This design comes from an exercise in tuning for small area, a short achievable clock period and few clock cycles per item on the open sky130 flow, not from production work.
Where RTL was checked, it was by simulation tests only, not by an equivalence proof against the original.
Some runs may be left out. An edit can pass the tests and still lose a function that they never use.
No functional check of the RTL was part of runs 7 to 11.

==> flow/design.v, too long to show whole: its modules and the start of the top module <==
// module sram22_64x32m4w8: 20 lines
// module dot_product: 1544 lines
module dot_product #(
  parameter ADDR_WIDTH = 5,
  parameter WIDTH = 32
) (
  input clk,
  input rst,
  input [ADDR_WIDTH:0] len,
  input [WIDTH-1:0] a_data,
  input a_valid,
  output reg a_ready,
  input [WIDTH-1:0] b_data,
  input b_valid,
  output reg b_ready,
  output [WIDTH-1:0] c_data,
  output reg c_valid,
  input c_ready
);
  // ...
==> flow/flow/run.sh <==
#!/bin/bash
# Own layout flow: the standard layout (standard synthesis, floorplan,
# placement, CTS, routing) run through standard.sh, with extra make settings
# read from flow/make_args.txt (one VAR=value per line). They set how hard
# timing repair works (a setup slack margin, so that repair keeps shortening
# the critical paths after the 10 ns clock is met) and which buffer cell
# buffers the ports. The design's clock and I/O constraints are unchanged.
# make's full output goes to flow_make.log here; each ORFS step also keeps
# its own log under orfs/logs/.
set -euo pipefail
cd "$(dirname "$0")/.."
args=()
while IFS= read -r line || [[ -n "$line" ]]; do
  [[ -z "$line" || "$line" == \#* ]] && continue
  args+=("$line")
done < flow/make_args.txt
bash standard.sh "${args[@]}" finish > flow_make.log 2>&1
==> flow/flow/make_args.txt <==
SETUP_SLACK_MARGIN=6.8
BUFFER_PORTS_ARGS=-buffer_cell sky130_fd_sc_hd__buf_2
==> flow/standard.sh <==
#!/bin/bash
# synth_recipe.tcl (not shown) runs the flow's synth.tcl, then flattens the netlist and writes it again
# the make line also repeats each setting of config.mk as NAME=value (left out here)
make -C /OpenROAD-flow-scripts/flow DESIGN_CONFIG=/design/flow/config.mk WORK_HOME=/design/flow/orfs CLKGATE_MAP_FILE= SYNTH_SCRIPT=/design/flow/synth_recipe.tcl "${@:-finish}"
==> flow/config.mk <==
export PLATFORM = sky130hd
export DESIGN_NAME = dot_product
export DESIGN_NICKNAME = dot_product
export VERILOG_FILES = /design/flow/design.v
export SDC_FILE = /design/flow/constraint.sdc
export NUM_CORES = 4
export LEC_CHECK = 0
export CAP_MARGIN = 5
export CORE_MARGIN = 2
export CORE_UTILIZATION = 40
export PLACE_DENSITY = 0.6
export SLEW_MARGIN = 5
export TNS_END_PERCENT = 10
==> flow/constraint.sdc <==
create_clock -name core_clock -period 10.0 [get_ports {clk}]
set_input_delay 2.0000 -clock core_clock [delete_from_list [all_inputs] [get_ports {clk}]]
set_output_delay 2.0000 -clock core_clock [all_outputs]
set_load 0.01 [all_outputs]
Run 1, the metal 1 layer:
Scale bar: 50 um. Supply wires on this layer in grey.
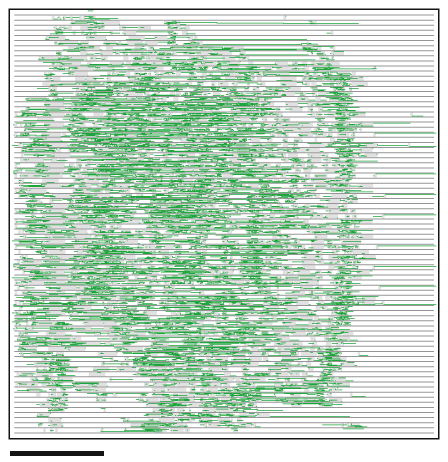
The layer carries 23.9 mm of wire. The wires run mostly horizontal. 2,259 nets have wire on it. The layer holds 43% of the routed length. The longest straight run is 68.5 um.

Run 1, signal wires on met2:
Scale bar: 50 um.
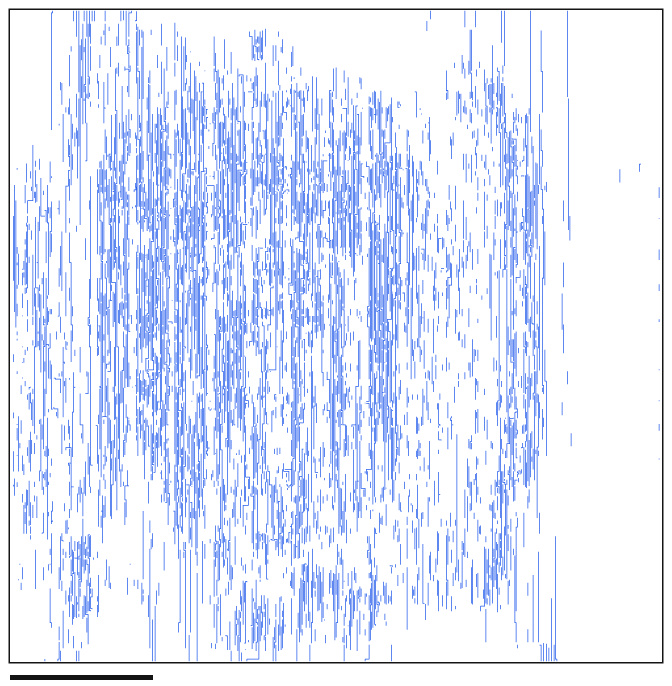
The layer carries 26.6 mm of wire. The wires run mostly vertical. The layer holds 47% of the routed length. The longest straight run is 70.7 um.

Run 1, met3 routing:
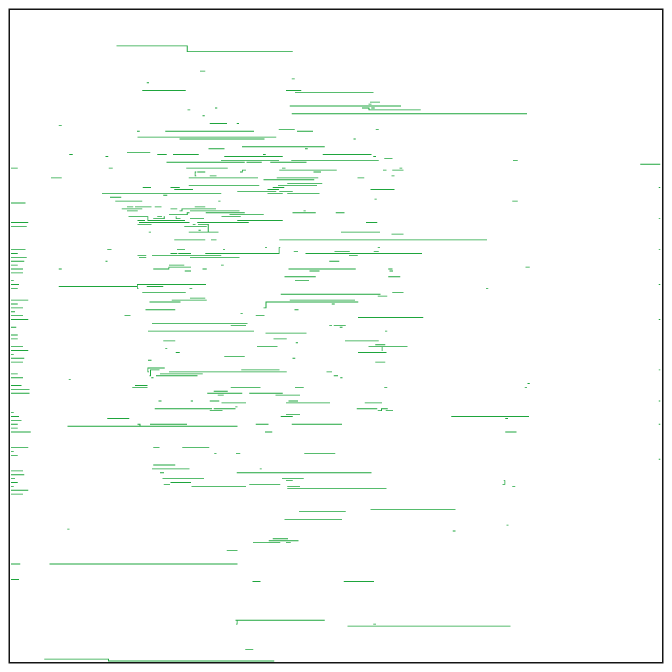
The layer carries 2,910 um of wire. 200 nets have wire on it. The layer holds 5.2% of the routed length. The wires run mostly horizontal.
met3 Use GR: 0.0237
DRT Wirelength: 56.2 mm
vias post-DR: 16,082

==> impl_metrics.json, run 1 <==
{
  "dr.pass1.iters": 6,
  "period_needed_ps": 3260,
  "grt_pass1_wl_mm": 86.2,
  "routed_via_density": 5.40,
  "netlist_top_cells_count": "652 x xnor2_1, 247 x a22oi_1, 156 x dfxtp_1",
  "finalSetupTns_ps": 0,
  "antenna_found_initial": 0,
  "postRouteAntennaNets": 0,
  "grt_use_total": 0.204,
  "synth.most_common_cell": "xnor2_1",
  "avgSynthCellArea_sq_um": 9.52,
  "fp.dieH_um": 228,
  "syn_inst": 2116,
  "yosysTopAreaCell": "xnor2_1",
  "rsz0062_at_grt": "yes",
  "cp.arrival_ps": 3710,
  "holdWs_ps": 524,
  "core_area_sq_mm": 0.0500,
  "syn_nets": 2273,
  "synth_warnings": 1,
  "cts_sinks": 236,
  "hold_depth": 2,
  "area_growth_pct": 20.5,
  "critPathKind": "register to register",
  "top_usage_layer": "met2",
  "final.fill_count": 4588,
  "status": "timing/DRC/antenna clean",
  "port_buffers": 109,
  "core.rowCount": 82,
  "postLayoutCoreUtil": 0.486,
  "cts_tree": "yes",
  "skew_ps": 13.5,
  "drv_slew": 0,
  "ctsHoldBuffers": 0,
  "clockBufferDepth": 3,
  "grt_overflow_total": 0,
  "cp_max_fo": 4,
  "ys_ff_latch": 236,
  "cts_buffers": 28,
  "synth_area_leaders": "xnor2_1 28%, dfxtp_1 15%, edfxtp_1 12%, a22oi_1 9.2%, maj3_1 6.9%",
  "netlist_area_sq_mm": 0.0202,
  "maxCapViolCount": 0,
  "gr-usage-met2": 0.346,
  "grt_max_degree": 49,
  "tightest_slew_ps": 1080,
  "final-setup-viol-count": 0,
  "gp_congestion": 0.887,
  "end_kind": "register",
  "synth_top_area_frac": 0.283,
  "initial_utilization": 0.403,
  "cp-start-kind": "register",
  "drive_above_1_share": 0.233,
  "drt_iter0_drc": 1177,
  "synth-async-reset-ratio": 0,
  "fmax_mhz": 306,
  "pre_cts_ws_ps": 5980,
  "yosys_most_used_dff": "dfxtp_1",
  "r2r_setup_slack_ps": 6740,
  "hold_viol_final": 0,
  "cts_root_buf": "clkbuf_16",
  "diodes": 0,
  "die_width_um": 228,
  "worstSkewPairLatency_ps": 570,
  "period_share": 0.326,
  "cts_max_level": 1,
  "ios": 110,
  "die_area_sq_mm": 0.0522,
  "synth_edf_count": 80,
  "num-nets-final": 2442,
  "drcViolationCount": 0
}
Testbench counts for the RTL of run 1, summed over its fixed seeds: cycles 10,109, items 512.
[run 1: critical path: stages, from the launching register on]
cell and delay (ps):
dfxtp_2 330, ha_4 240, ha_4 160, fa_2 380, a21o_1 210, a21oi_2 210
o21bai_2 120, a2111o_1 480, and2_4 190, a21oi_4 250, o21ai_2 110, a31oi_1 230
xor2_1 170, nor2_1 60
[run 1: kinds of logic (layout without fill, tap and decap cells)]
group                    Yosys count  in the layout  share of synthesized area
flip-flops                       236            236                      0.274
XOR/XNOR                         757            757                      0.332
buffers and inverters            166            357                     0.0377
AO/OA/AOI/OAI                    414            414                      0.146
AND/OR/NAND/NOR                  296            296                     0.0706
multiplexers                      26             26                     0.0140
adder cells (fa/ha/maj)          221            221                      0.126
[run 1: layer usage]
metal	wire length (um)	share of wire
met1	23900	0.43
met2	26600	0.47
met3	2910	0.052
met4	2780	0.049
met5	0	0
[run 1: area by class of cell]
class / count / area share
Multi-Input combinational cell: 1714 / 0.610
Sequential cell: 236 / 0.228
Timing Repair Buffer: 282 / 0.0843
Tap cell: 672 / 0.0346
Clock buffer: 36 / 0.0335
Clock inverter: 16 / 0.00639
Inverter: 23 / 0.00356
[run 1: repair_timing]
item	in CTS	in global routing
buffers inserted	83	56
pin swaps	19	92
hold endpoints to repair	0	0
setup endpoints to repair	43	44
gates resized for setup	54	141
[run 1: cells in the final DEF (no fill, tap or decap), types with 12 or more instances in the layout]
master     count
xnor2_1      595
a22oi_1      233
dfxtp_1      152
buf_4        141
maj3_1       125
buf_2        109
nor2_1       108
xor2_1        89
edfxtp_1      80
nand2_1       76
xnor2_2       63
a21oi_1       57
ha_1          53
and2_1        36
clkbuf_16     30
inv_1         23
a22oi_2       22
a21o_1        22
buf_6         22
o21ai_0       18
nand3b_1      17
or3b_2        15
maj3_2        14
mux2_2        14
a21oi_2       13
ha_4          12
[run 1: per-stage QoR]
| stage | std cells | area (sq um) |
|---|---|---|
| CTS | 2923 | 23000 |
| detailed placement | 2788 | 21100 |
| floorplan | 2116 | 20200 |
| finish | 2979 | 24300 |
| global route | 2979 | 24300 |
| global placement | 2788 | 21100 |
Run 1, the routed nets:
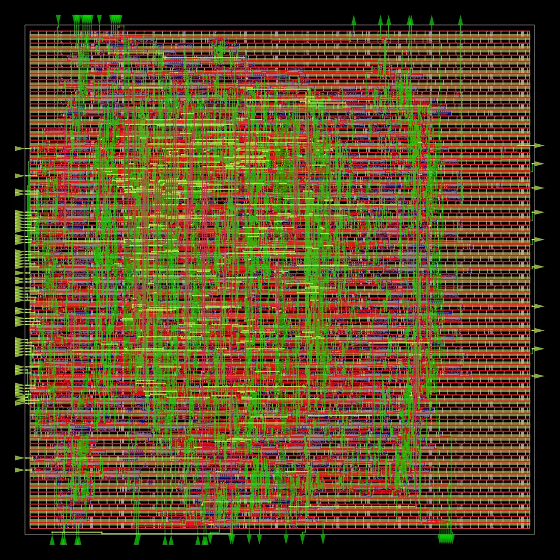

==> run 1 -> run 2 <==
==> flow/flow/make_args.txt (replaced) <==
SETUP_SLACK_MARGIN=6.55
BUFFER_PORTS_ARGS=-buffer_cell sky130_fd_sc_hd__buf_2
--- a/flow/config.mk
+++ b/flow/config.mk
@@ -10,4 +10,3 @@
 export CORE_UTILIZATION = 40
 export PLACE_DENSITY = 0.6
 export SLEW_MARGIN = 5
-export TNS_END_PERCENT = 10
Run 2, the routed nets:
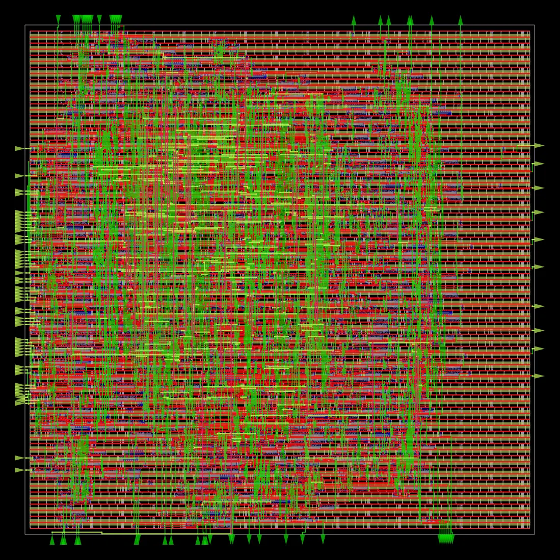
vias post-DR: 15,695
met3 wire length: 2.95 mm
DRT Wirelength: 54.6 mm
gr usage total: 0.201
post-DR wirelength/cell: 18.7 um

Run 2, signal wires on met2:
Scale bar: 50 um.
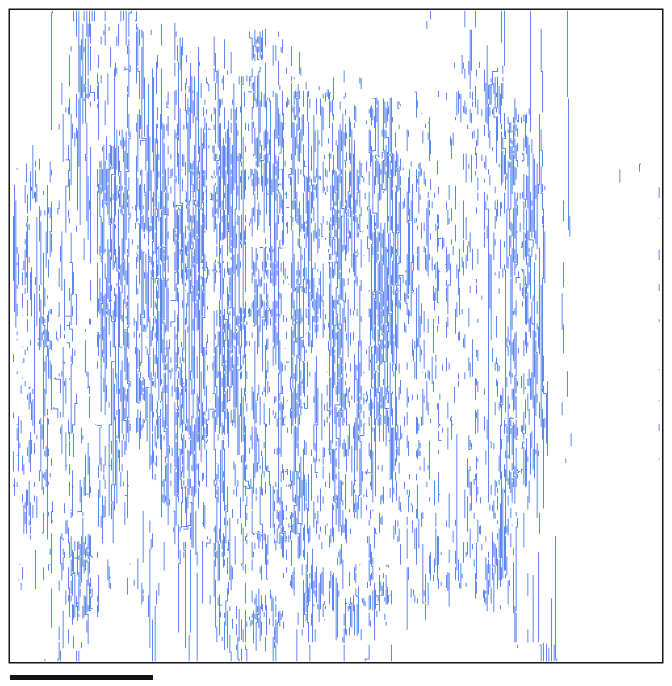
The layer carries 25.9 mm of wire. 2,015 nets have wire on it. The longest straight run is 103 um. The wires run mostly vertical.

Run 2, the metal 1 layer:
Scale bar: 50 um. Supply wires on this layer in grey.
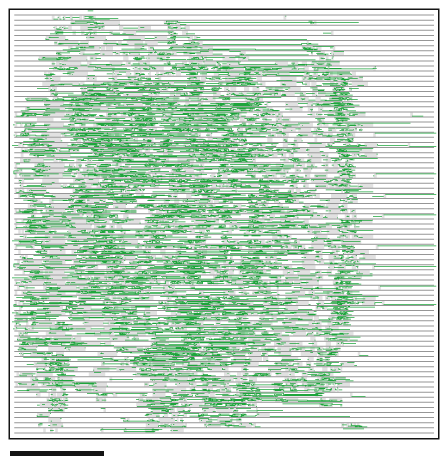
The wires run mostly horizontal. 2,212 nets have wire on it. The layer carries 23.7 mm of wire. The layer holds 44% of the routed length.
M1 GR Usage: 0.259

==> run 2 against run 1 <==
  * Non-clock buffer count is 55 lower
  * Count of clock-buffer cells in the layout stayed put
==> impl_metrics.json, run 2 <==
{
  "maxCapViolCount": 0,
  "ios": 110,
  "final.fill_count": 4779,
  "core.rowCount": 82,
  "ys_types": 54,
  "place_area_sq_mm": 0.0211,
  "period_needed_ps": 3330,
  "cts_root_buf": "clkbuf_16",
  "stdcell_count": 2924,
  "grt_max_degree": 49,
  "netlist_top_cells_count": "652 x xnor2_1, 247 x a22oi_1, 156 x dfxtp_1",
  "cts_max_level": 1,
  "yosysTopAreaCell": "xnor2_1",
  "r2r_setup_slack_ps": 6670,
  "dp_hpwl_mm": 38.9,
  "hold_viol_final": 0,
  "routed_via_density": 5.37,
  "final_common_cell": "xnor2_1",
  "period_share": 0.333,
  "critPathKind": "register to register",
  "cp.required_ps": 10460,
  "fmax_mhz": 301,
  "postRouteAntennaNets": 0,
  "cts_sinks": 236,
  "initial_utilization": 0.403,
  "end_kind": "register",
  "placed_cells": 2788,
  "final-setup-viol-count": 0,
  "cp.arrival_ps": 3790,
  "seq_area_sq_mm": 0.00553,
  "min-delay-path-class": "register to register",
  "synth-async-reset-ratio": 0,
  "layout_common_cells": "642 x xnor2_1, 247 x a22oi_1, 156 x dfxtp_1, 138 x maj3_1, 111 x buf_2",
  "path_clk_slew_ps": 60,
  "synth.most_common_cell": "xnor2_1",
  "port_buffers": 109,
  "finalSetupTns_ps": 0,
  "synth_warnings": 1,
  "tightest_slew_ps": 1080,
  "die_area_sq_mm": 0.0522,
  "num-nets-final": 2387,
  "grt_pass1_vias": 15272,
  "dr.pass1.iters": 6,
  "area_growth_pct": 14.1,
  "wl_met2_mm": 25.9,
  "ctsHoldBuffers": 0,
  "max_slew_margin": 0.278,
  "yosysSeqAreaShare": 0.274,
  "multi_input_area_sq_mm": 0.0141,
  "wl_met1_mm": 23.7,
  "netlist_area_sq_mm": 0.0202,
  "skew_ps": 15.4,
  "grt_overflow_total": 0,
  "avgSynthCellArea_sq_um": 9.52,
  "antenna_found_initial": 0,
  "ys_ff_latch": 236,
  "die_width_um": 228,
  "synth_edf_count": 80,
  "clockBufferDepth": 3,
  "drcViolationCount": 0,
  "drt_iter0_drc": 975,
  "cts_buffers": 28,
  "hold_depth": 2,
  "r2r_cells": 10,
  "synth_area_leaders": "xnor2_1 28%, dfxtp_1 15%, edfxtp_1 12%, a22oi_1 9.2%, maj3_1 6.9%",
  "cp_max_fo": 32,
  "routed.top_layer": "met4",
  "drv_slew": 0,
  "status": "timing/DRC/antenna clean",
  "diodes": 0,
  "yosys_most_used_dff": "dfxtp_1",
  "fp.dieH_um": 228,
  "cts_tree": "yes",
  "worstSkewPairLatency_ps": 570,
  "finalInstanceArea_sq_mm": 0.0230,
  "cp-start-kind": "register",
  "syn_nets": 2273,
  "grt_pass1_wl_mm": 84.5,
  "synth_top_area_frac": 0.283,
  "gp_congestion": 0.887,
  "core_area_sq_mm": 0.0500,
  "syn_inst": 2116,
  "rsz0062_at_grt": "yes",
  "drive_above_1_share": 0.165
}
## run 2: what timing repair did
item,in CTS,in global routing
pin swaps,5,11
setup endpoints to repair,26,20
setup buffers,39,45
gates resized for setup,18,37
## run 2: cell type report
class / count / area share
multi-input combinational: 1714 / 0.612
sequential: 236 / 0.240
timing repair buffer: 227 / 0.0654
tap: 672 / 0.0366
clock buffer: 36 / 0.0354
clock inverter: 16 / 0.00675
inverter: 23 / 0.00375
## run 2: layer usage
metal | vias up | track usage
li1 | 7555 | -
met1 | 7542 | 0.259
met2 | 479 | 0.343
met3 | 119 | 0.0235
met4 | 0 | 0.0770
met5 | - | 0
## run 2: per-stage QoR
stage,setup WS [ps],hold slack [ps],util
final,6670,524,0.460
after global routing,6520,548,0.460
after CTS,6560,520,0.450
after detailed placement,5980,514,0.423
after global placement,6110,493,0.423
after floorplan,6000,343,-
## run 2: critical path: stages (launching register included)
cell      delay [ps]
edfxtp_1         340
buf_6            250
a22oi_1          150
xnor2_1          290
xor2_1           130
xnor2_1          330
xnor2_1          250
maj3_1           430
maj3_1           380
fa_1             370
ha_1             280
## run 2: logic make-up after synthesis
logic type,synth area share
DFF,0.274
xor gates and xnor gates,0.332
adders and majority gates,0.126
AOI/OAI and AO/OA,0.146
muxes,0.0140
and+or+nand+nor,0.0706
buffers and inverters,0.0377
Run 2, met4 routing:
Supply wires on this layer in grey.
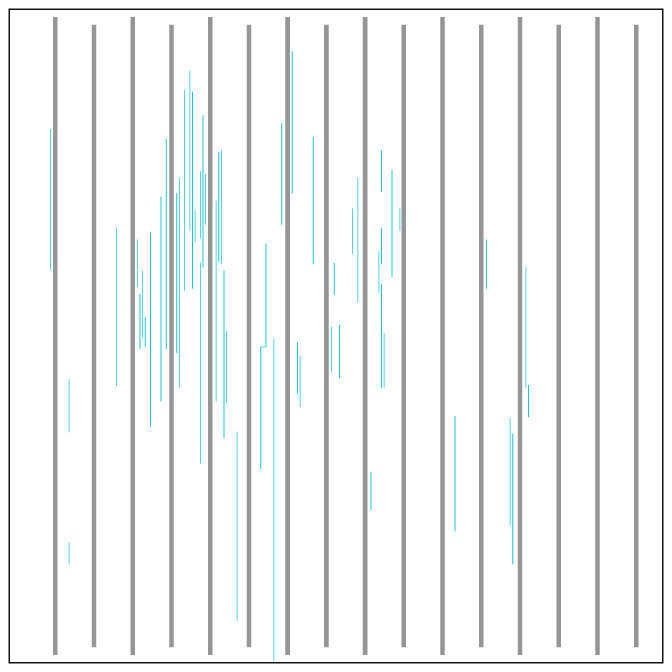

==> run 2 -> run 3 <==
==> flow/flow/make_args.txt (replaced) <==
SETUP_SLACK_MARGIN=6.62
BUFFER_PORTS_ARGS=-buffer_cell sky130_fd_sc_hd__buf_2
Run 3, met4 routing:
Supply wires on this layer in grey.
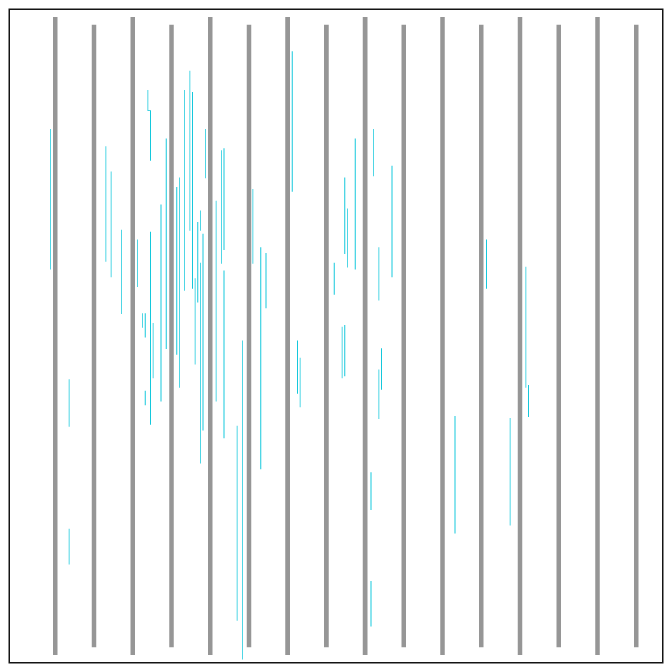
The longest straight run is 112 um. The layer carries 2,030 um of wire.
DRT Wirelength: 54.7 mm
vias post-DR: 15,827

Run 3, the routed nets:
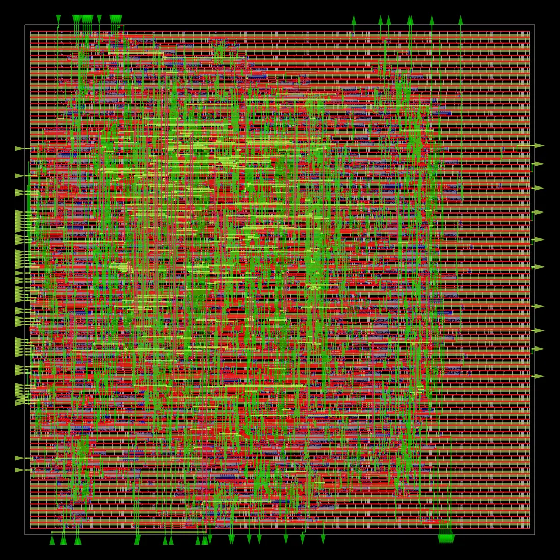
post-DR wirelength/cell: 18.7 um
Top Layer Used: met4
met3 wire length: 2.95 mm
gr usage total: 0.201
met2 WL post-DR: 26.0 mm

==> run 3 against run 2 <==
  * Synthesized cell count unchanged
  * Still clean on timing, DRC and antenna
  * Die area unchanged
  * Setup slack better by 23 ps
  * Final area up 0.89%
  * Synthesized area unchanged
  * Wire length up 0.29%
  * Global-route usage about the same
  * Final cell count up 0.24%
==> impl_metrics.json, run 3 <==
{
  "rsz0062_at_grt": "yes",
  "cts_tree": "yes",
  "r2r_cells": 12,
  "hold_depth": 2,
  "cts_root_buf": "clkbuf_16",
  "synth_top_area_frac": 0.283,
  "yosys_most_used_dff": "dfxtp_1",
  "layout_common_cells": "632 x xnor2_1, 247 x a22oi_1, 156 x dfxtp_1, 137 x maj3_1, 110 x buf_2",
  "synth_warnings": 1,
  "grt_pass1_vias": 15338,
  "end_kind": "register",
  "antenna_found_initial": 0,
  "grt_max_degree": 49,
  "gr-usage-met2": 0.344,
  "cts_max_level": 1,
  "period_needed_ps": 3300,
  "period_share": 0.330,
  "initial_utilization": 0.403,
  "postRouteAntennaNets": 0,
  "final.fill_count": 4733,
  "cp.required_ps": 10460,
  "path_clk_slew_ps": 60,
  "max_stage_delay_ps": 390,
  "syn_inst": 2116,
  "hold_viol_final": 0,
  "port_buffers": 109,
  "cts_sinks": 236,
  "synth-async-reset-ratio": 0,
  "syn_nets": 2273,
  "cp.arrival_ps": 3760,
  "fp.dieH_um": 228,
  "die_area_sq_mm": 0.0522,
  "core_area_sq_mm": 0.0500,
  "routed_via_density": 5.40,
  "crit_slowest_cell": "fa_1",
  "critPathKind": "register to register",
  "cts_buffers": 28,
  "final-setup-viol-count": 0,
  "drcViolationCount": 0,
  "skew_ps": 14.5,
  "dp_hpwl_mm": 38.9,
  "synth.most_common_cell": "xnor2_1",
  "r2r_setup_slack_ps": 6700,
  "gp_congestion": 0.887,
  "dr.pass1.iters": 6,
  "avgSynthCellArea_sq_um": 9.52,
  "fmax_mhz": 303,
  "grt_overflow_total": 0,
  "grt_pass1_wl_mm": 84.8,
  "drv_slew": 0,
  "use_met1": 0.260,
  "area_growth_pct": 15.1,
  "max_slew_margin": 0.280,
  "synth_edf_count": 80,
  "postLayoutCoreUtil": 0.464,
  "ys_ff_latch": 236,
  "drive_above_1_share": 0.177,
  "diodes": 0,
  "min-delay-path-class": "register to register",
  "cp-start-kind": "register",
  "die_width_um": 228,
  "final_common_cell": "xnor2_1",
  "synth_area_leaders": "xnor2_1 28%, dfxtp_1 15%, edfxtp_1 12%, a22oi_1 9.2%, maj3_1 6.9%",
  "drt_iter0_drc": 1037,
  "netlist_top_cells_count": "652 x xnor2_1, 247 x a22oi_1, 156 x dfxtp_1",
  "status": "timing/DRC/antenna clean",
  "tightest_slew_ps": 1080,
  "worstSkewPairLatency_ps": 570,
  "cp_cell_sequence": "buf_4, buf_4, a22oi_1, xnor2_1, xor2_1, xnor2_2, a21oi_2, xnor2_1, xnor2_2, mux2_2, fa_1, ha_1",
  "top_usage_layer": "met2",
  "gr-usage-met3": 0.0217,
  "netlist_area_sq_mm": 0.0202,
  "num-nets-final": 2394,
  "finalSetupTns_ps": 0,
  "maxCapViolCount": 0,
  "yosysSeqAreaShare": 0.274,
  "clockBufferDepth": 3,
  "yosysTopAreaCell": "xnor2_1",
  "core.rowCount": 82,
  "ys_types": 54,
  "cp_max_fo": 9,
  "ios": 110
}
Run 3, met3 routing:
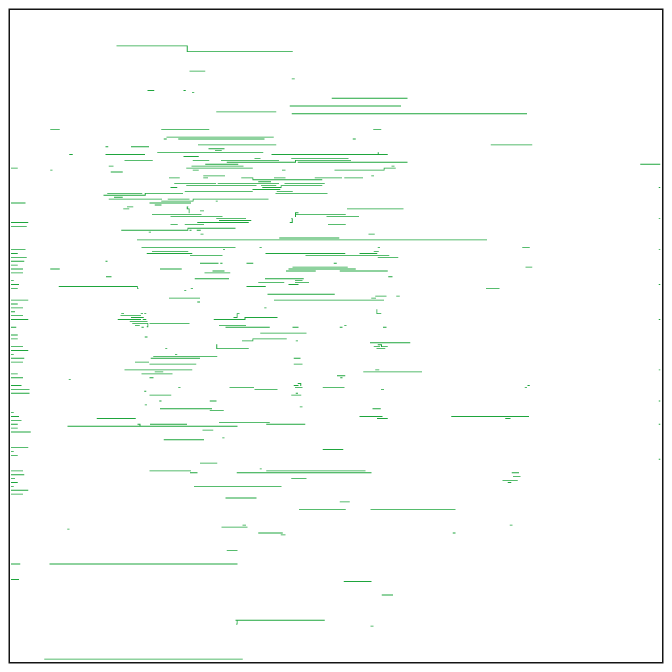
198 nets have wire on it. The layer holds 5.4% of the routed length. The longest straight run is 122 um. The layer carries 2,950 um of wire. The wires run mostly horizontal.

-- run 3: cell counts after synthesis --
No cell type changed its count.
-- run 3: cell type report --
class | count | area [sq um] | share of cell area
clock buffers | 36 | 815 | 0.0351
clock inverters | 16 | 155 | 0.00669
inverters | 23 | 86.3 | 0.00372
multi-input cells | 1714 | 14200 | 0.613
flip-flops and latches | 236 | 5530 | 0.238
well taps | 672 | 841 | 0.0362
repair buffers | 234 | 1570 | 0.0675
-- run 3: critical path: cells and delay by family, from the launching register on --
kind,cells,cell delay [ps]
multiplexers,1,370
adder cells (fa/ha/maj),2,670
buffers and inverters,2,330
flip-flops,1,360
XOR/XNOR,5,1020
AO/OA/AOI/OAI,2,450
-- run 3: metrics by stage --
step                      std cells  cell area (sq um)  hold slack [ps]  worst slack (ps)
final                          2931              23200              524              6700
after floorplan                2116              20200              343              6000
after global placement         2788              21100              493              6110
after detailed placement       2788              21100              514              5980
after CTS                      2886              22600              520              6620
after global routing           2931              23200              548              6590
-- run 3: cells by family after synthesis --
| logic type | synth area share |
|---|---|
| flops | 0.274 |
| buf+inv | 0.0377 |
| xor+xnor | 0.332 |
| mux | 0.0140 |
| compound gates | 0.146 |
| fa+ha+maj | 0.126 |
| simple gates | 0.0706 |
-- run 3: routing by layer --
| layer | up-vias | wire (um) | share of wire |
|---|---|---|---|
| li1 | 7573 | - | - |
| met1 | 7622 | 23700 | 0.43 |
| met2 | 508 | 26000 | 0.48 |
| met3 | 124 | 2950 | 0.054 |
| met4 | 0 | 2030 | 0.037 |
| met5 | - | 0 | 0 |
-- run 3: what timing repair did --
action / CTS / global route
hold endpoints to repair: 0 / 0
hold buffers: 0 / 0
endpoints found under the setup margin: 33 / 25
pin swaps: 6 / 17
setup buffers: 46 / 45
resized for setup: 30 / 53
Run 3, signal wires on met2:
Scale bar: 50 um.
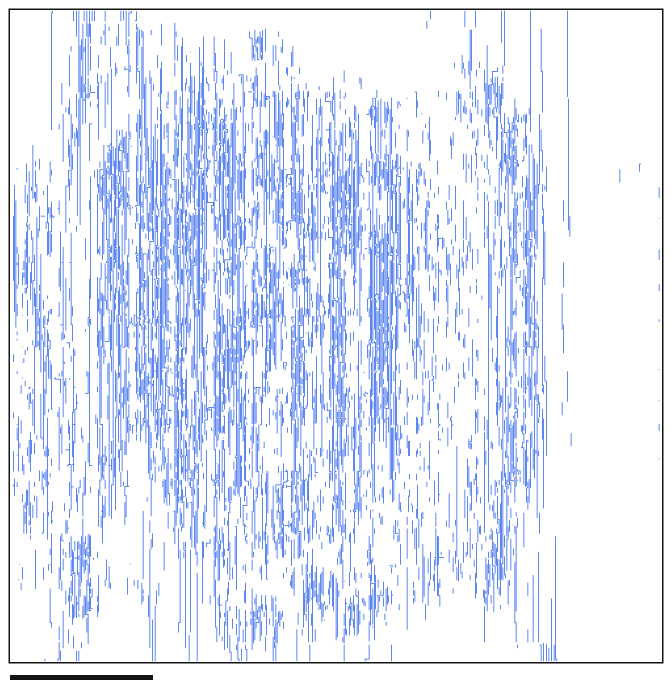

==> run 3 -> run 4 <==
==> flow/flow/make_args.txt (replaced) <==
SETUP_SLACK_MARGIN=6.6
BUFFER_PORTS_ARGS=-buffer_cell sky130_fd_sc_hd__buf_2
--- a/flow/config.mk
+++ b/flow/config.mk
@@ -8,5 +8,6 @@
 export CAP_MARGIN = 5
 export CORE_MARGIN = 2
 export CORE_UTILIZATION = 40
+export GPL_ROUTABILITY_DRIVEN = 0
 export PLACE_DENSITY = 0.6
 export SLEW_MARGIN = 5
Run 4, signal wires on met2:
Scale bar: 50 um.
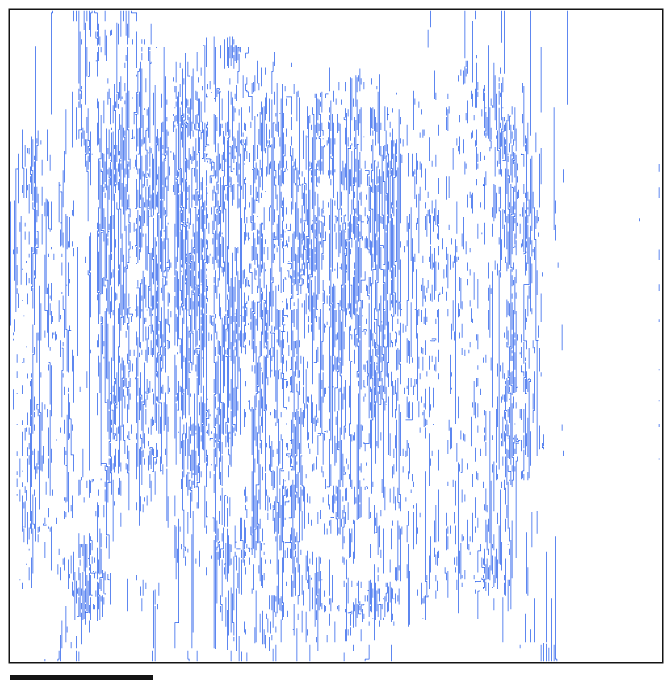
2,009 nets have wire on it. The layer carries 25.7 mm of wire. The wires run mostly vertical. The longest straight run is 70.0 um. The layer holds 47% of the routed length.
GR Util met2: 0.344
DRT Wirelength: 54.8 mm
vias post-DR: 15,839

Run 4, met4 routing:
Supply wires on this layer in grey.
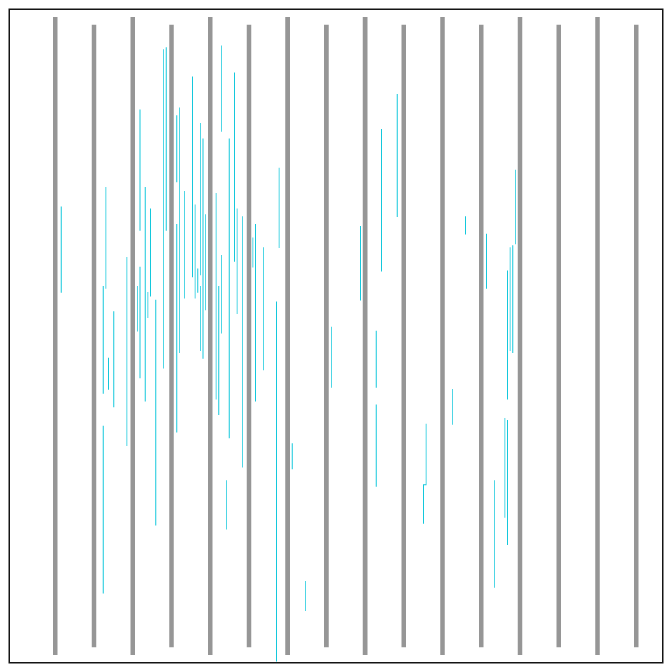
The wires run mostly vertical. The layer holds 4.7% of the routed length. The longest straight run is 126 um. The layer carries 2,550 um of wire.

Run 4, met3 routing:
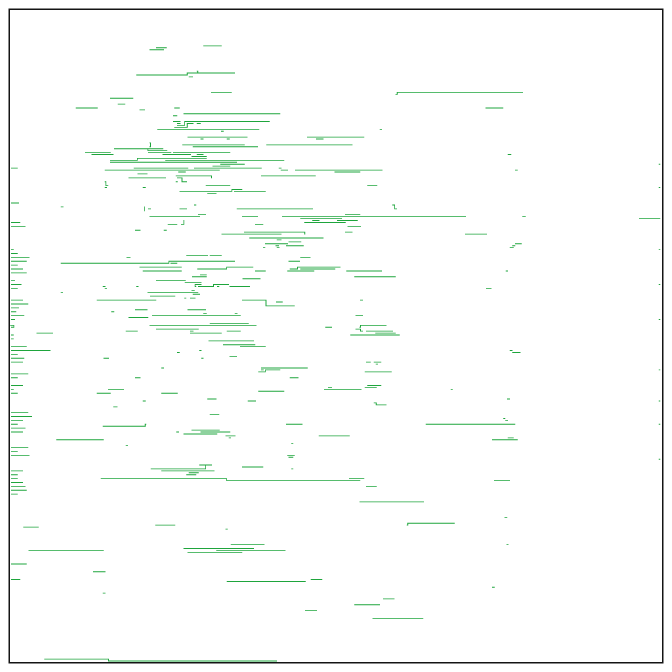
The longest straight run is 64.2 um. The layer carries 2,570 um of wire. 205 nets have wire on it. The wires run mostly horizontal.
met3 Use GR: 0.0196

==> run 4 against run 3 <==
  * Still clean
  * Setup slack worse by 24 ps
  * Via count about the same
  * Synthesized cell count stayed put
  * Critical path type unchanged
  * Largest cell class unchanged
==> impl_metrics.json, run 4 <==
{
  "status": "timing/DRC/antenna clean",
  "yosys_most_used_dff": "dfxtp_1",
  "core.rowCount": 82,
  "maxCapViolCount": 0,
  "cts_buffers": 28,
  "netlist_top_cells_count": "652 x xnor2_1, 247 x a22oi_1, 156 x dfxtp_1",
  "cp.required_ps": 10470,
  "cts_root_buf": "clkbuf_16",
  "period_share": 0.333,
  "path_clk_slew_ps": 60,
  "dp_hpwl_mm": 38.9,
  "rsz0062_at_grt": "yes",
  "max_slew_margin": 0.298,
  "fmax_mhz": 301,
  "hold_depth": 2,
  "synth-async-reset-ratio": 0,
  "synth_top_area_frac": 0.283,
  "synth_warnings": 1,
  "cts_sinks": 236,
  "min-delay-path-class": "register to register",
  "dr.pass1.iters": 7,
  "final-setup-viol-count": 0,
  "initial_utilization": 0.403,
  "diodes": 0,
  "num-nets-final": 2394,
  "grt_overflow_total": 0,
  "netlist_area_sq_mm": 0.0202,
  "die_width_um": 228,
  "drv_slew": 0,
  "cp-start-kind": "register",
  "die_area_sq_mm": 0.0522,
  "routed_via_density": 5.40,
  "final_common_cell": "xnor2_1",
  "grt_max_degree": 49,
  "grt_pass1_vias": 15415,
  "fp.dieH_um": 228,
  "end_kind": "register",
  "pre_cts_ws_ps": 6080,
  "area_growth_pct": 15.3,
  "crit_slowest_cell": "maj3_1",
  "worstSkewPairLatency_ps": 580,
  "syn_inst": 2116,
  "cts_tree": "yes",
  "postLayoutCoreUtil": 0.465,
  "cp_cell_sequence": "buf_12, a22oi_1, xnor2_1, maj3_1, xor2_1, xnor2_1, o21ai_0, ha_1, xor2_2, xor2_1, xnor2_1, ha_1",
  "tightest_slew_ps": 1050,
  "skew_ps": 17.1,
  "hold_viol_final": 0,
  "finalSetupTns_ps": 0,
  "drcViolationCount": 0,
  "yosysSeqAreaShare": 0.274,
  "syn_nets": 2273,
  "port_buffers": 109,
  "r2r_setup_slack_ps": 6670,
  "synth_edf_count": 80,
  "grt_use_total": 0.203,
  "cp_max_fo": 32,
  "placed_cells": 2785,
  "synth_area_leaders": "xnor2_1 28%, dfxtp_1 15%, edfxtp_1 12%, a22oi_1 9.2%, maj3_1 6.9%",
  "r2r_cells": 12,
  "cp.arrival_ps": 3790,
  "yosysTopAreaCell": "xnor2_1",
  "finalWorstSetupSlack_ps": 6670,
  "max_stage_delay_ps": 480,
  "ctsHoldBuffers": 0,
  "antenna_found_initial": 0,
  "ys_ff_latch": 236,
  "critPathKind": "register to register",
  "crit_top_cell": "xnor2_1",
  "period_needed_ps": 3330,
  "avgSynthCellArea_sq_um": 9.52,
  "clockBufferDepth": 3,
  "stdcell_count": 2931,
  "cts_max_level": 1,
  "layout_common_cells": "633 x xnor2_1, 247 x a22oi_1, 156 x dfxtp_1, 136 x maj3_1, 110 x buf_2"
}
==> run 4: metal layers <==
layer | global-route usage | vias up | wire length, um
li1 | - | 7573 | -
met1 | 0.261 | 7632 | 23900
met2 | 0.344 | 503 | 25700
met3 | 0.0196 | 131 | 2570
met4 | 0.0931 | 0 | 2550
met5 | 0 | - | 0
==> run 4: through the flow <==
step	hold slack, ps	cell area, sq um
finish	519	23200
global route	562	23200
CTS	517	22600
detailed placement	504	21100
global placement	494	21100
floorplan	343	20200
==> run 4: worst max-delay path, delay by kind of cell, from the launching register on <==
| kind | cells | cell delay [ps] |
|---|---|---|
| fa+ha+maj | 3 | 1070 |
| compound gates | 2 | 390 |
| flops | 1 | 410 |
| xor+xnor | 6 | 1150 |
| buf+inv | 1 | 190 |
==> run 4: layout make-up <==
type | instances | area [sq um]
clock buffers | 38 | 816
multi-input cells | 1714 | 14200
clock inverters | 14 | 185
inverters | 23 | 86.3
well taps | 672 | 841
fillers | 4742 | 26700
flip-flops and latches | 236 | 5530
repair buffers | 234 | 1600
==> run 4: cells by family (layout without fill, tap and decap cells) <==
logic type                 Yosys count  after routing  synth area share
muxes                               26             26            0.0140
buffers and inverters              166            309            0.0377
DFF                                236            236             0.274
and+or+nand+nor                    296            296            0.0706
xor gates and xnor gates           757            757             0.332
AOI/OAI and AO/OA                  414            414             0.146
adders and majority gates          221            221             0.126
==> run 4: timing repair <==
action / CTS / global route
pin swaps: 4 / 18
endpoints found under the setup margin: 32 / 26
buffers inserted: 51 / 43
gates cloned: 0 / 0
resized for setup: 24 / 51
Run 4, the metal 1 layer:
Scale bar: 50 um. Supply wires on this layer in grey.
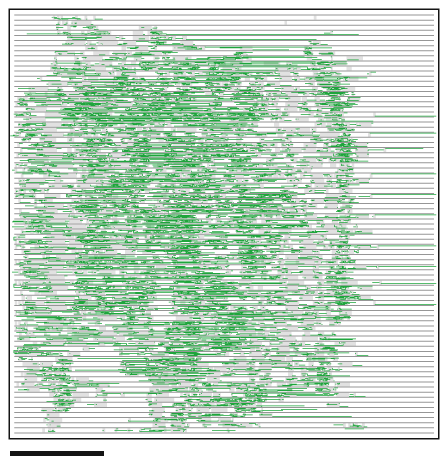

==> run 4 -> run 5 <==
--- a/flow/config.mk
+++ b/flow/config.mk
@@ -7,7 +7,6 @@
 export LEC_CHECK = 0
 export CAP_MARGIN = 5
 export CORE_MARGIN = 2
-export CORE_UTILIZATION = 40
-export GPL_ROUTABILITY_DRIVEN = 0
-export PLACE_DENSITY = 0.6
+export CORE_UTILIZATION = 45
+export PLACE_DENSITY = 0.55
 export SLEW_MARGIN = 5
Run 5, the metal 1 layer:
Scale bar: 50 um. Supply wires on this layer in grey.
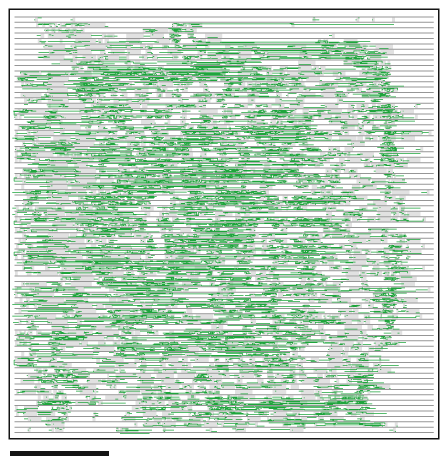
The wires run mostly horizontal. The layer holds 45% of the routed length. The layer carries 24.1 mm of wire. The longest straight run is 72.7 um. 2,196 nets have wire on it.
vias post-DR: 15,563
DRT Wirelength: 53.8 mm
M1 GR Usage: 0.300

Run 5, the routed nets:
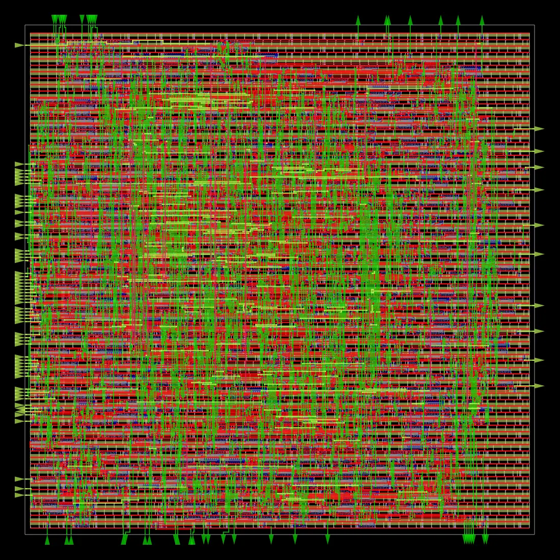
met3 wire length: 2.63 mm
Routed met1 length: 24.1 mm
gr usage total: 0.225
met2 WL post-DR: 25.7 mm

==> run 5 against run 4 <==
  * Non-clock buffer count decreased by 8
  * Die area is 11% lower
  * Largest cell class unchanged
  * Wire length is 1.8% lower
  * Setup slack lost 12 ps
  * Critical path depth did not move
  * Via count shrank 1.7%
  * Synthesized cell count unchanged
  * Highest routed layer unchanged
  * Final area shrank 1.3%
  * Worst hold slack worse by 11 ps
==> impl_metrics.json, run 5 <==
{
  "port_buffers": 109,
  "die_area_sq_mm": 0.0465,
  "final.fill_count": 4087,
  "finalSetupTns_ps": 0,
  "synth-simple-area-share": 0.0706,
  "fmax_mhz": 300,
  "hold_depth": 2,
  "cts_resized": 20,
  "yosys_most_used_dff": "dfxtp_1",
  "wl_per_cell_um": 18.9,
  "grt_max_degree": 49,
  "synthMuxAreaShare": 0.0140,
  "cts_buffers": 27,
  "num-nets-final": 2385,
  "core_area_sq_mm": 0.0442,
  "cp-start-kind": "register",
  "cp_max_fo": 4,
  "cts_root_buf": "clkbuf_16",
  "grt_overflow_total": 0,
  "synth_top_family_by_area": "XOR/XNOR gates",
  "synth_xor_area_frac": 0.332,
  "drive_above_1_share": 0.166,
  "final-setup-viol-count": 0,
  "ys_ff_latch": 236,
  "path_clk_slew_ps": 60,
  "cp.arrival_ps": 3790,
  "yosysTopAreaCell": "xnor2_1",
  "finalInstanceArea_sq_mm": 0.0230,
  "netlist_top_cells_count": "652 x xnor2_1, 247 x a22oi_1, 156 x dfxtp_1",
  "max_slew_margin": 0.538,
  "syn_inst": 2116,
  "drcViolationCount": 0,
  "initial_utilization": 0.456,
  "netlist_area_sq_mm": 0.0202,
  "cts_sinks": 236,
  "gp_congestion": 0.827,
  "die_width_um": 216,
  "status": "timing/DRC/antenna clean",
  "ys_types": 54,
  "layout_common_cells": "640 x xnor2_1, 247 x a22oi_1, 156 x dfxtp_1, 137 x maj3_1",
  "drt_iter0_drc": 1182,
  "fp.dieH_um": 216,
  "r2r_setup_slack_ps": 6660,
  "synth_compound_area_frac": 0.146,
  "core.rowCount": 77,
  "place_area_sq_mm": 0.0210,
  "synth_area_leaders": "xnor2_1 28%, dfxtp_1 15%, edfxtp_1 12%, a22oi_1 9.2%, maj3_1 6.9%",
  "rsz0062_at_grt": "yes",
  "area_growth_pct": 13.9,
  "postRouteAntennaNets": 0,
  "cts_max_level": 1,
  "synthAdderAreaFrac": 0.126,
  "antenna_found_initial": 0,
  "syn_nets": 2273,
  "period_share": 0.334,
  "synth-async-reset-ratio": 0,
  "cts_tree": "yes",
  "dp_hpwl_mm": 38.4,
  "drv_slew": 0,
  "end_kind": "register",
  "ios": 110,
  "skew_ps": 8.72,
  "dr.pass1.iters": 6,
  "synth_warnings": 1,
  "min-delay-path-class": "register to register",
  "hold_viol_final": 0,
  "ctsHoldBuffers": 0,
  "diodes": 0,
  "cp.required_ps": 10460,
  "synth_top_area_frac": 0.283,
  "avgSynthCellArea_sq_um": 9.52,
  "critPathKind": "register to register",
  "routed_via_density": 5.48,
  "grt_pass1_vias": 14936,
  "maxCapViolCount": 0,
  "post-cts-setup-buffer-count": 46,
  "tightest_slew_ps": 694,
  "period_needed_ps": 3340,
  "synth_edf_count": 80,
  "final_common_cell": "xnor2_1",
  "clockBufferDepth": 3,
  "r2r_cells": 12,
  "grt_pass1_wl_mm": 83.6,
  "worstSkewPairLatency_ps": 580,
  "yosysSeqAreaShare": 0.274
}
Run 5, met3 routing:
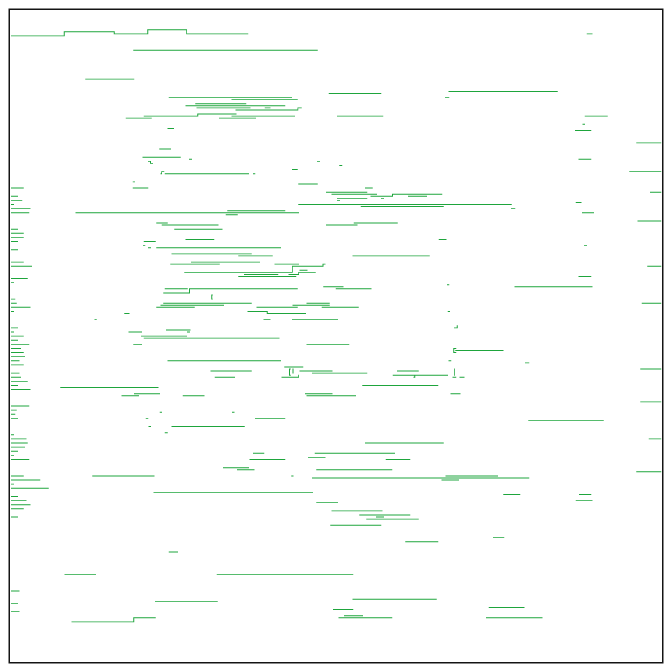
The layer holds 4.9% of the routed length. The wires run mostly horizontal. 167 nets have wire on it.

-- run 5: cell count changes in the layout (fill, tap and decap cells not counted), moves of 3 or more --
| cell | previous run | this run |
|---|---|---|
| clkbuf_16 | 30 | 27 |
| buf_4 | 105 | 96 |
| clkinv_1 | 0 | 4 |
| xnor2_2 | 26 | 19 |
| ha_2 | 4 | 1 |
| clkinvlp_2 | 0 | 5 |
| ha_4 | 0 | 5 |
| clkbuf_8 | 3 | 0 |
| xnor2_1 | 633 | 640 |
-- run 5: per-layer routing --
layer / vias up / wire length, um / GRT usage
met5: - / 0 / 0
met4: 0 / 1390 / 0.0630
met3: 65 / 2630 / 0.0238
met2: 396 / 25700 / 0.387
met1: 7533 / 24100 / 0.300
li1: 7569 / - / -
-- run 5: final cells by class --
type / instances / area [sq um] / share of cell area
clock buffer: 29 / 683 / 0.0298
tap: 592 / 741 / 0.0323
clock inverter: 21 / 184 / 0.00801
inverter: 23 / 86.3 / 0.00376
multi-input combinational: 1714 / 14200 / 0.618
sequential: 236 / 5530 / 0.241
timing repair buffer: 226 / 1550 / 0.0676
-- run 5: worst max-delay path, cell delays in order (launching register included) --
cell,delay [ps]
dfxtp_1,320
fa_1,430
ha_1,300
ha_1,330
a21oi_2,180
o21bai_1,110
a2111o_1,510
and2_4,210
a21oi_4,220
o21bai_1,170
o31ai_2,220
xor2_1,160
nor2_1,50
-- run 5: metrics by stage --
step                worst slack [ps]  hold slack (ps)  std cells   util
floorplan                       6000              343       2116      -
global placement                6020              495       2706  0.475
detailed placement              5950              502       2706  0.475
CTS                             6590              511       2802  0.506
global route                    6560              554       2841  0.519
finish                          6660              508       2841  0.519
-- run 5: kinds of logic (layout without fill, tap and decap cells) --
family | Yosys count | count (layout)
flip-flops | 236 | 236
adder cells (fa/ha/maj) | 221 | 221
XOR/XNOR | 757 | 757
buffers and inverters | 166 | 299
AND/OR/NAND/NOR | 296 | 296
AO/OA/AOI/OAI | 414 | 414
multiplexers | 26 | 26
Run 5, met4 routing:
Supply wires on this layer in grey.
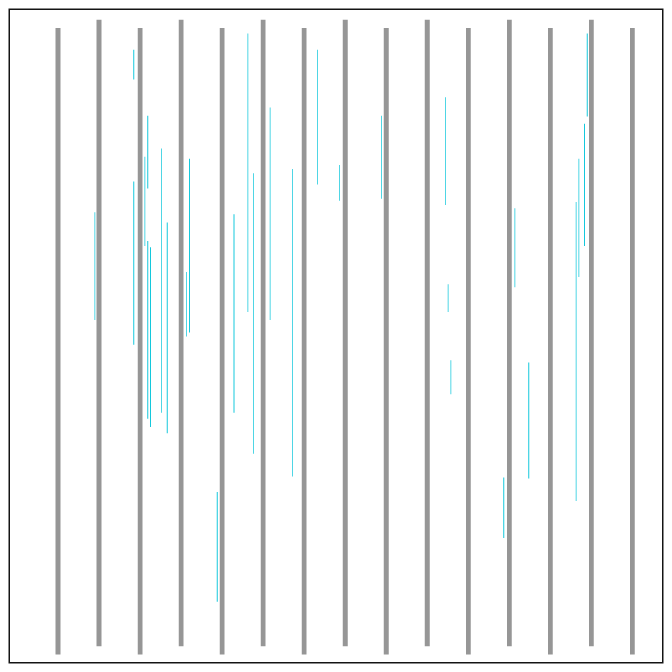

==> run 5 -> run 6 <==
==> flow/flow/make_args.txt (replaced) <==
SETUP_SLACK_MARGIN=6.6
BUFFER_PORTS_ARGS=-buffer_cell sky130_fd_sc_hd__buf_2
DONT_USE_CELLS=sky130_fd_sc_hd__probe_p_8 sky130_fd_sc_hd__probec_p_8 sky130_fd_sc_hd__lpflow_bleeder_1 sky130_fd_sc_hd__lpflow_clkbufkapwr_1 sky130_fd_sc_hd__lpflow_clkbufkapwr_16 sky130_fd_sc_hd__lpflow_clkbufkapwr_2 sky130_fd_sc_hd__lpflow_clkbufkapwr_4 sky130_fd_sc_hd__lpflow_clkbufkapwr_8 sky130_fd_sc_hd__lpflow_clkinvkapwr_1 sky130_fd_sc_hd__lpflow_clkinvkapwr_16 sky130_fd_sc_hd__lpflow_clkinvkapwr_2 sky130_fd_sc_hd__lpflow_clkinvkapwr_4 sky130_fd_sc_hd__lpflow_clkinvkapwr_8 sky130_fd_sc_hd__lpflow_decapkapwr_12 sky130_fd_sc_hd__lpflow_decapkapwr_3 sky130_fd_sc_hd__lpflow_decapkapwr_4 sky130_fd_sc_hd__lpflow_decapkapwr_6 sky130_fd_sc_hd__lpflow_decapkapwr_8 sky130_fd_sc_hd__lpflow_inputiso0n_1 sky130_fd_sc_hd__lpflow_inputiso0p_1 sky130_fd_sc_hd__lpflow_inputiso1n_1 sky130_fd_sc_hd__lpflow_inputiso1p_1 sky130_fd_sc_hd__lpflow_inputisolatch_1 sky130_fd_sc_hd__lpflow_isobufsrc_1 sky130_fd_sc_hd__lpflow_isobufsrc_16 sky130_fd_sc_hd__lpflow_isobufsrc_2 sky130_fd_sc_hd__lpflow_isobufsrc_4 sky130_fd_sc_hd__lpflow_isobufsrc_8 sky130_fd_sc_hd__lpflow_isobufsrckapwr_16 sky130_fd_sc_hd__lpflow_lsbuf_lh_hl_isowell_tap_1 sky130_fd_sc_hd__lpflow_lsbuf_lh_hl_isowell_tap_2 sky130_fd_sc_hd__lpflow_lsbuf_lh_hl_isowell_tap_4 sky130_fd_sc_hd__lpflow_lsbuf_lh_isowell_4 sky130_fd_sc_hd__lpflow_lsbuf_lh_isowell_tap_1 sky130_fd_sc_hd__lpflow_lsbuf_lh_isowell_tap_2 sky130_fd_sc_hd__lpflow_lsbuf_lh_isowell_tap_4 sky130_fd_sc_hd__fa_1 sky130_fd_sc_hd__fa_2 sky130_fd_sc_hd__fa_4 sky130_fd_sc_hd__ha_1 sky130_fd_sc_hd__ha_2 sky130_fd_sc_hd__ha_4
==> flow/config.mk (replaced) <==
export PLATFORM = sky130hd
export DESIGN_NAME = dot_product
export DESIGN_NICKNAME = dot_product
export VERILOG_FILES = /design/flow/design.v
export SDC_FILE = /design/flow/constraint.sdc
export NUM_CORES = 4
export LEC_CHECK = 0
export CAP_MARGIN = 20
export CORE_MARGIN = 2
export CORE_UTILIZATION = 40
export PLACE_DENSITY = 0.6
export SLEW_MARGIN = 20
Run 6, met4 routing:
Supply wires on this layer in grey.
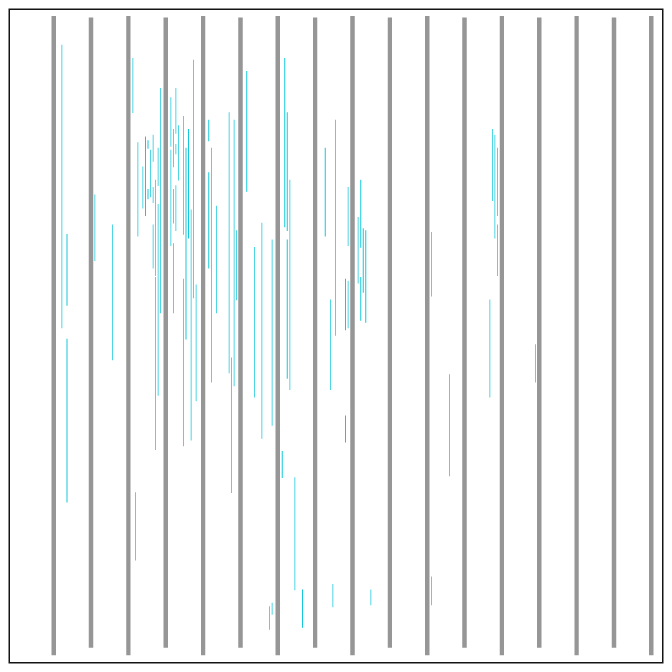
The wires run mostly vertical. The layer carries 2,830 um of wire. The longest straight run is 103 um.
DRT Wirelength: 61.2 mm
vias post-DR: 18,574

Run 6, signal wires on met2:
Scale bar: 50 um.
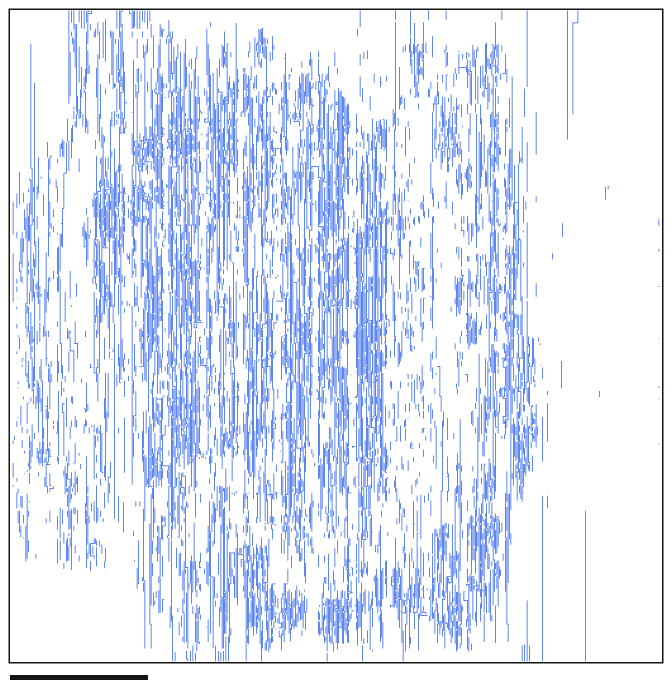
2,314 nets have wire on it. The longest straight run is 92.6 um.

Run 6, the metal 1 layer:
Scale bar: 50 um. Supply wires on this layer in grey.
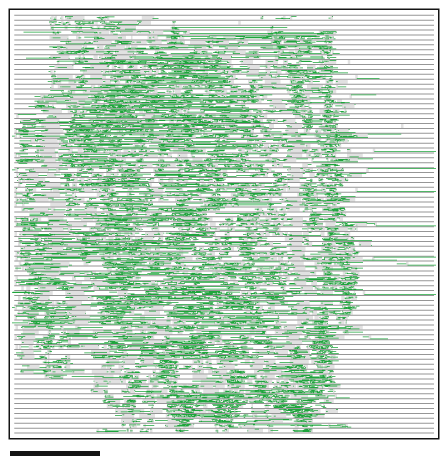
The layer holds 41% of the routed length. 2,540 nets have wire on it. The layer carries 25.0 mm of wire. The longest straight run is 79.1 um. The wires run mostly horizontal.
M1 GR Usage: 0.257

==> run 6 against run 5 <==
  * Still clean
  * Count of clock-buffer cells in the layout grew 5
  * Wire length grew 14%
  * Sequential share of layout area shrank 1.9 points
  * Final cell count grew 18%
  * Clock skew grew 4.5 ps
  * Core utilization shrank 5.2 points
  * Via count grew 19%
  * Critical path type unchanged
  * Highest routed layer unchanged
==> impl_metrics.json, run 6 <==
{
  "status": "timing/DRC/antenna clean",
  "fp.dieH_um": 237,
  "cp.arrival_ps": 3900,
  "min-delay-path-class": "register to register",
  "clockBufferDepth": 3,
  "r2r_setup_slack_ps": 6530,
  "yosysSeqAreaShare": 0.255,
  "stdcell_count": 3362,
  "die_width_um": 237,
  "cts_sinks": 236,
  "final_common_cell": "xnor2_1",
  "drv_slew": 0,
  "ys_ff_latch": 236,
  "path_clk_slew_ps": 60,
  "critPathKind": "register to register",
  "synth_edf_count": 80,
  "cp_max_fo": 8,
  "cts_buffers": 27,
  "gp_congestion": 0.892,
  "period_share": 0.347,
  "hold_viol_final": 0,
  "grt_use_total": 0.210,
  "ios": 110,
  "cts_tree": "yes",
  "dr.pass1.iters": 6,
  "core.rowCount": 85,
  "holdWs_ps": 513,
  "num-nets-final": 2721,
  "r2r_cells": 13,
  "ctsHoldBuffers": 0,
  "period_needed_ps": 3470,
  "postLayoutCoreUtil": 0.468,
  "core_area_sq_mm": 0.0537,
  "grt_pass1_wl_mm": 95.4,
  "routed_via_density": 5.52,
  "syn_inst": 2528,
  "cts_root_buf": "clkbuf_16",
  "end_kind": "register",
  "tightest_slew_ps": 739,
  "netlist_top_cells_count": "648 x xnor2_1, 260 x a22oi_1, 198 x nor2_1",
  "yosysTopAreaCell": "xnor2_1",
  "ys_types": 82,
  "area_growth_pct": 15.8,
  "synth-async-reset-ratio": 0,
  "synth_area_leaders": "xnor2_1 26%, dfxtp_1 14%, edfxtp_1 11%, a22oi_1 9.0%, xor2_1 6.4%",
  "dp_hpwl_mm": 42.1,
  "hold_depth": 2,
  "synth_top_area_frac": 0.262,
  "drt_iter0_drc": 1285,
  "netlist_area_sq_mm": 0.0217,
  "crit_slowest_cell": "a311o_1",
  "wl_per_cell_um": 18.2,
  "skew_ps": 13.3,
  "fmax_mhz": 288,
  "cp.required_ps": 10430,
  "grt_max_degree": 49,
  "grt_pass1_vias": 17869,
  "die_area_sq_mm": 0.0561,
  "maxCapViolCount": 0,
  "initial_utilization": 0.404,
  "crit_top_cell": "a311o_1",
  "final.fill_count": 5071,
  "port_buffers": 109,
  "avgSynthCellArea_sq_um": 8.58,
  "worstSkewPairLatency_ps": 570,
  "cts_max_level": 1,
  "layout_common_cells": "629 x xnor2_1, 259 x a22oi_1, 195 x nor2_1, 152 x xor2_1, 152 x nand2_1",
  "postRouteAntennaNets": 0,
  "grt_overflow_total": 0,
  "cp-start-kind": "register",
  "drive_above_1_share": 0.159,
  "placed_cells": 3201,
  "syn_nets": 2603,
  "synth_warnings": 1,
  "max_slew_margin": 0.504,
  "yosys_most_used_dff": "dfxtp_1",
  "synth.most_common_cell": "xnor2_1",
  "diodes": 0,
  "rsz0062_at_grt": "yes",
  "cp_cell_sequence": "maj3_2, or2_4, o311a_1, nand3_2, xnor2_2, a311o_1, a32oi_4, and2_4, o41ai_4, a311o_1, a31oi_2, xnor2_1, nor2_1",
  "antenna_found_initial": 0,
  "max_stage_delay_ps": 430,
  "finalSetupTns_ps": 0,
  "drcViolationCount": 0,
  "final-setup-viol-count": 0
}
## run 6: cell count changes after synthesis, sizes merged, moves of 20 or more
| cell | before | now |
|---|---|---|
| inv | 23 | 43 |
| o21ai | 23 | 64 |
| clkbuf | 44 | 114 |
| nor2 | 110 | 198 |
| nand2 | 76 | 152 |
| ha | 67 | 0 |
| buf | 99 | 49 |
| and2 | 37 | 59 |
| mux2i | 8 | 29 |
| xor2 | 98 | 162 |
| a21oi | 72 | 106 |
## run 6: worst max-delay path: cells and delay by family, from the launching register on
kind,cells,cell delay [ps]
xor gates and xnor gates,2,270
and+or+nand+nor,4,650
AOI/OAI and AO/OA,6,1650
DFF,1,340
adders and majority gates,1,420
## run 6: timing repair
item                       in CTS  in global routing
gates cloned                    0                  1
gates resized for setup        68                 49
buffers inserted               51                 60
pin swaps                      27                 27
setup endpoints to repair      37                 31
## run 6: per-layer routing
metal | share of wire | global-route usage
met5 | 0 | 0
met4 | 0.046 | 0.0938
met2 | 0.48 | 0.370
met1 | 0.41 | 0.257
met3 | 0.062 | 0.0225
## run 6: cell type report
class                   count  area [sq um]  area share
clock buffers              34           722      0.0287
clock inverters            15           149     0.00593
inverters                  43           161     0.00643
multi-input cells        2087         15900       0.632
flip-flops and latches    236          5570       0.222
well taps                 696           871      0.0347
repair buffers            251          1780      0.0707
## run 6: through the flow
stage,setup slack [ps],instance area (sq um)
4_1_cts,6530,24300
5_1_grt,6420,25100
3_5_place_dp,5930,22700
3_3_place_gp,6040,22700
6_report,6530,25100
2_1_floorplan,6000,21700
## run 6: kinds of logic (layout without fill, tap and decap cells)
logic type / count (synthesis) / count (layout) / synth area share
adders and majority gates: 137 / 137 / 0.0637
muxes: 34 / 34 / 0.0160
AOI/OAI and AO/OA: 554 / 554 / 0.176
DFF: 236 / 236 / 0.255
xor gates and xnor gates: 816 / 817 / 0.334
buffers and inverters: 206 / 343 / 0.0373
and+or+nand+nor: 545 / 545 / 0.118
Run 6, the routed nets:
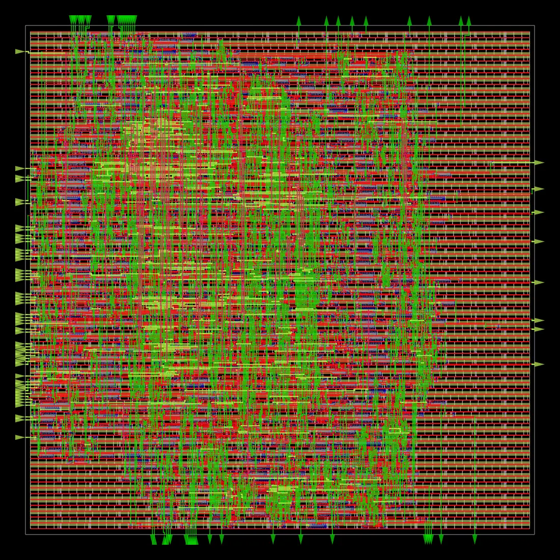

## Run 7: large edit since run 6, in outline
flow/design.v: 1564 -> 1536 lines; modules unchanged: 1
  dot_product: edited, 1544 -> 1516 lines
==> flow/flow/make_args.txt (replaced) <==
SETUP_SLACK_MARGIN=6.6
BUFFER_PORTS_ARGS=-buffer_cell sky130_fd_sc_hd__buf_2
Run 7, the routed nets:
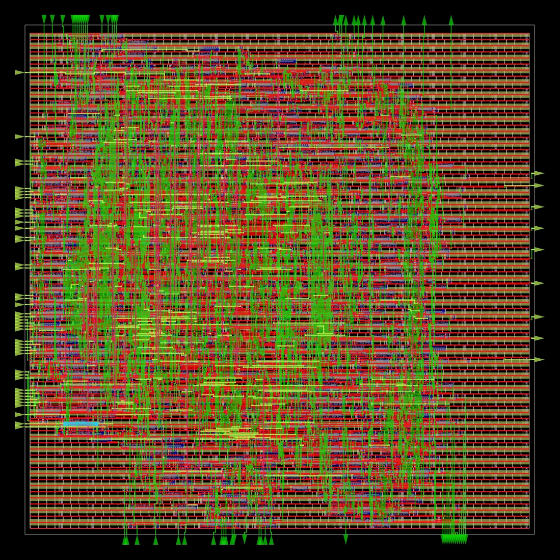
met2 WL post-DR: 26.1 mm
post-DR wirelength/cell: 18.6 um
vias post-DR: 15,740
Top Layer Used: met5
gr usage total: 0.207

Run 7, met3 routing:
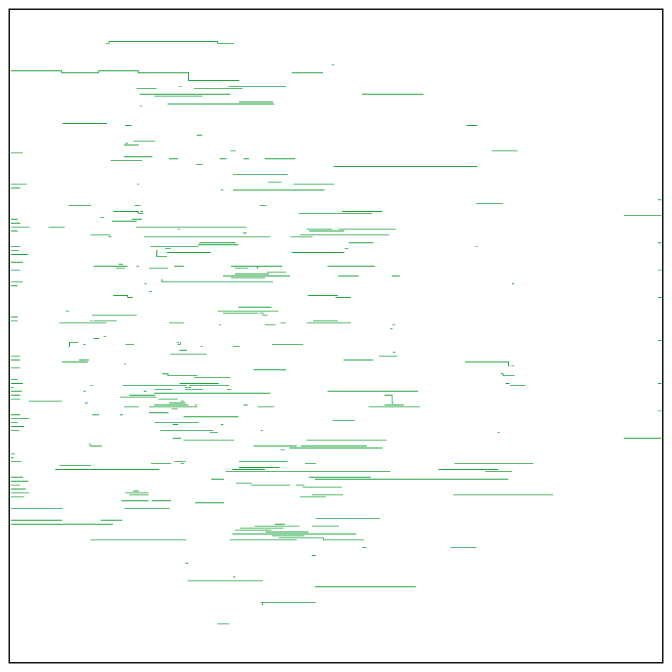
The layer carries 2,770 um of wire. The wires run mostly horizontal. The layer holds 5.1% of the routed length. 183 nets have wire on it. The longest straight run is 66.9 um.

==> run 7 against run 6 <==
  * Still clean
  * Via count decreased by 15%
  * Count of clock-buffer cells in the layout up 2
  * Synthesized cell count is 17% lower
  * Maximum frequency rose by 2.3%
  * Final area fell by 6.6%
  * Global-route usage shrank 0.31 points
  * Core utilization rose by 1.1 points
  * Critical path type unchanged
  * Critical endpoint is now acc[30]
==> impl_metrics.json, run 7 <==
{
  "status": "timing/DRC/antenna clean",
  "place_area_sq_mm": 0.0208,
  "placed_cells": 2744,
  "routed_via_density": 5.38,
  "cts_max_level": 1,
  "yosysTopAreaCell": "xnor2_1",
  "min-delay-path-class": "register to register",
  "cp_cell_sequence": "fa_2, xnor2_1, xnor2_1, ha_1, inv_1, o21bai_1, a21o_1, a21oi_4, o211ai_1, a21oi_2, o31ai_4, a221oi_2, or4b_4, nand3_2",
  "ios": 110,
  "synth_edf_count": 80,
  "layout_common_cells": "583 x xnor2_1, 244 x a22oi_1, 137 x buf_4, 133 x xor2_1, 133 x dfxtp_1",
  "postLayoutCoreUtil": 0.479,
  "final.fill_count": 4516,
  "netlist_top_cells_count": "609 x xnor2_1, 248 x a22oi_1, 143 x dfxtp_1",
  "die_width_um": 227,
  "finalSetupTns_ps": 0,
  "clockBufferDepth": 3,
  "postRouteAntennaNets": 0,
  "cts_tree": "yes",
  "synth_area_leaders": "xnor2_1 27%, dfxtp_1 14%, edfxtp_1 12%, a22oi_1 9.4%, maj3_1 7.1%",
  "r2r_setup_slack_ps": 6610,
  "cts_root_buf": "clkbuf_16",
  "stdcell_count": 2925,
  "gp_congestion": 0.878,
  "fp.dieH_um": 227,
  "grt_overflow_total": 0,
  "synth_top_area_frac": 0.269,
  "finalInstanceArea_sq_mm": 0.0234,
  "syn_nets": 2243,
  "drt_iter0_drc": 1205,
  "port_buffers": 109,
  "num-nets-final": 2399,
  "r2r_cells": 14,
  "crit_slowest_cell": "or4b_4",
  "drcViolationCount": 0,
  "die_area_sq_mm": 0.0515,
  "core.rowCount": 81,
  "period_needed_ps": 3390,
  "worstSkewPairLatency_ps": 550,
  "ys_types": 55,
  "yosysSeqAreaShare": 0.265,
  "dp_hpwl_mm": 37.8,
  "drive_above_1_share": 0.202,
  "holdWs_ps": 487,
  "final-setup-viol-count": 0,
  "grt_max_degree": 49,
  "cp_max_fo": 3,
  "max_slew_margin": 0.251,
  "avgSynthCellArea_sq_um": 9.52,
  "crit_top_cell": "xnor2_1",
  "core_area_sq_mm": 0.0490,
  "diodes": 0,
  "area_growth_pct": 18.0,
  "initial_utilization": 0.406,
  "rsz0062_at_grt": "yes",
  "drv_slew": 0,
  "synth-async-reset-ratio": 0,
  "cts_sinks": 223,
  "cp-start-kind": "register",
  "final_common_cell": "xnor2_1",
  "maxCapViolCount": 0,
  "dr.pass1.iters": 6,
  "max_stage_delay_ps": 490,
  "ys_ff_latch": 223,
  "critPathKind": "register to register",
  "antenna_found_initial": 2,
  "grt_pass1_wl_mm": 84.5,
  "period_share": 0.339
}
Run 7, signal wires on met2:
Scale bar: 50 um.
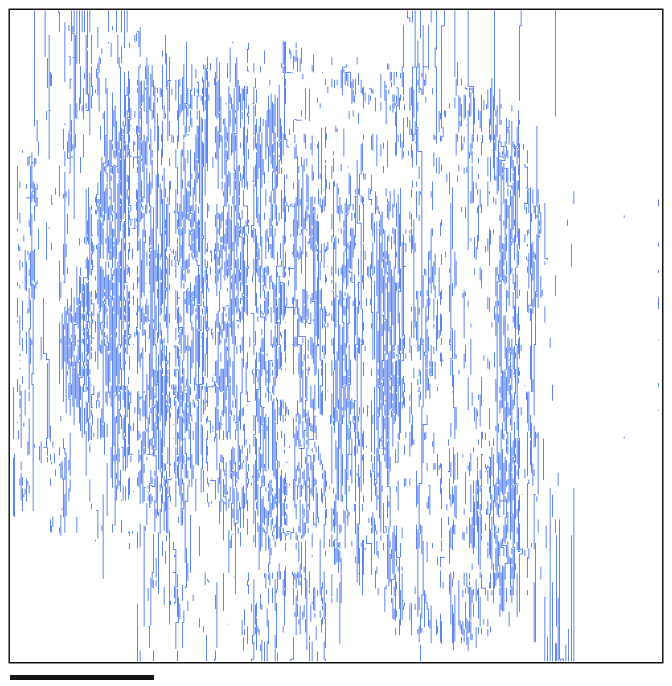
The wires run mostly vertical. 2,032 nets have wire on it. The layer carries 26.1 mm of wire. The layer holds 48% of the routed length. The longest straight run is 78.9 um.
DRT Wirelength: 54.4 mm
GR Util met2: 0.350

run 7: metal layers:
| layer | global-route usage | vias up | wire (um) |
|---|---|---|---|
| li1 | - | 7582 | - |
| met3 | 0.0209 | 113 | 2770 |
| met4 | 0.0898 | 2 | 2130 |
| met2 | 0.350 | 461 | 26100 |
| met1 | 0.267 | 7582 | 23400 |
| met5 | 0 | - | 13 |
run 7: worst max-delay path: cells and delay by family (launching register included):
kind / cells / cell delay [ps]
XOR/XNOR: 2 / 270
AO/OA/AOI/OAI: 7 / 1430
buffers and inverters: 1 / 40
AND/OR/NAND/NOR: 2 / 560
adder cells (fa/ha/maj): 2 / 710
flip-flops: 1 / 320
run 7: area by class of cell:
cell class,count,area [sq um],area share
multi-input cells,1702,14500,0.617
flip-flops and latches,223,5280,0.225
repair buffers,272,1930,0.0825
well taps,664,831,0.0354
clock buffers,36,732,0.0312
clock inverters,8,134,0.00571
inverters,20,75.1,0.00320
run 7: logic make-up (layout without fill, tap and decap cells):
logic type,Yosys count,count (layout),synth area share
multiplexers,35,35,0.0181
flip-flops,223,223,0.265
adder cells (fa/ha/maj),227,227,0.131
buffers and inverters,162,336,0.0377
XOR/XNOR,754,754,0.336
AND/OR/NAND/NOR,260,260,0.0619
AO/OA/AOI/OAI,426,426,0.151
run 7: timing repair:
action                                 CTS  global route
endpoints found under the hold margin    0             0
buffers inserted                        70            67
hold buffers                             0             0
pin swaps                               23            61
setup endpoints to repair               41            28
gates resized for setup                 59            80
run 7: per-stage QoR:
step	worst slack (ps)
finish	6610
global route	6450
global placement	6090
detailed placement	6000
floorplan	6600
CTS	6600
Run 7, the metal 1 layer:
Scale bar: 50 um. Supply wires on this layer in grey.
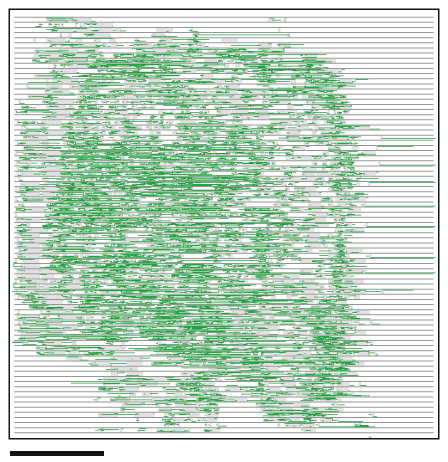

--- run 8: outline of the changes from run 7 ---
flow/design.v: 1536 -> 1591 lines; modules unchanged: 1
  dot_product: edited, 1516 -> 1571 lines
--- a/flow/config.mk
+++ b/flow/config.mk
@@ -6,7 +6,7 @@
 export NUM_CORES = 4
 export LEC_CHECK = 0
-export CAP_MARGIN = 20
+export CAP_MARGIN = 5
 export CORE_MARGIN = 2
 export CORE_UTILIZATION = 40
 export PLACE_DENSITY = 0.6
-export SLEW_MARGIN = 20
+export SLEW_MARGIN = 5
Run 8, the metal 1 layer:
Scale bar: 50 um. Supply wires on this layer in grey.
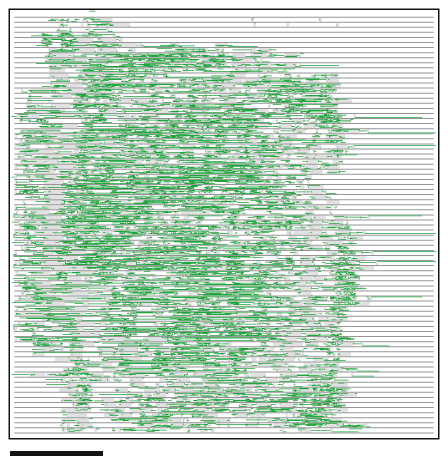
The wires run mostly horizontal. The longest straight run is 59.3 um. 2,342 nets have wire on it. The layer holds 43% of the routed length. The layer carries 23.3 mm of wire.
DRT Wirelength: 53.9 mm
M1 GR Usage: 0.260

Run 8, met4 routing:
Supply wires on this layer in grey.
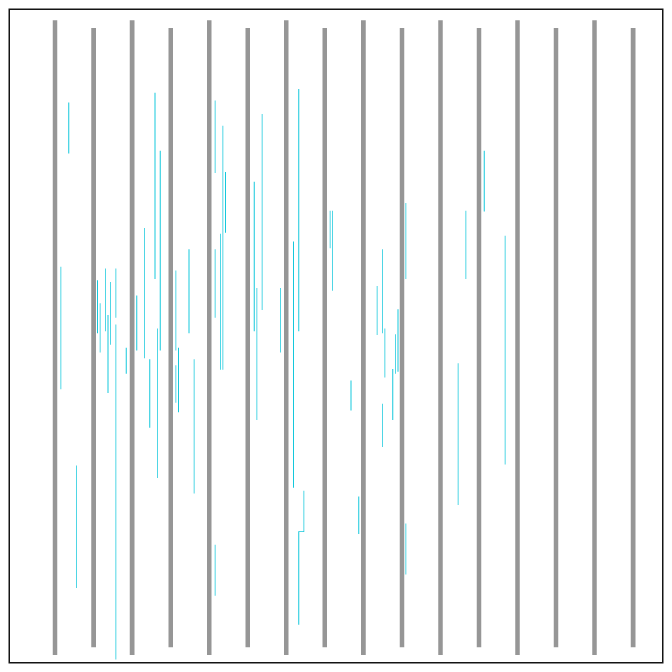
The layer holds 3.4% of the routed length. The wires run mostly vertical. 42 nets have wire on it.

==> run 8 against run 7 <==
  * Final cell count increased by 2.4%
  * Synthesized area increased by 2.5%
  * Setup slack got worse by 120 ps
  * Critical path depth is the same
  * Final area shrank 0.70%
  * Core utilization down 1.5 points
  * Highest routed layer is now met4
  * Maximum frequency is 3.4% lower
  * Register-to-register slack worse by 120 ps
==> impl_metrics.json, run 8 <==
{
  "grt_max_degree": 49,
  "cts_tree": "yes",
  "layout_common_cells": "527 x xnor2_1, 253 x a22oi_1, 170 x inv_1, 154 x dfxtp_1, 109 x buf_2",
  "min-delay-path-class": "register to register",
  "max_slew_margin": 0.150,
  "drcViolationCount": 0,
  "final-setup-viol-count": 0,
  "port_buffers": 109,
  "status": "timing/DRC/antenna clean",
  "grt_overflow_total": 0,
  "drt_iter0_drc": 1055,
  "netlist_area_sq_mm": 0.0204,
  "core.rowCount": 82,
  "ys_types": 55,
  "avgSynthCellArea_sq_um": 9.29,
  "yosysTopAreaCell": "xnor2_1",
  "period_share": 0.351,
  "clockBufferDepth": 3,
  "area_growth_pct": 14.4,
  "fmax_mhz": 285,
  "synth_area_leaders": "xnor2_1 23%, dfxtp_1 15%, edfxtp_1 12%, a22oi_1 9.4%, fa_1 6.8%",
  "antenna_found_initial": 0,
  "cp_max_fo": 4,
  "finalSetupTns_ps": 0,
  "r2r_cells": 14,
  "ys_ff_latch": 236,
  "pre_cts_ws_ps": 5970,
  "diodes": 0,
  "rsz0062_at_grt": "yes",
  "drive_above_1_share": 0.155,
  "cts_max_level": 1,
  "syn_nets": 2399,
  "hold_depth": 2,
  "die_area_sq_mm": 0.0527,
  "grt_use_total": 0.201,
  "critPathKind": "register to register",
  "grt_pass1_wl_mm": 85.8,
  "cp.arrival_ps": 4010,
  "die_width_um": 230,
  "wl_per_cell_um": 18.0,
  "drv_slew": 0,
  "grt_pass1_vias": 15804,
  "initial_utilization": 0.406,
  "tightest_slew_ps": 1270,
  "core_area_sq_mm": 0.0502,
  "dr.pass1.iters": 5,
  "synth-async-reset-ratio": 0,
  "syn_inst": 2192,
  "hold_viol_final": 0,
  "skew_ps": 27.9,
  "dp_hpwl_mm": 38.0,
  "fp.dieH_um": 230,
  "finalInstanceArea_sq_mm": 0.0233,
  "ios": 110,
  "final_common_cell": "xnor2_1",
  "netlist_top_cells_count": "533 x xnor2_1, 254 x a22oi_1, 176 x inv_1",
  "finalWorstSetupSlack_ps": 6490,
  "path_clk_slew_ps": 60,
  "postRouteAntennaNets": 0,
  "cp-start-kind": "register",
  "maxCapViolCount": 0,
  "place_area_sq_mm": 0.0213,
  "worstSkewPairLatency_ps": 570,
  "cts_root_buf": "clkbuf_16",
  "cp.required_ps": 10500,
  "routed-via-count": 15869,
  "synth.most_common_cell": "xnor2_1",
  "yosys_most_used_dff": "dfxtp_1",
  "num-nets-final": 2508,
  "routed_via_density": 5.30,
  "r2r_setup_slack_ps": 6490,
  "cts_sinks": 236,
  "gp_congestion": 0.855,
  "yosysSeqAreaShare": 0.271,
  "period_needed_ps": 3510,
  "synth_edf_count": 80,
  "end_kind": "register",
  "synth_warnings": 1,
  "synth_top_area_frac": 0.229,
  "cts_buffers": 28
}
Run 8, signal wires on met2:
Scale bar: 50 um.
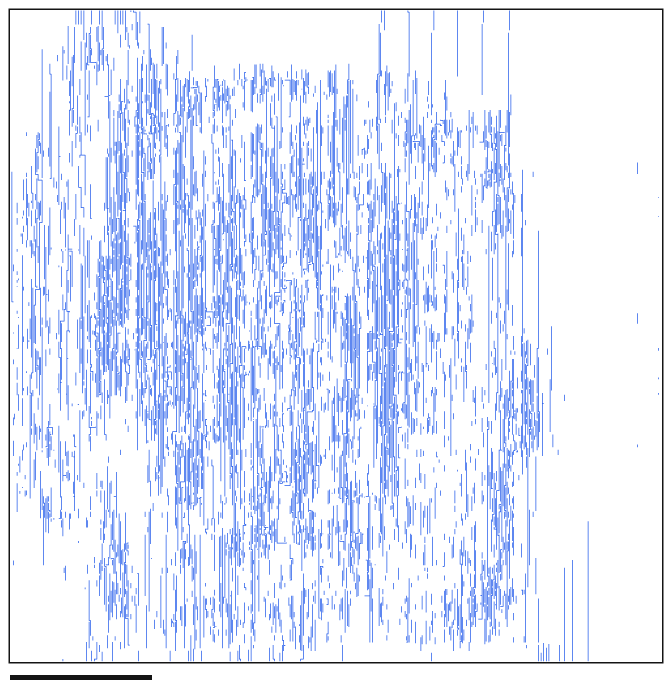
The layer holds 48% of the routed length. The longest straight run is 67.5 um. The layer carries 26.0 mm of wire. The wires run mostly vertical.

[run 8: kinds of logic (layout without fill, tap and decap cells)]
kind of cell,Yosys count,in the layout,share of synthesized area
multiplexers,33,33,0.0171
AO/OA/AOI/OAI,429,429,0.145
buffers and inverters,322,453,0.0659
adder cells (fa/ha/maj),209,209,0.145
flip-flops,236,236,0.271
AND/OR/NAND/NOR,322,322,0.0780
XOR/XNOR,641,641,0.278
[run 8: what timing repair did]
item / 4_1_cts / 5_1_grt
hold endpoints to repair: 0 / 0
hold buffers: 0 / 0
resized for setup: 24 / 55
endpoints found under the setup margin: 28 / 31
pin swaps: 23 / 30
buffers inserted: 46 / 38
[run 8: through the flow]
stage / hold slack, ps / cells / utilization
floorplan: 343 / 2192 / -
global placement: 502 / 2859 / 0.425
detailed placement: 510 / 2859 / 0.425
CTS: 517 / 2957 / 0.453
global route: 551 / 2995 / 0.464
finish: 518 / 2995 / 0.464
[run 8: layout make-up]
type	count	area [sq um]
sequential	236	5530
multi-input combinational	1634	13800
fill	4768	26900
tap	672	841
clock buffer	38	810
clock inverter	14	106
timing repair buffer	225	1550
inverter	176	663
[run 8: routing by layer]
layer | routed length (um) | track usage | vias up
met3 | 2760 | 0.0233 | 118
met5 | 0 | 0 | -
met2 | 26000 | 0.348 | 463
met1 | 23300 | 0.260 | 7705
met4 | 1810 | 0.0698 | 0
li1 | - | - | 7583
[run 8: worst max-delay path, cell delays in order, from the launching register on]
cell	delay [ps]
dfxtp_2	320
inv_2	30
fa_1	500
fa_1	530
inv_2	50
ha_4	210
a21o_1	150
a21o_1	180
a21oi_2	110
o21ai_1	70
a221o_2	460
a31o_4	290
a21o_1	200
a21oi_2	150
mux2i_1	200
Run 8, the routed nets:
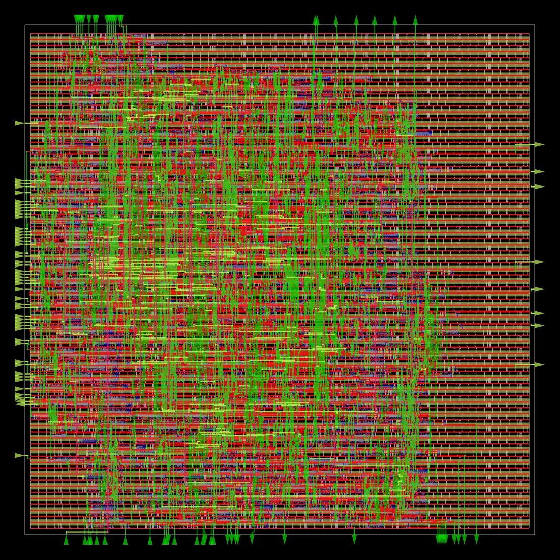

==> run 9: too many edits to list; what changed since run 8 <==
flow/design.v: 1591 -> 1562 lines; modules unchanged: 1
  dot_product: edited, 1571 -> 1542 lines
Run 9, the routed nets:
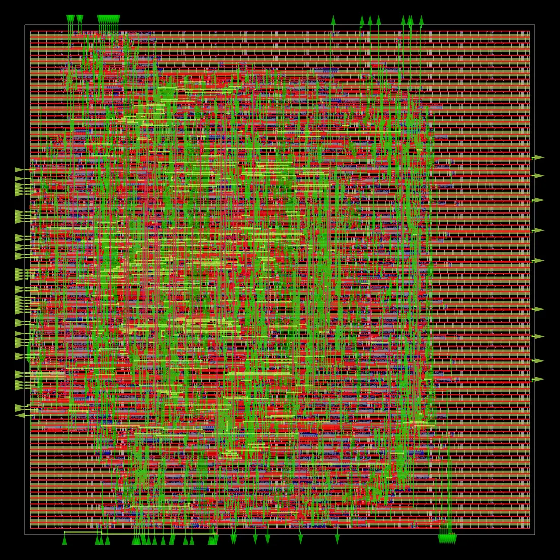
DRT Wirelength: 55.6 mm
met3 wire length: 2.97 mm

Run 9, signal wires on met2:
Scale bar: 50 um.
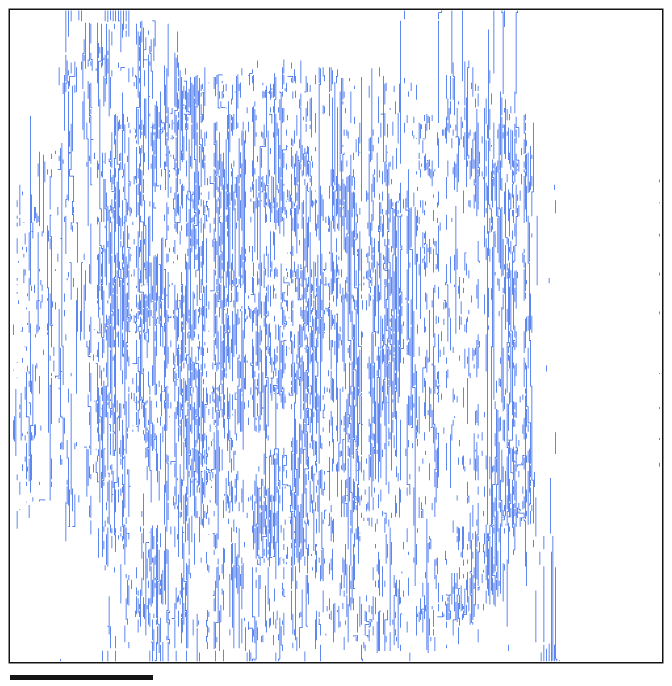
The layer holds 48% of the routed length. The longest straight run is 96.9 um. The wires run mostly vertical. 2,060 nets have wire on it.

==> run 9 against run 8 <==
  * Still clean
  * Worst hold slack gained 17 ps
  * Wire length rose by 3.2%
  * Largest cell class unchanged
  * Highest routed layer unchanged
==> impl_metrics.json, run 9 <==
{
  "status": "timing/DRC/antenna clean",
  "gp_congestion": 0.860,
  "hold_depth": 2,
  "netlist_area_sq_mm": 0.0201,
  "die_width_um": 228,
  "grt_max_degree": 49,
  "tightest_slew_ps": 908,
  "fp.dieH_um": 228,
  "netlist_top_cells_count": "628 x xnor2_1, 256 x a22oi_1, 156 x dfxtp_1",
  "synth_warnings": 1,
  "antenna_found_initial": 0,
  "core.rowCount": 82,
  "cp.required_ps": 10440,
  "r2r_setup_slack_ps": 6630,
  "cp-start-kind": "register",
  "wl_per_cell_um": 18.5,
  "synth-async-reset-ratio": 0,
  "r2r_cells": 14,
  "synth_top_area_frac": 0.273,
  "final_common_cell": "xnor2_1",
  "synth_edf_count": 80,
  "fmax_mhz": 296,
  "drt_iter0_drc": 1215,
  "max_stage_delay_ps": 430,
  "cts_max_level": 1,
  "layout_common_cells": "607 x xnor2_1, 246 x a22oi_1, 153 x dfxtp_1, 150 x buf_4, 132 x maj3_1",
  "grt_pass1_vias": 15723,
  "pre_cts_ws_ps": 6160,
  "final-setup-viol-count": 0,
  "drcViolationCount": 0,
  "drive_above_1_share": 0.195,
  "area_growth_pct": 18.7,
  "cts_buffers": 28,
  "syn_nets": 2290,
  "diodes": 0,
  "core_area_sq_mm": 0.0500,
  "critPathTopFamily": "compound AO/OA/AOI/OAI gates",
  "rsz0062_at_grt": "yes",
  "port_buffers": 109,
  "multi_input_area_sq_mm": 0.0144,
  "ys_types": 57,
  "cts_tree": "yes",
  "grt_use_total": 0.204,
  "num-nets-final": 2460,
  "holdWs_ps": 534,
  "cts_root_buf": "clkbuf_16",
  "finalSetupTns_ps": 0,
  "cp_cell_sequence": "maj3_2, xnor2_2, xnor2_2, ha_4, a21o_1, a21o_1, a21o_1, a21o_1, a21o_1, a21o_1, a221o_2, a31oi_4, mux2i_1, nand3_1",
  "synth_area_leaders": "xnor2_1 27%, dfxtp_1 16%, edfxtp_1 12%, a22oi_1 9.5%, maj3_1 7.2%",
  "crit_slowest_cell": "a221o_2",
  "drv_slew": 0,
  "hold_viol_final": 0,
  "final.fill_count": 4621,
  "critPathKind": "register to register",
  "end_kind": "register",
  "maxCapViolCount": 0,
  "crit_cells": 14,
  "cts_sinks": 236,
  "cp_max_fo": 5,
  "cp.arrival_ps": 3810,
  "ctsHoldBuffers": 0,
  "crit_buf_inv": 0,
  "finalWorstSetupSlack_ps": 6630,
  "avgSynthCellArea_sq_um": 9.41,
  "stdcell_count": 3005,
  "placed_cells": 2802,
  "yosysSeqAreaShare": 0.274,
  "path_clk_slew_ps": 70,
  "min-delay-path-class": "register to register",
  "grt_overflow_total": 0,
  "routed_via_density": 5.39,
  "syn_inst": 2141,
  "grt_pass1_wl_mm": 86.2,
  "yosysTopAreaCell": "xnor2_1",
  "clockBufferDepth": 3,
  "dr.pass1.iters": 6,
  "seq_area_sq_mm": 0.00553,
  "worstSkewPairLatency_ps": 580,
  "period_needed_ps": 3370,
  "ios": 110,
  "synth.most_common_cell": "xnor2_1",
  "crit_top_cell": "a21o_1",
  "dp_hpwl_mm": 38.7,
  "initial_utilization": 0.403,
  "period_share": 0.337,
  "max_slew_margin": 0.390,
  "ys_ff_latch": 236,
  "postRouteAntennaNets": 0,
  "skew_ps": 26.0,
  "die_area_sq_mm": 0.0522,
  "yosys_most_used_dff": "dfxtp_1"
}
Run 9, met3 routing:
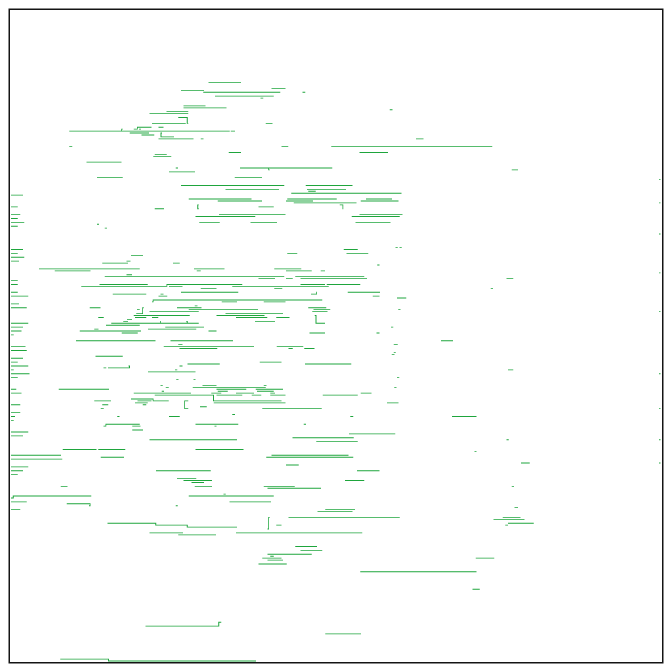
The layer holds 5.3% of the routed length. 206 nets have wire on it. The layer carries 2,970 um of wire. The longest straight run is 62.6 um.
met3 Use GR: 0.0178
vias post-DR: 16,184

## run 9: metal layers
metal | vias up | track usage | share of wire
met5 | - | 0 | 0
met1 | 7741 | 0.260 | 0.43
met4 | 0 | 0.0903 | 0.044
li1 | 7791 | - | -
met3 | 117 | 0.0178 | 0.053
met2 | 535 | 0.351 | 0.47
## run 9: cell type report
cell class / count / area share
clock buffers: 40 / 0.0333
clock inverters: 12 / 0.00738
inverters: 20 / 0.00330
multi-input cells: 1739 / 0.604
flip-flops and latches: 236 / 0.231
well taps: 672 / 0.0352
repair buffers: 286 / 0.0855
## run 9: worst register-to-register path, stage by stage (launching register included)
cell	delay [ps]
dfxtp_2	330
maj3_2	340
xnor2_2	210
xnor2_2	150
ha_4	230
a21o_1	160
a21o_1	160
a21o_1	170
a21o_1	170
a21o_1	170
a21o_1	170
a221o_2	430
a31oi_4	220
mux2i_1	210
nand3_1	90
## run 9: stage by stage
stage | utilization | instance area, sq um
after CTS | 0.456 | 22800
after global routing | 0.479 | 23900
after global placement | 0.423 | 21100
final | 0.479 | 23900
after floorplan | - | 20200
after detailed placement | 0.423 | 21100
## run 9: cell families (layout without fill, tap and decap cells)
family | after synthesis | after routing | share of synthesized area
xor+xnor | 758 | 758 | 0.332
compound gates | 411 | 411 | 0.144
simple gates | 327 | 327 | 0.0799
flops | 236 | 236 | 0.274
fa+ha+maj | 220 | 220 | 0.123
buf+inv | 166 | 358 | 0.0340
mux | 23 | 23 | 0.0122
## run 9: timing repair
item | 4_1_cts | 5_1_grt
setup buffers | 62 | 87
resized for setup | 45 | 66
pin swaps | 14 | 38
gates cloned | 0 | 2
setup endpoints to repair | 35 | 25
Run 9, the metal 1 layer:
Scale bar: 50 um. Supply wires on this layer in grey.
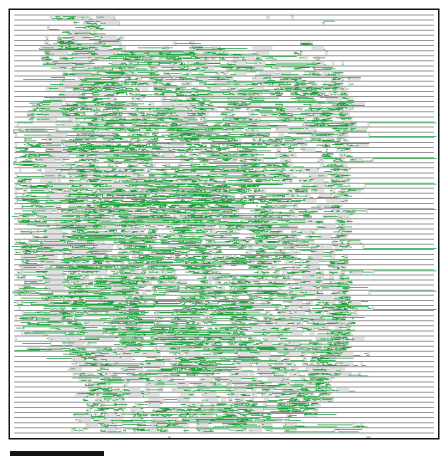

## Run 10: large edit since run 9, in outline
flow/design.v: 1562 -> 1564 lines; modules unchanged: 1
  dot_product: edited, 1542 -> 1544 lines
--- a/flow/config.mk
+++ b/flow/config.mk
@@ -6,7 +6,7 @@
 export NUM_CORES = 4
 export LEC_CHECK = 0
-export CAP_MARGIN = 5
+export CAP_MARGIN = 20
 export CORE_MARGIN = 2
 export CORE_UTILIZATION = 40
 export PLACE_DENSITY = 0.6
-export SLEW_MARGIN = 5
+export SLEW_MARGIN = 20
Run 10, the metal 1 layer:
Scale bar: 50 um. Supply wires on this layer in grey.
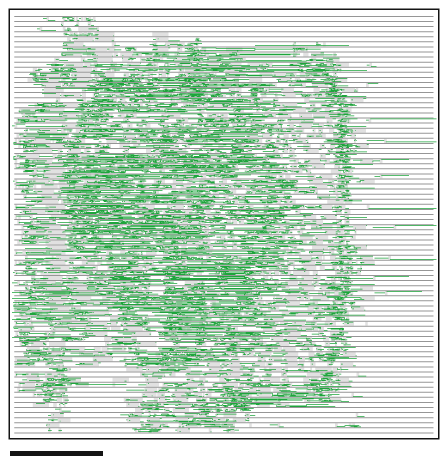
The layer carries 23.8 mm of wire. The longest straight run is 56.2 um. The layer holds 42% of the routed length. 2,234 nets have wire on it.

Run 10, met4 routing:
Supply wires on this layer in grey.
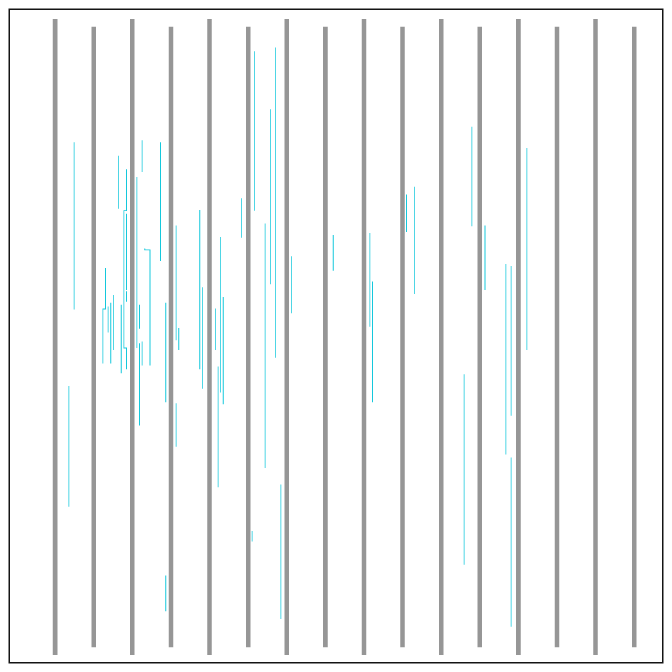
40 nets have wire on it. The layer carries 1,780 um of wire. The wires run mostly vertical. The layer holds 3.2% of the routed length.

Run 10, signal wires on met2:
Scale bar: 50 um.
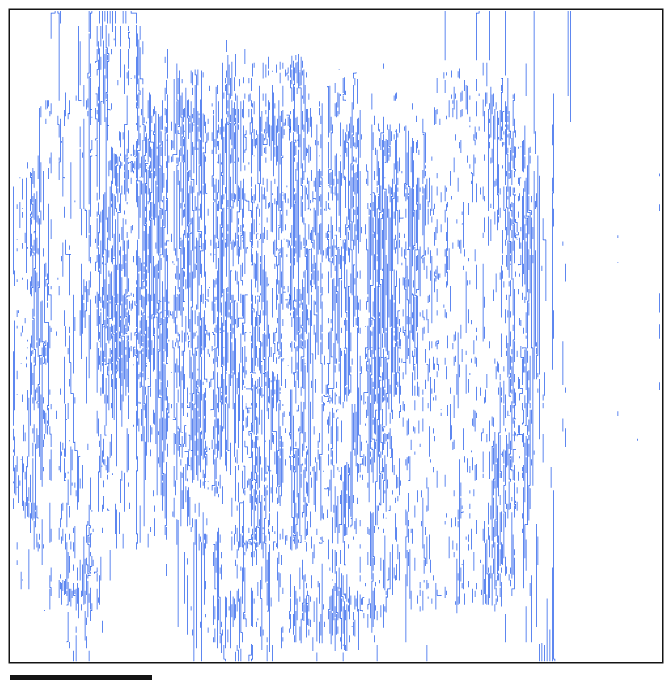
The longest straight run is 73.1 um. The layer carries 26.9 mm of wire. 2,015 nets have wire on it.

==> run 10 against run 9 <==
  * Final area fell by 2.5%
  * Die area grew 0.70%
  * Wire length rose by 1.2%
  * Sequential share of layout area grew 0.57 points
  * Global-route usage is 0.18 points higher
  * Largest cell class unchanged
==> impl_metrics.json, run 10 <==
{
  "min-delay-path-class": "register to register",
  "synth.most_common_cell": "xnor2_1",
  "yosysTopAreaCell": "xnor2_1",
  "dr.pass1.iters": 5,
  "syn_inst": 2131,
  "period_needed_ps": 3330,
  "cp.required_ps": 10440,
  "end_kind": "register",
  "synth-simple-area-share": 0.0709,
  "maxCapViolCount": 0,
  "gp_congestion": 0.888,
  "netlist_top_cells_count": "661 x xnor2_1, 255 x a22oi_1, 156 x dfxtp_1",
  "final.fill_count": 4835,
  "synth-async-reset-ratio": 0,
  "tightest_slew_ps": 687,
  "antenna_found_initial": 0,
  "rsz0062_at_grt": "yes",
  "synth_edf_count": 80,
  "period_share": 0.333,
  "finalSetupTns_ps": 0,
  "ios": 110,
  "ys_ff_latch": 236,
  "cts_sinks": 236,
  "cp-start-kind": "register",
  "drv_slew": 0,
  "max_stage_delay_ps": 770,
  "r2r_cells": 9,
  "grt_use_total": 0.206,
  "fmax_mhz": 300,
  "synth_top_family_by_area": "XOR/XNOR gates",
  "layout_common_cells": "642 x xnor2_1, 248 x a22oi_1, 156 x dfxtp_1, 141 x maj3_1, 109 x buf_2",
  "ys_types": 57,
  "cp_max_fo": 12,
  "synth_xor_area_frac": 0.334,
  "clockBufferDepth": 3,
  "r2r_setup_slack_ps": 6670,
  "final_common_cell": "xnor2_1",
  "cts_max_level": 1,
  "fp.dieH_um": 229,
  "area_growth_pct": 14.9,
  "drt_wl_total_mm": 56.3,
  "die_area_sq_mm": 0.0525,
  "netlist_area_sq_mm": 0.0203,
  "hold_depth": 2,
  "num-nets-final": 2402,
  "critPathKind": "register to register",
  "synth_area_leaders": "xnor2_1 29%, dfxtp_1 15%, edfxtp_1 12%, a22oi_1 9.4%, maj3_1 7.0%",
  "grt_max_degree": 49,
  "synth_top_area_frac": 0.285,
  "path_clk_slew_ps": 60,
  "place_area_sq_mm": 0.0212,
  "cp_cell_sequence": "a22oi_1, xnor2_1, xnor2_1, xnor2_1, xnor2_1, xor2_1, xnor2_1, xnor2_1, fa_1",
  "synth_compound_area_frac": 0.142,
  "crit_buf_inv": 0,
  "crit_top_cell": "xnor2_1",
  "drt_iter0_drc": 1321,
  "yosysSeqAreaShare": 0.272,
  "crit_slowest_cell": "edfxtp_1",
  "synthAdderAreaFrac": 0.130,
  "status": "timing/DRC/antenna clean",
  "port_buffers": 109,
  "hold_viol_final": 0,
  "wl_per_cell_um": 19.2,
  "synthMuxAreaShare": 0.0107
}
[run 10: cell types whose count changed in the layout (fill, tap and decap cells not counted), moves of 8 or more]
cell / before / now
inv_1: 18 / 29
ha_1: 48 / 65
maj3_2: 14 / 5
maj3_1: 132 / 141
buf_4: 150 / 92
ha_4: 10 / 2
xnor2_1: 607 / 642
xor2_1: 125 / 86
[run 10: kinds of logic (layout without fill, tap and decap cells)]
family,after synthesis,in the layout
compound gates,411,411
xor+xnor,763,763
fa+ha+maj,230,230
buf+inv,174,307
flops,236,236
mux,20,20
simple gates,297,297
[run 10: through the flow]
stage               worst slack, ps  cells  hold slack, ps  utilization
floorplan                      6000   2131             343            -
global placement               6210   2803             501        0.424
detailed placement             6170   2803             509        0.424
CTS                            6600   2899             517        0.451
global route                   6560   2936             555        0.466
finish                         6670   2936             513        0.466
[run 10: tightest hold or removal path: cells and delay by family, from the launching register on]
kind	cells	cell delay (ps)
compound gates	1	50
flops	1	350
simple gates	1	70
[run 10: routing by layer]
| layer | global-route usage | vias to the layer above | share of wire |
|---|---|---|---|
| met5 | 0 | - | 0 |
| met4 | 0.0779 | 0 | 0.032 |
| met3 | 0.0300 | 116 | 0.068 |
| met2 | 0.351 | 580 | 0.48 |
| met1 | 0.263 | 7754 | 0.42 |
| li1 | - | 7597 | - |
[run 10: timing repair]
item | CTS | global route
gates resized for setup | 22 | 62
setup endpoints to repair | 33 | 26
cloned | 0 | 1
hold endpoints to repair | 0 | 0
setup buffers | 46 | 36
pin swaps | 5 | 26
hold buffers | 0 | 0
[run 10: area by class of cell]
type	count	area (sq um)	area share
Multi-Input combinational cell	1721	14300	0.614
Sequential cell	236	5530	0.237
Timing Repair Buffer	228	1640	0.0704
Tap cell	672	841	0.0361
Clock buffer	30	687	0.0295
Clock inverter	20	190	0.00816
Inverter	29	109	0.00467
Run 10, met3 routing:
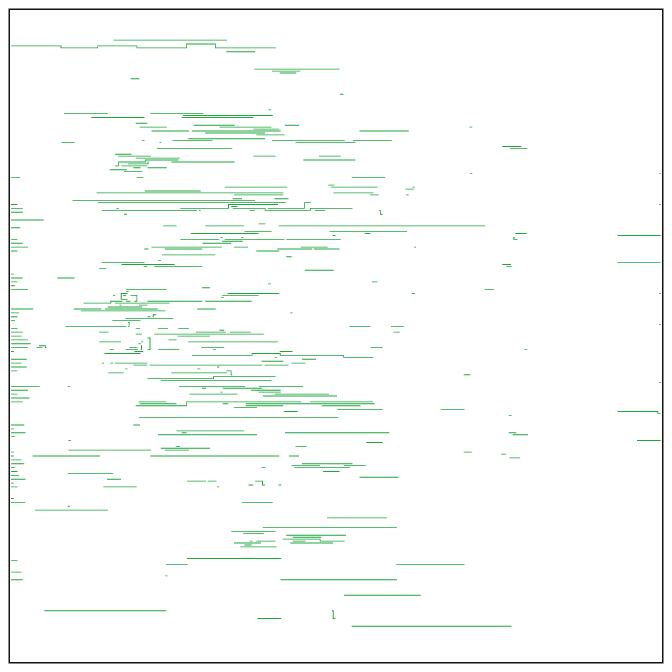

## Run 11: large edit since run 10, in outline
flow/design.v: 1564 -> 1520 lines; modules unchanged: 1
  dot_product: edited, 1544 -> 1500 lines
Run 11, met3 routing:
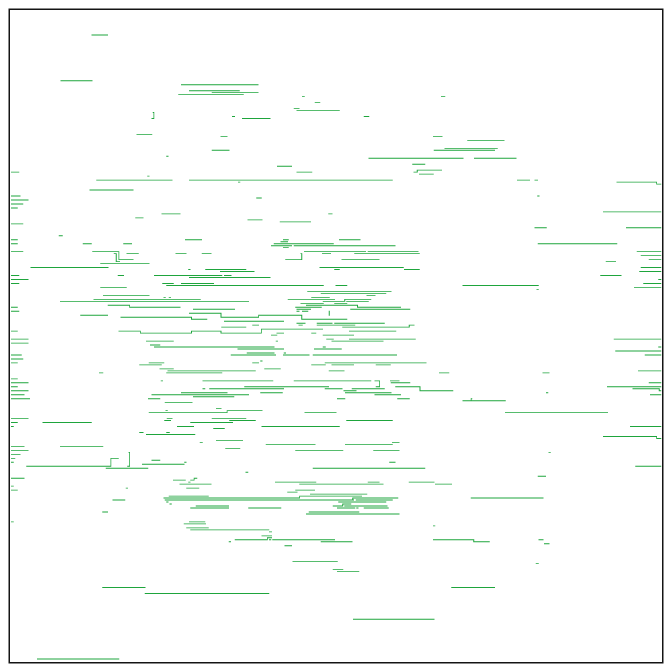
The layer holds 6.5% of the routed length. 214 nets have wire on it. The longest straight run is 69.5 um. The wires run mostly horizontal.

Run 11, signal wires on met2:
Scale bar: 50 um.
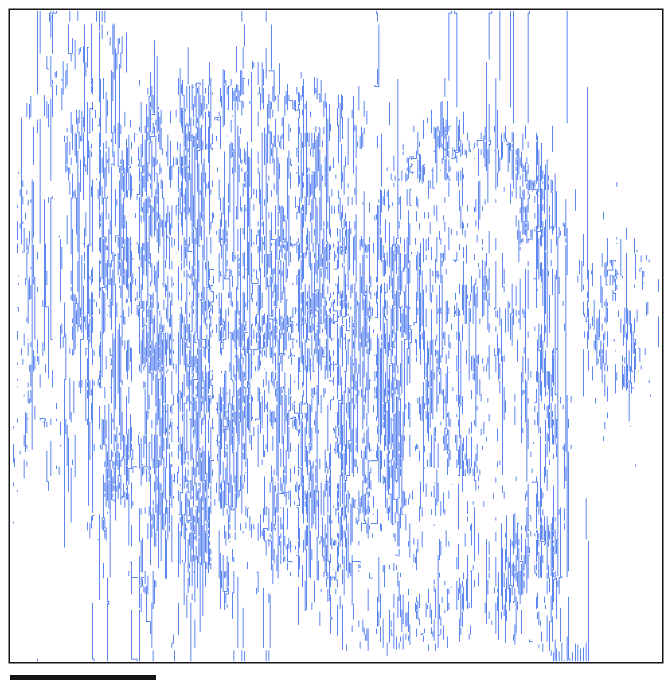
The layer holds 46% of the routed length. The wires run mostly vertical. The longest straight run is 116 um.

Run 11, the routed nets:
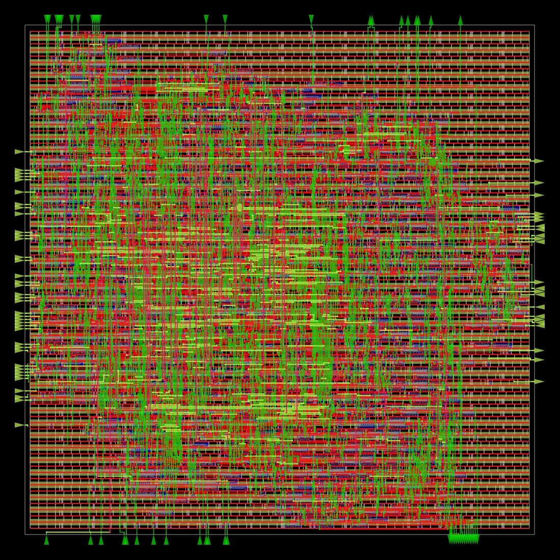
met3 wire length: 3.65 mm
DRT Wirelength: 56.5 mm
Top Layer Used: met4

==> run 11 against run 10 <==
  * Die area shrank 5.2%
  * First-iteration DRC count shrank 17%
  * Worst hold slack worse by 27 ps
  * Final area up 3.5%
  * Flip-flop and latch count is 28 lower
  * Via count is 0.12% lower
  * Final cell count shrank 0.24%
  * Critical endpoint is now m_29_1
==> impl_metrics.json, run 11 <==
{
  "status": "timing/DRC/antenna clean",
  "antenna_found_initial": 0,
  "clockBufferDepth": 3,
  "port_buffers": 109,
  "yosysTopAreaCell": "xnor2_1",
  "area_growth_pct": 25.6,
  "maxCapViolCount": 0,
  "final_common_cell": "xnor2_1",
  "period_share": 0.380,
  "place_area_sq_mm": 0.0202,
  "num-nets-final": 2488,
  "netlist_area_sq_mm": 0.0192,
  "critPathKind": "register to register",
  "synth_top_area_frac": 0.243,
  "cts_sinks": 208,
  "gp_congestion": 0.879,
  "layout_common_cells": "467 x xnor2_1, 224 x a22oi_1, 187 x buf_4, 123 x xor2_1, 122 x dfxtp_1",
  "finalSetupTns_ps": 0,
  "cts_max_level": 1,
  "cp_max_fo": 6,
  "postLayoutCoreUtil": 0.507,
  "syn_inst": 2068,
  "drv_slew": 0,
  "wl_per_cell_um": 19.3,
  "ys_ff_latch": 208,
  "grt_use_total": 0.223,
  "rsz0062_at_grt": "yes",
  "netlist_top_cells_count": "533 x xnor2_1, 256 x a22oi_1, 140 x xor2_1",
  "hold_viol_final": 0,
  "ys_types": 53,
  "tightest_slew_ps": 994,
  "drt_iter0_drc": 1094,
  "die_area_sq_mm": 0.0498,
  "ios": 110,
  "yosysSeqAreaShare": 0.259,
  "min-delay-path-class": "register to register",
  "cp-start-kind": "register",
  "final.fill_count": 4266,
  "r2r_cells": 15,
  "r2r_setup_slack_ps": 6200,
  "seq_area_sq_mm": 0.00497,
  "multi_input_area_sq_mm": 0.0147,
  "period_needed_ps": 3800,
  "synth.most_common_cell": "xnor2_1",
  "synth-async-reset-ratio": 0,
  "fp.dieH_um": 223,
  "end_kind": "register",
  "ctsHoldBuffers": 0,
  "dr.pass1.iters": 7,
  "grt_max_degree": 49,
  "synth_edf_count": 80,
  "synth_area_leaders": "xnor2_1 24%, dfxtp_1 13%, edfxtp_1 13%, a22oi_1 10%, xor2_1 6.4%",
  "fmax_mhz": 263
}
[run 11: cell types whose count changed in the layout (fill, tap and decap cells not counted), sizes merged, moves of 20 or more]
cell / previous run / this run
and2: 35 / 2
buf: 227 / 334
dfxtp: 156 / 128
fa: 16 / 44
maj3: 146 / 87
mux2i: 7 / 27
nand2: 80 / 109
nand2b: 3 / 23
o21ai: 23 / 48
xnor2: 669 / 533
xor2: 91 / 140
[run 11: routing by layer]
metal  GRT usage  vias to the layer above  share of wire
li1            -                     7618              -
met1       0.290                     7713           0.43
met2       0.362                      572           0.46
met3      0.0358                      125          0.065
met4       0.110                        0          0.052
met5           0                        -              0
[run 11: cell families (layout without fill, tap and decap cells)]
logic type                 Yosys count  count (layout)  synth area share
buffers and inverters              178             424            0.0407
AOI/OAI and AO/OA                  457             457             0.162
muxes                               31              31            0.0164
DFF                                208             208             0.259
xor gates and xnor gates           674             674             0.308
and+or+nand+nor                    314             314            0.0741
adders and majority gates          206             206             0.140
[run 11: timing repair]
item,in CTS,in global routing
cloned,3,1
resized for setup,119,124
setup buffers,146,53
hold endpoints to repair,0,0
endpoints found under the setup margin,49,46
pin swaps,65,87
[run 11: critical path, cell delays in order, from the launching register on]
cell,delay [ps]
edfxtp_1,510
buf_4,190
a22oi_1,200
xnor2_1,130
maj3_1,410
ha_4,280
xnor2_4,140
xnor2_2,160
xnor2_2,230
xnor2_2,160
xnor2_2,150
xor2_1,200
xnor2_1,110
fa_1,500
inv_1,50
ha_1,270
[run 11: area by class of cell]
type | count | share of cell area
flip-flops and latches | 208 | 0.206
clock inverters | 8 | 0.00508
repair buffers | 338 | 0.108
well taps | 615 | 0.0319
inverters | 37 | 0.00576
clock buffers | 41 | 0.0344
multi-input cells | 1682 | 0.609
[run 11: per-stage QoR]
stage          hold WS (ps)  setup WS (ps)  std cells
2_1_floorplan           343           6350       2068
3_3_place_gp            450           5660       2676
3_5_place_dp            467           5640       2677
4_1_cts                 494           6240       2875
5_1_grt                 525           6050       2929
6_report                486           6200       2929

==> notes/layouts.md <==
Pictures saved along the way, in no particular order.

Met4 routing.
Supply wires on this layer in grey.
picture 1
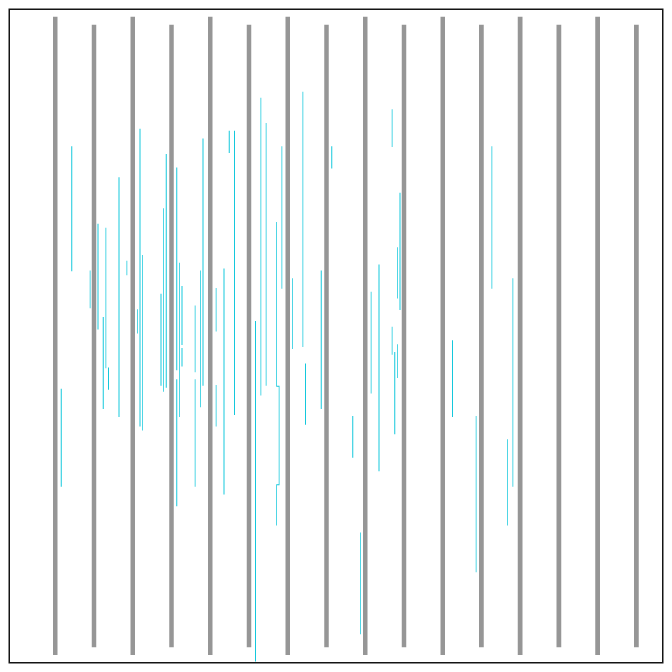
picture 2
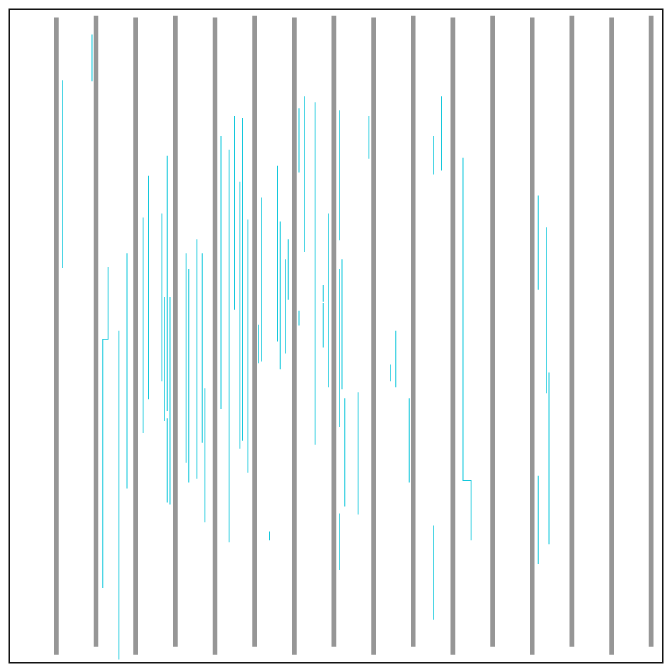
picture 2: run 11
picture 1: run 9

Key to picture 1:
The wires run mostly vertical. The layer carries 2,430 um of wire.


==> notes/layouts.md <==
Pictures saved along the way, in no particular order.

Met3 routing.
shot_01.png
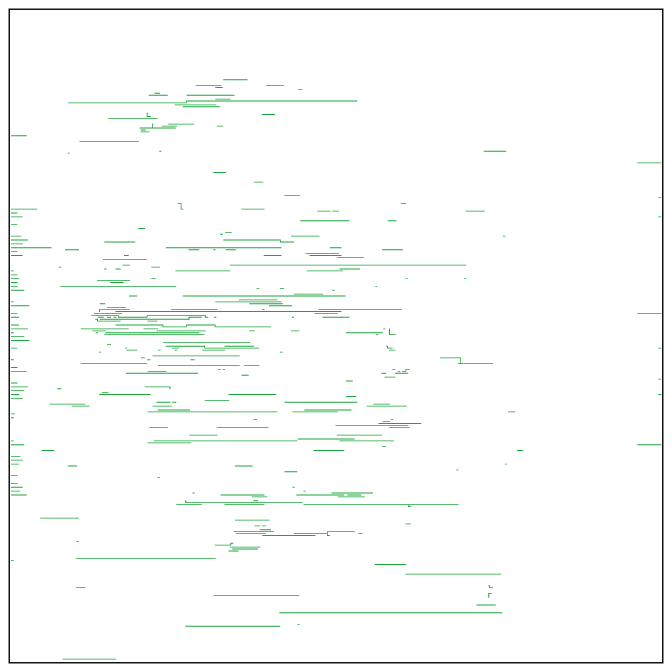
shot_02.png
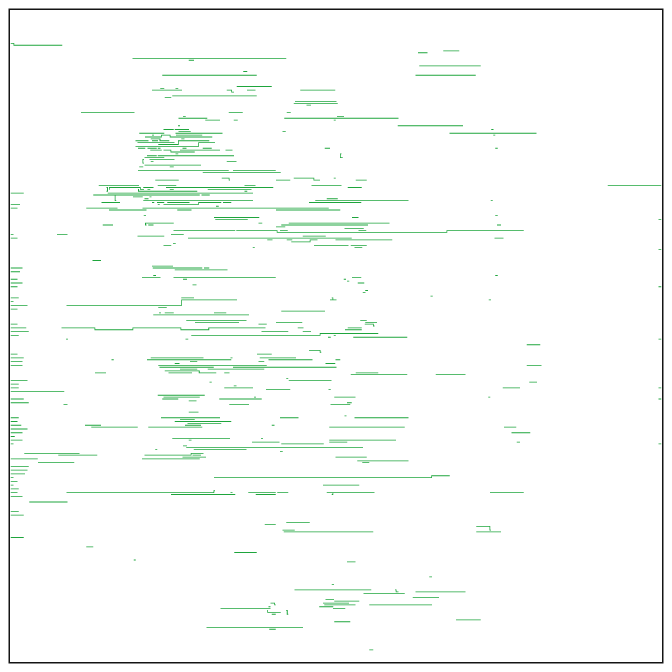
shot_01.png -> run 8
shot_02.png -> run 6

Key to shot_01.png:
The longest straight run is 83.0 um. The layer holds 5.1% of the routed length. 176 nets have wire on it. The wires run mostly horizontal.

==> re-timing with driven ports <==
In the flow no input, the clock included, has a driving cell. The finished layouts below were timed again as built, in two steps. Step 1: set_driving_cell puts a clkbuf_16 on clk and a buf_2 on each other input, an assumption about the parent block. Step 2, shift: input delay + t, output delay - t, t = (earliest + latest rising clock arrival at the registers) / 2. This alone moves slack from input paths to output paths. a / b / c = ideal / step 1 / step 2; a / b = the first two.
run | t, ns | setup slack, ns | hold slack, ns | worst setup path after step 2
run 1 | 0.618 | 6.735 / 6.735 / 6.490 | 0.524 / 0.524 / 0.524 | input to register
run 2 | 0.617 | 6.674 / 6.674 / 6.493 | 0.524 / 0.524 / 0.524 | input to register
run 3 | 0.621 | 6.697 / 6.685 / 6.491 | 0.524 / 0.524 / 0.524 | input to register
run 4 | 0.625 | 6.674 / 6.630 / 6.403 | 0.519 / 0.519 / 0.519 | input to register
run 5 | 0.627 | 6.662 / 6.662 / 6.636 | 0.508 / 0.508 / 0.508 | input to register
run 6 | 0.617 | 6.528 / 6.528 / 6.528 | 0.513 / 0.513 / 0.513 | register to register
run 7 | 0.592 | 6.607 / 6.607 / 6.309 | 0.487 / 0.487 / 0.487 | input to register
run 8 | 0.615 | 6.487 / 6.487 / 6.176 | 0.518 / 0.518 / 0.518 | input to register
run 9 | 0.625 | 6.627 / 6.627 / 6.558 | 0.534 / 0.534 / 0.534 | input to register
run 10 | 0.619 | 6.672 / 6.672 / 6.560 | 0.513 / 0.513 / 0.513 | input to register
run 11 | 0.617 | 6.200 / 6.200 / 6.200 | 0.486 / 0.486 / 0.486 | register to register
After both steps setup and hold are still met in every run listed. The setup slack of run 8, which loses most, moves by 0.000 ns with the drivers and by -0.311 ns with both steps.
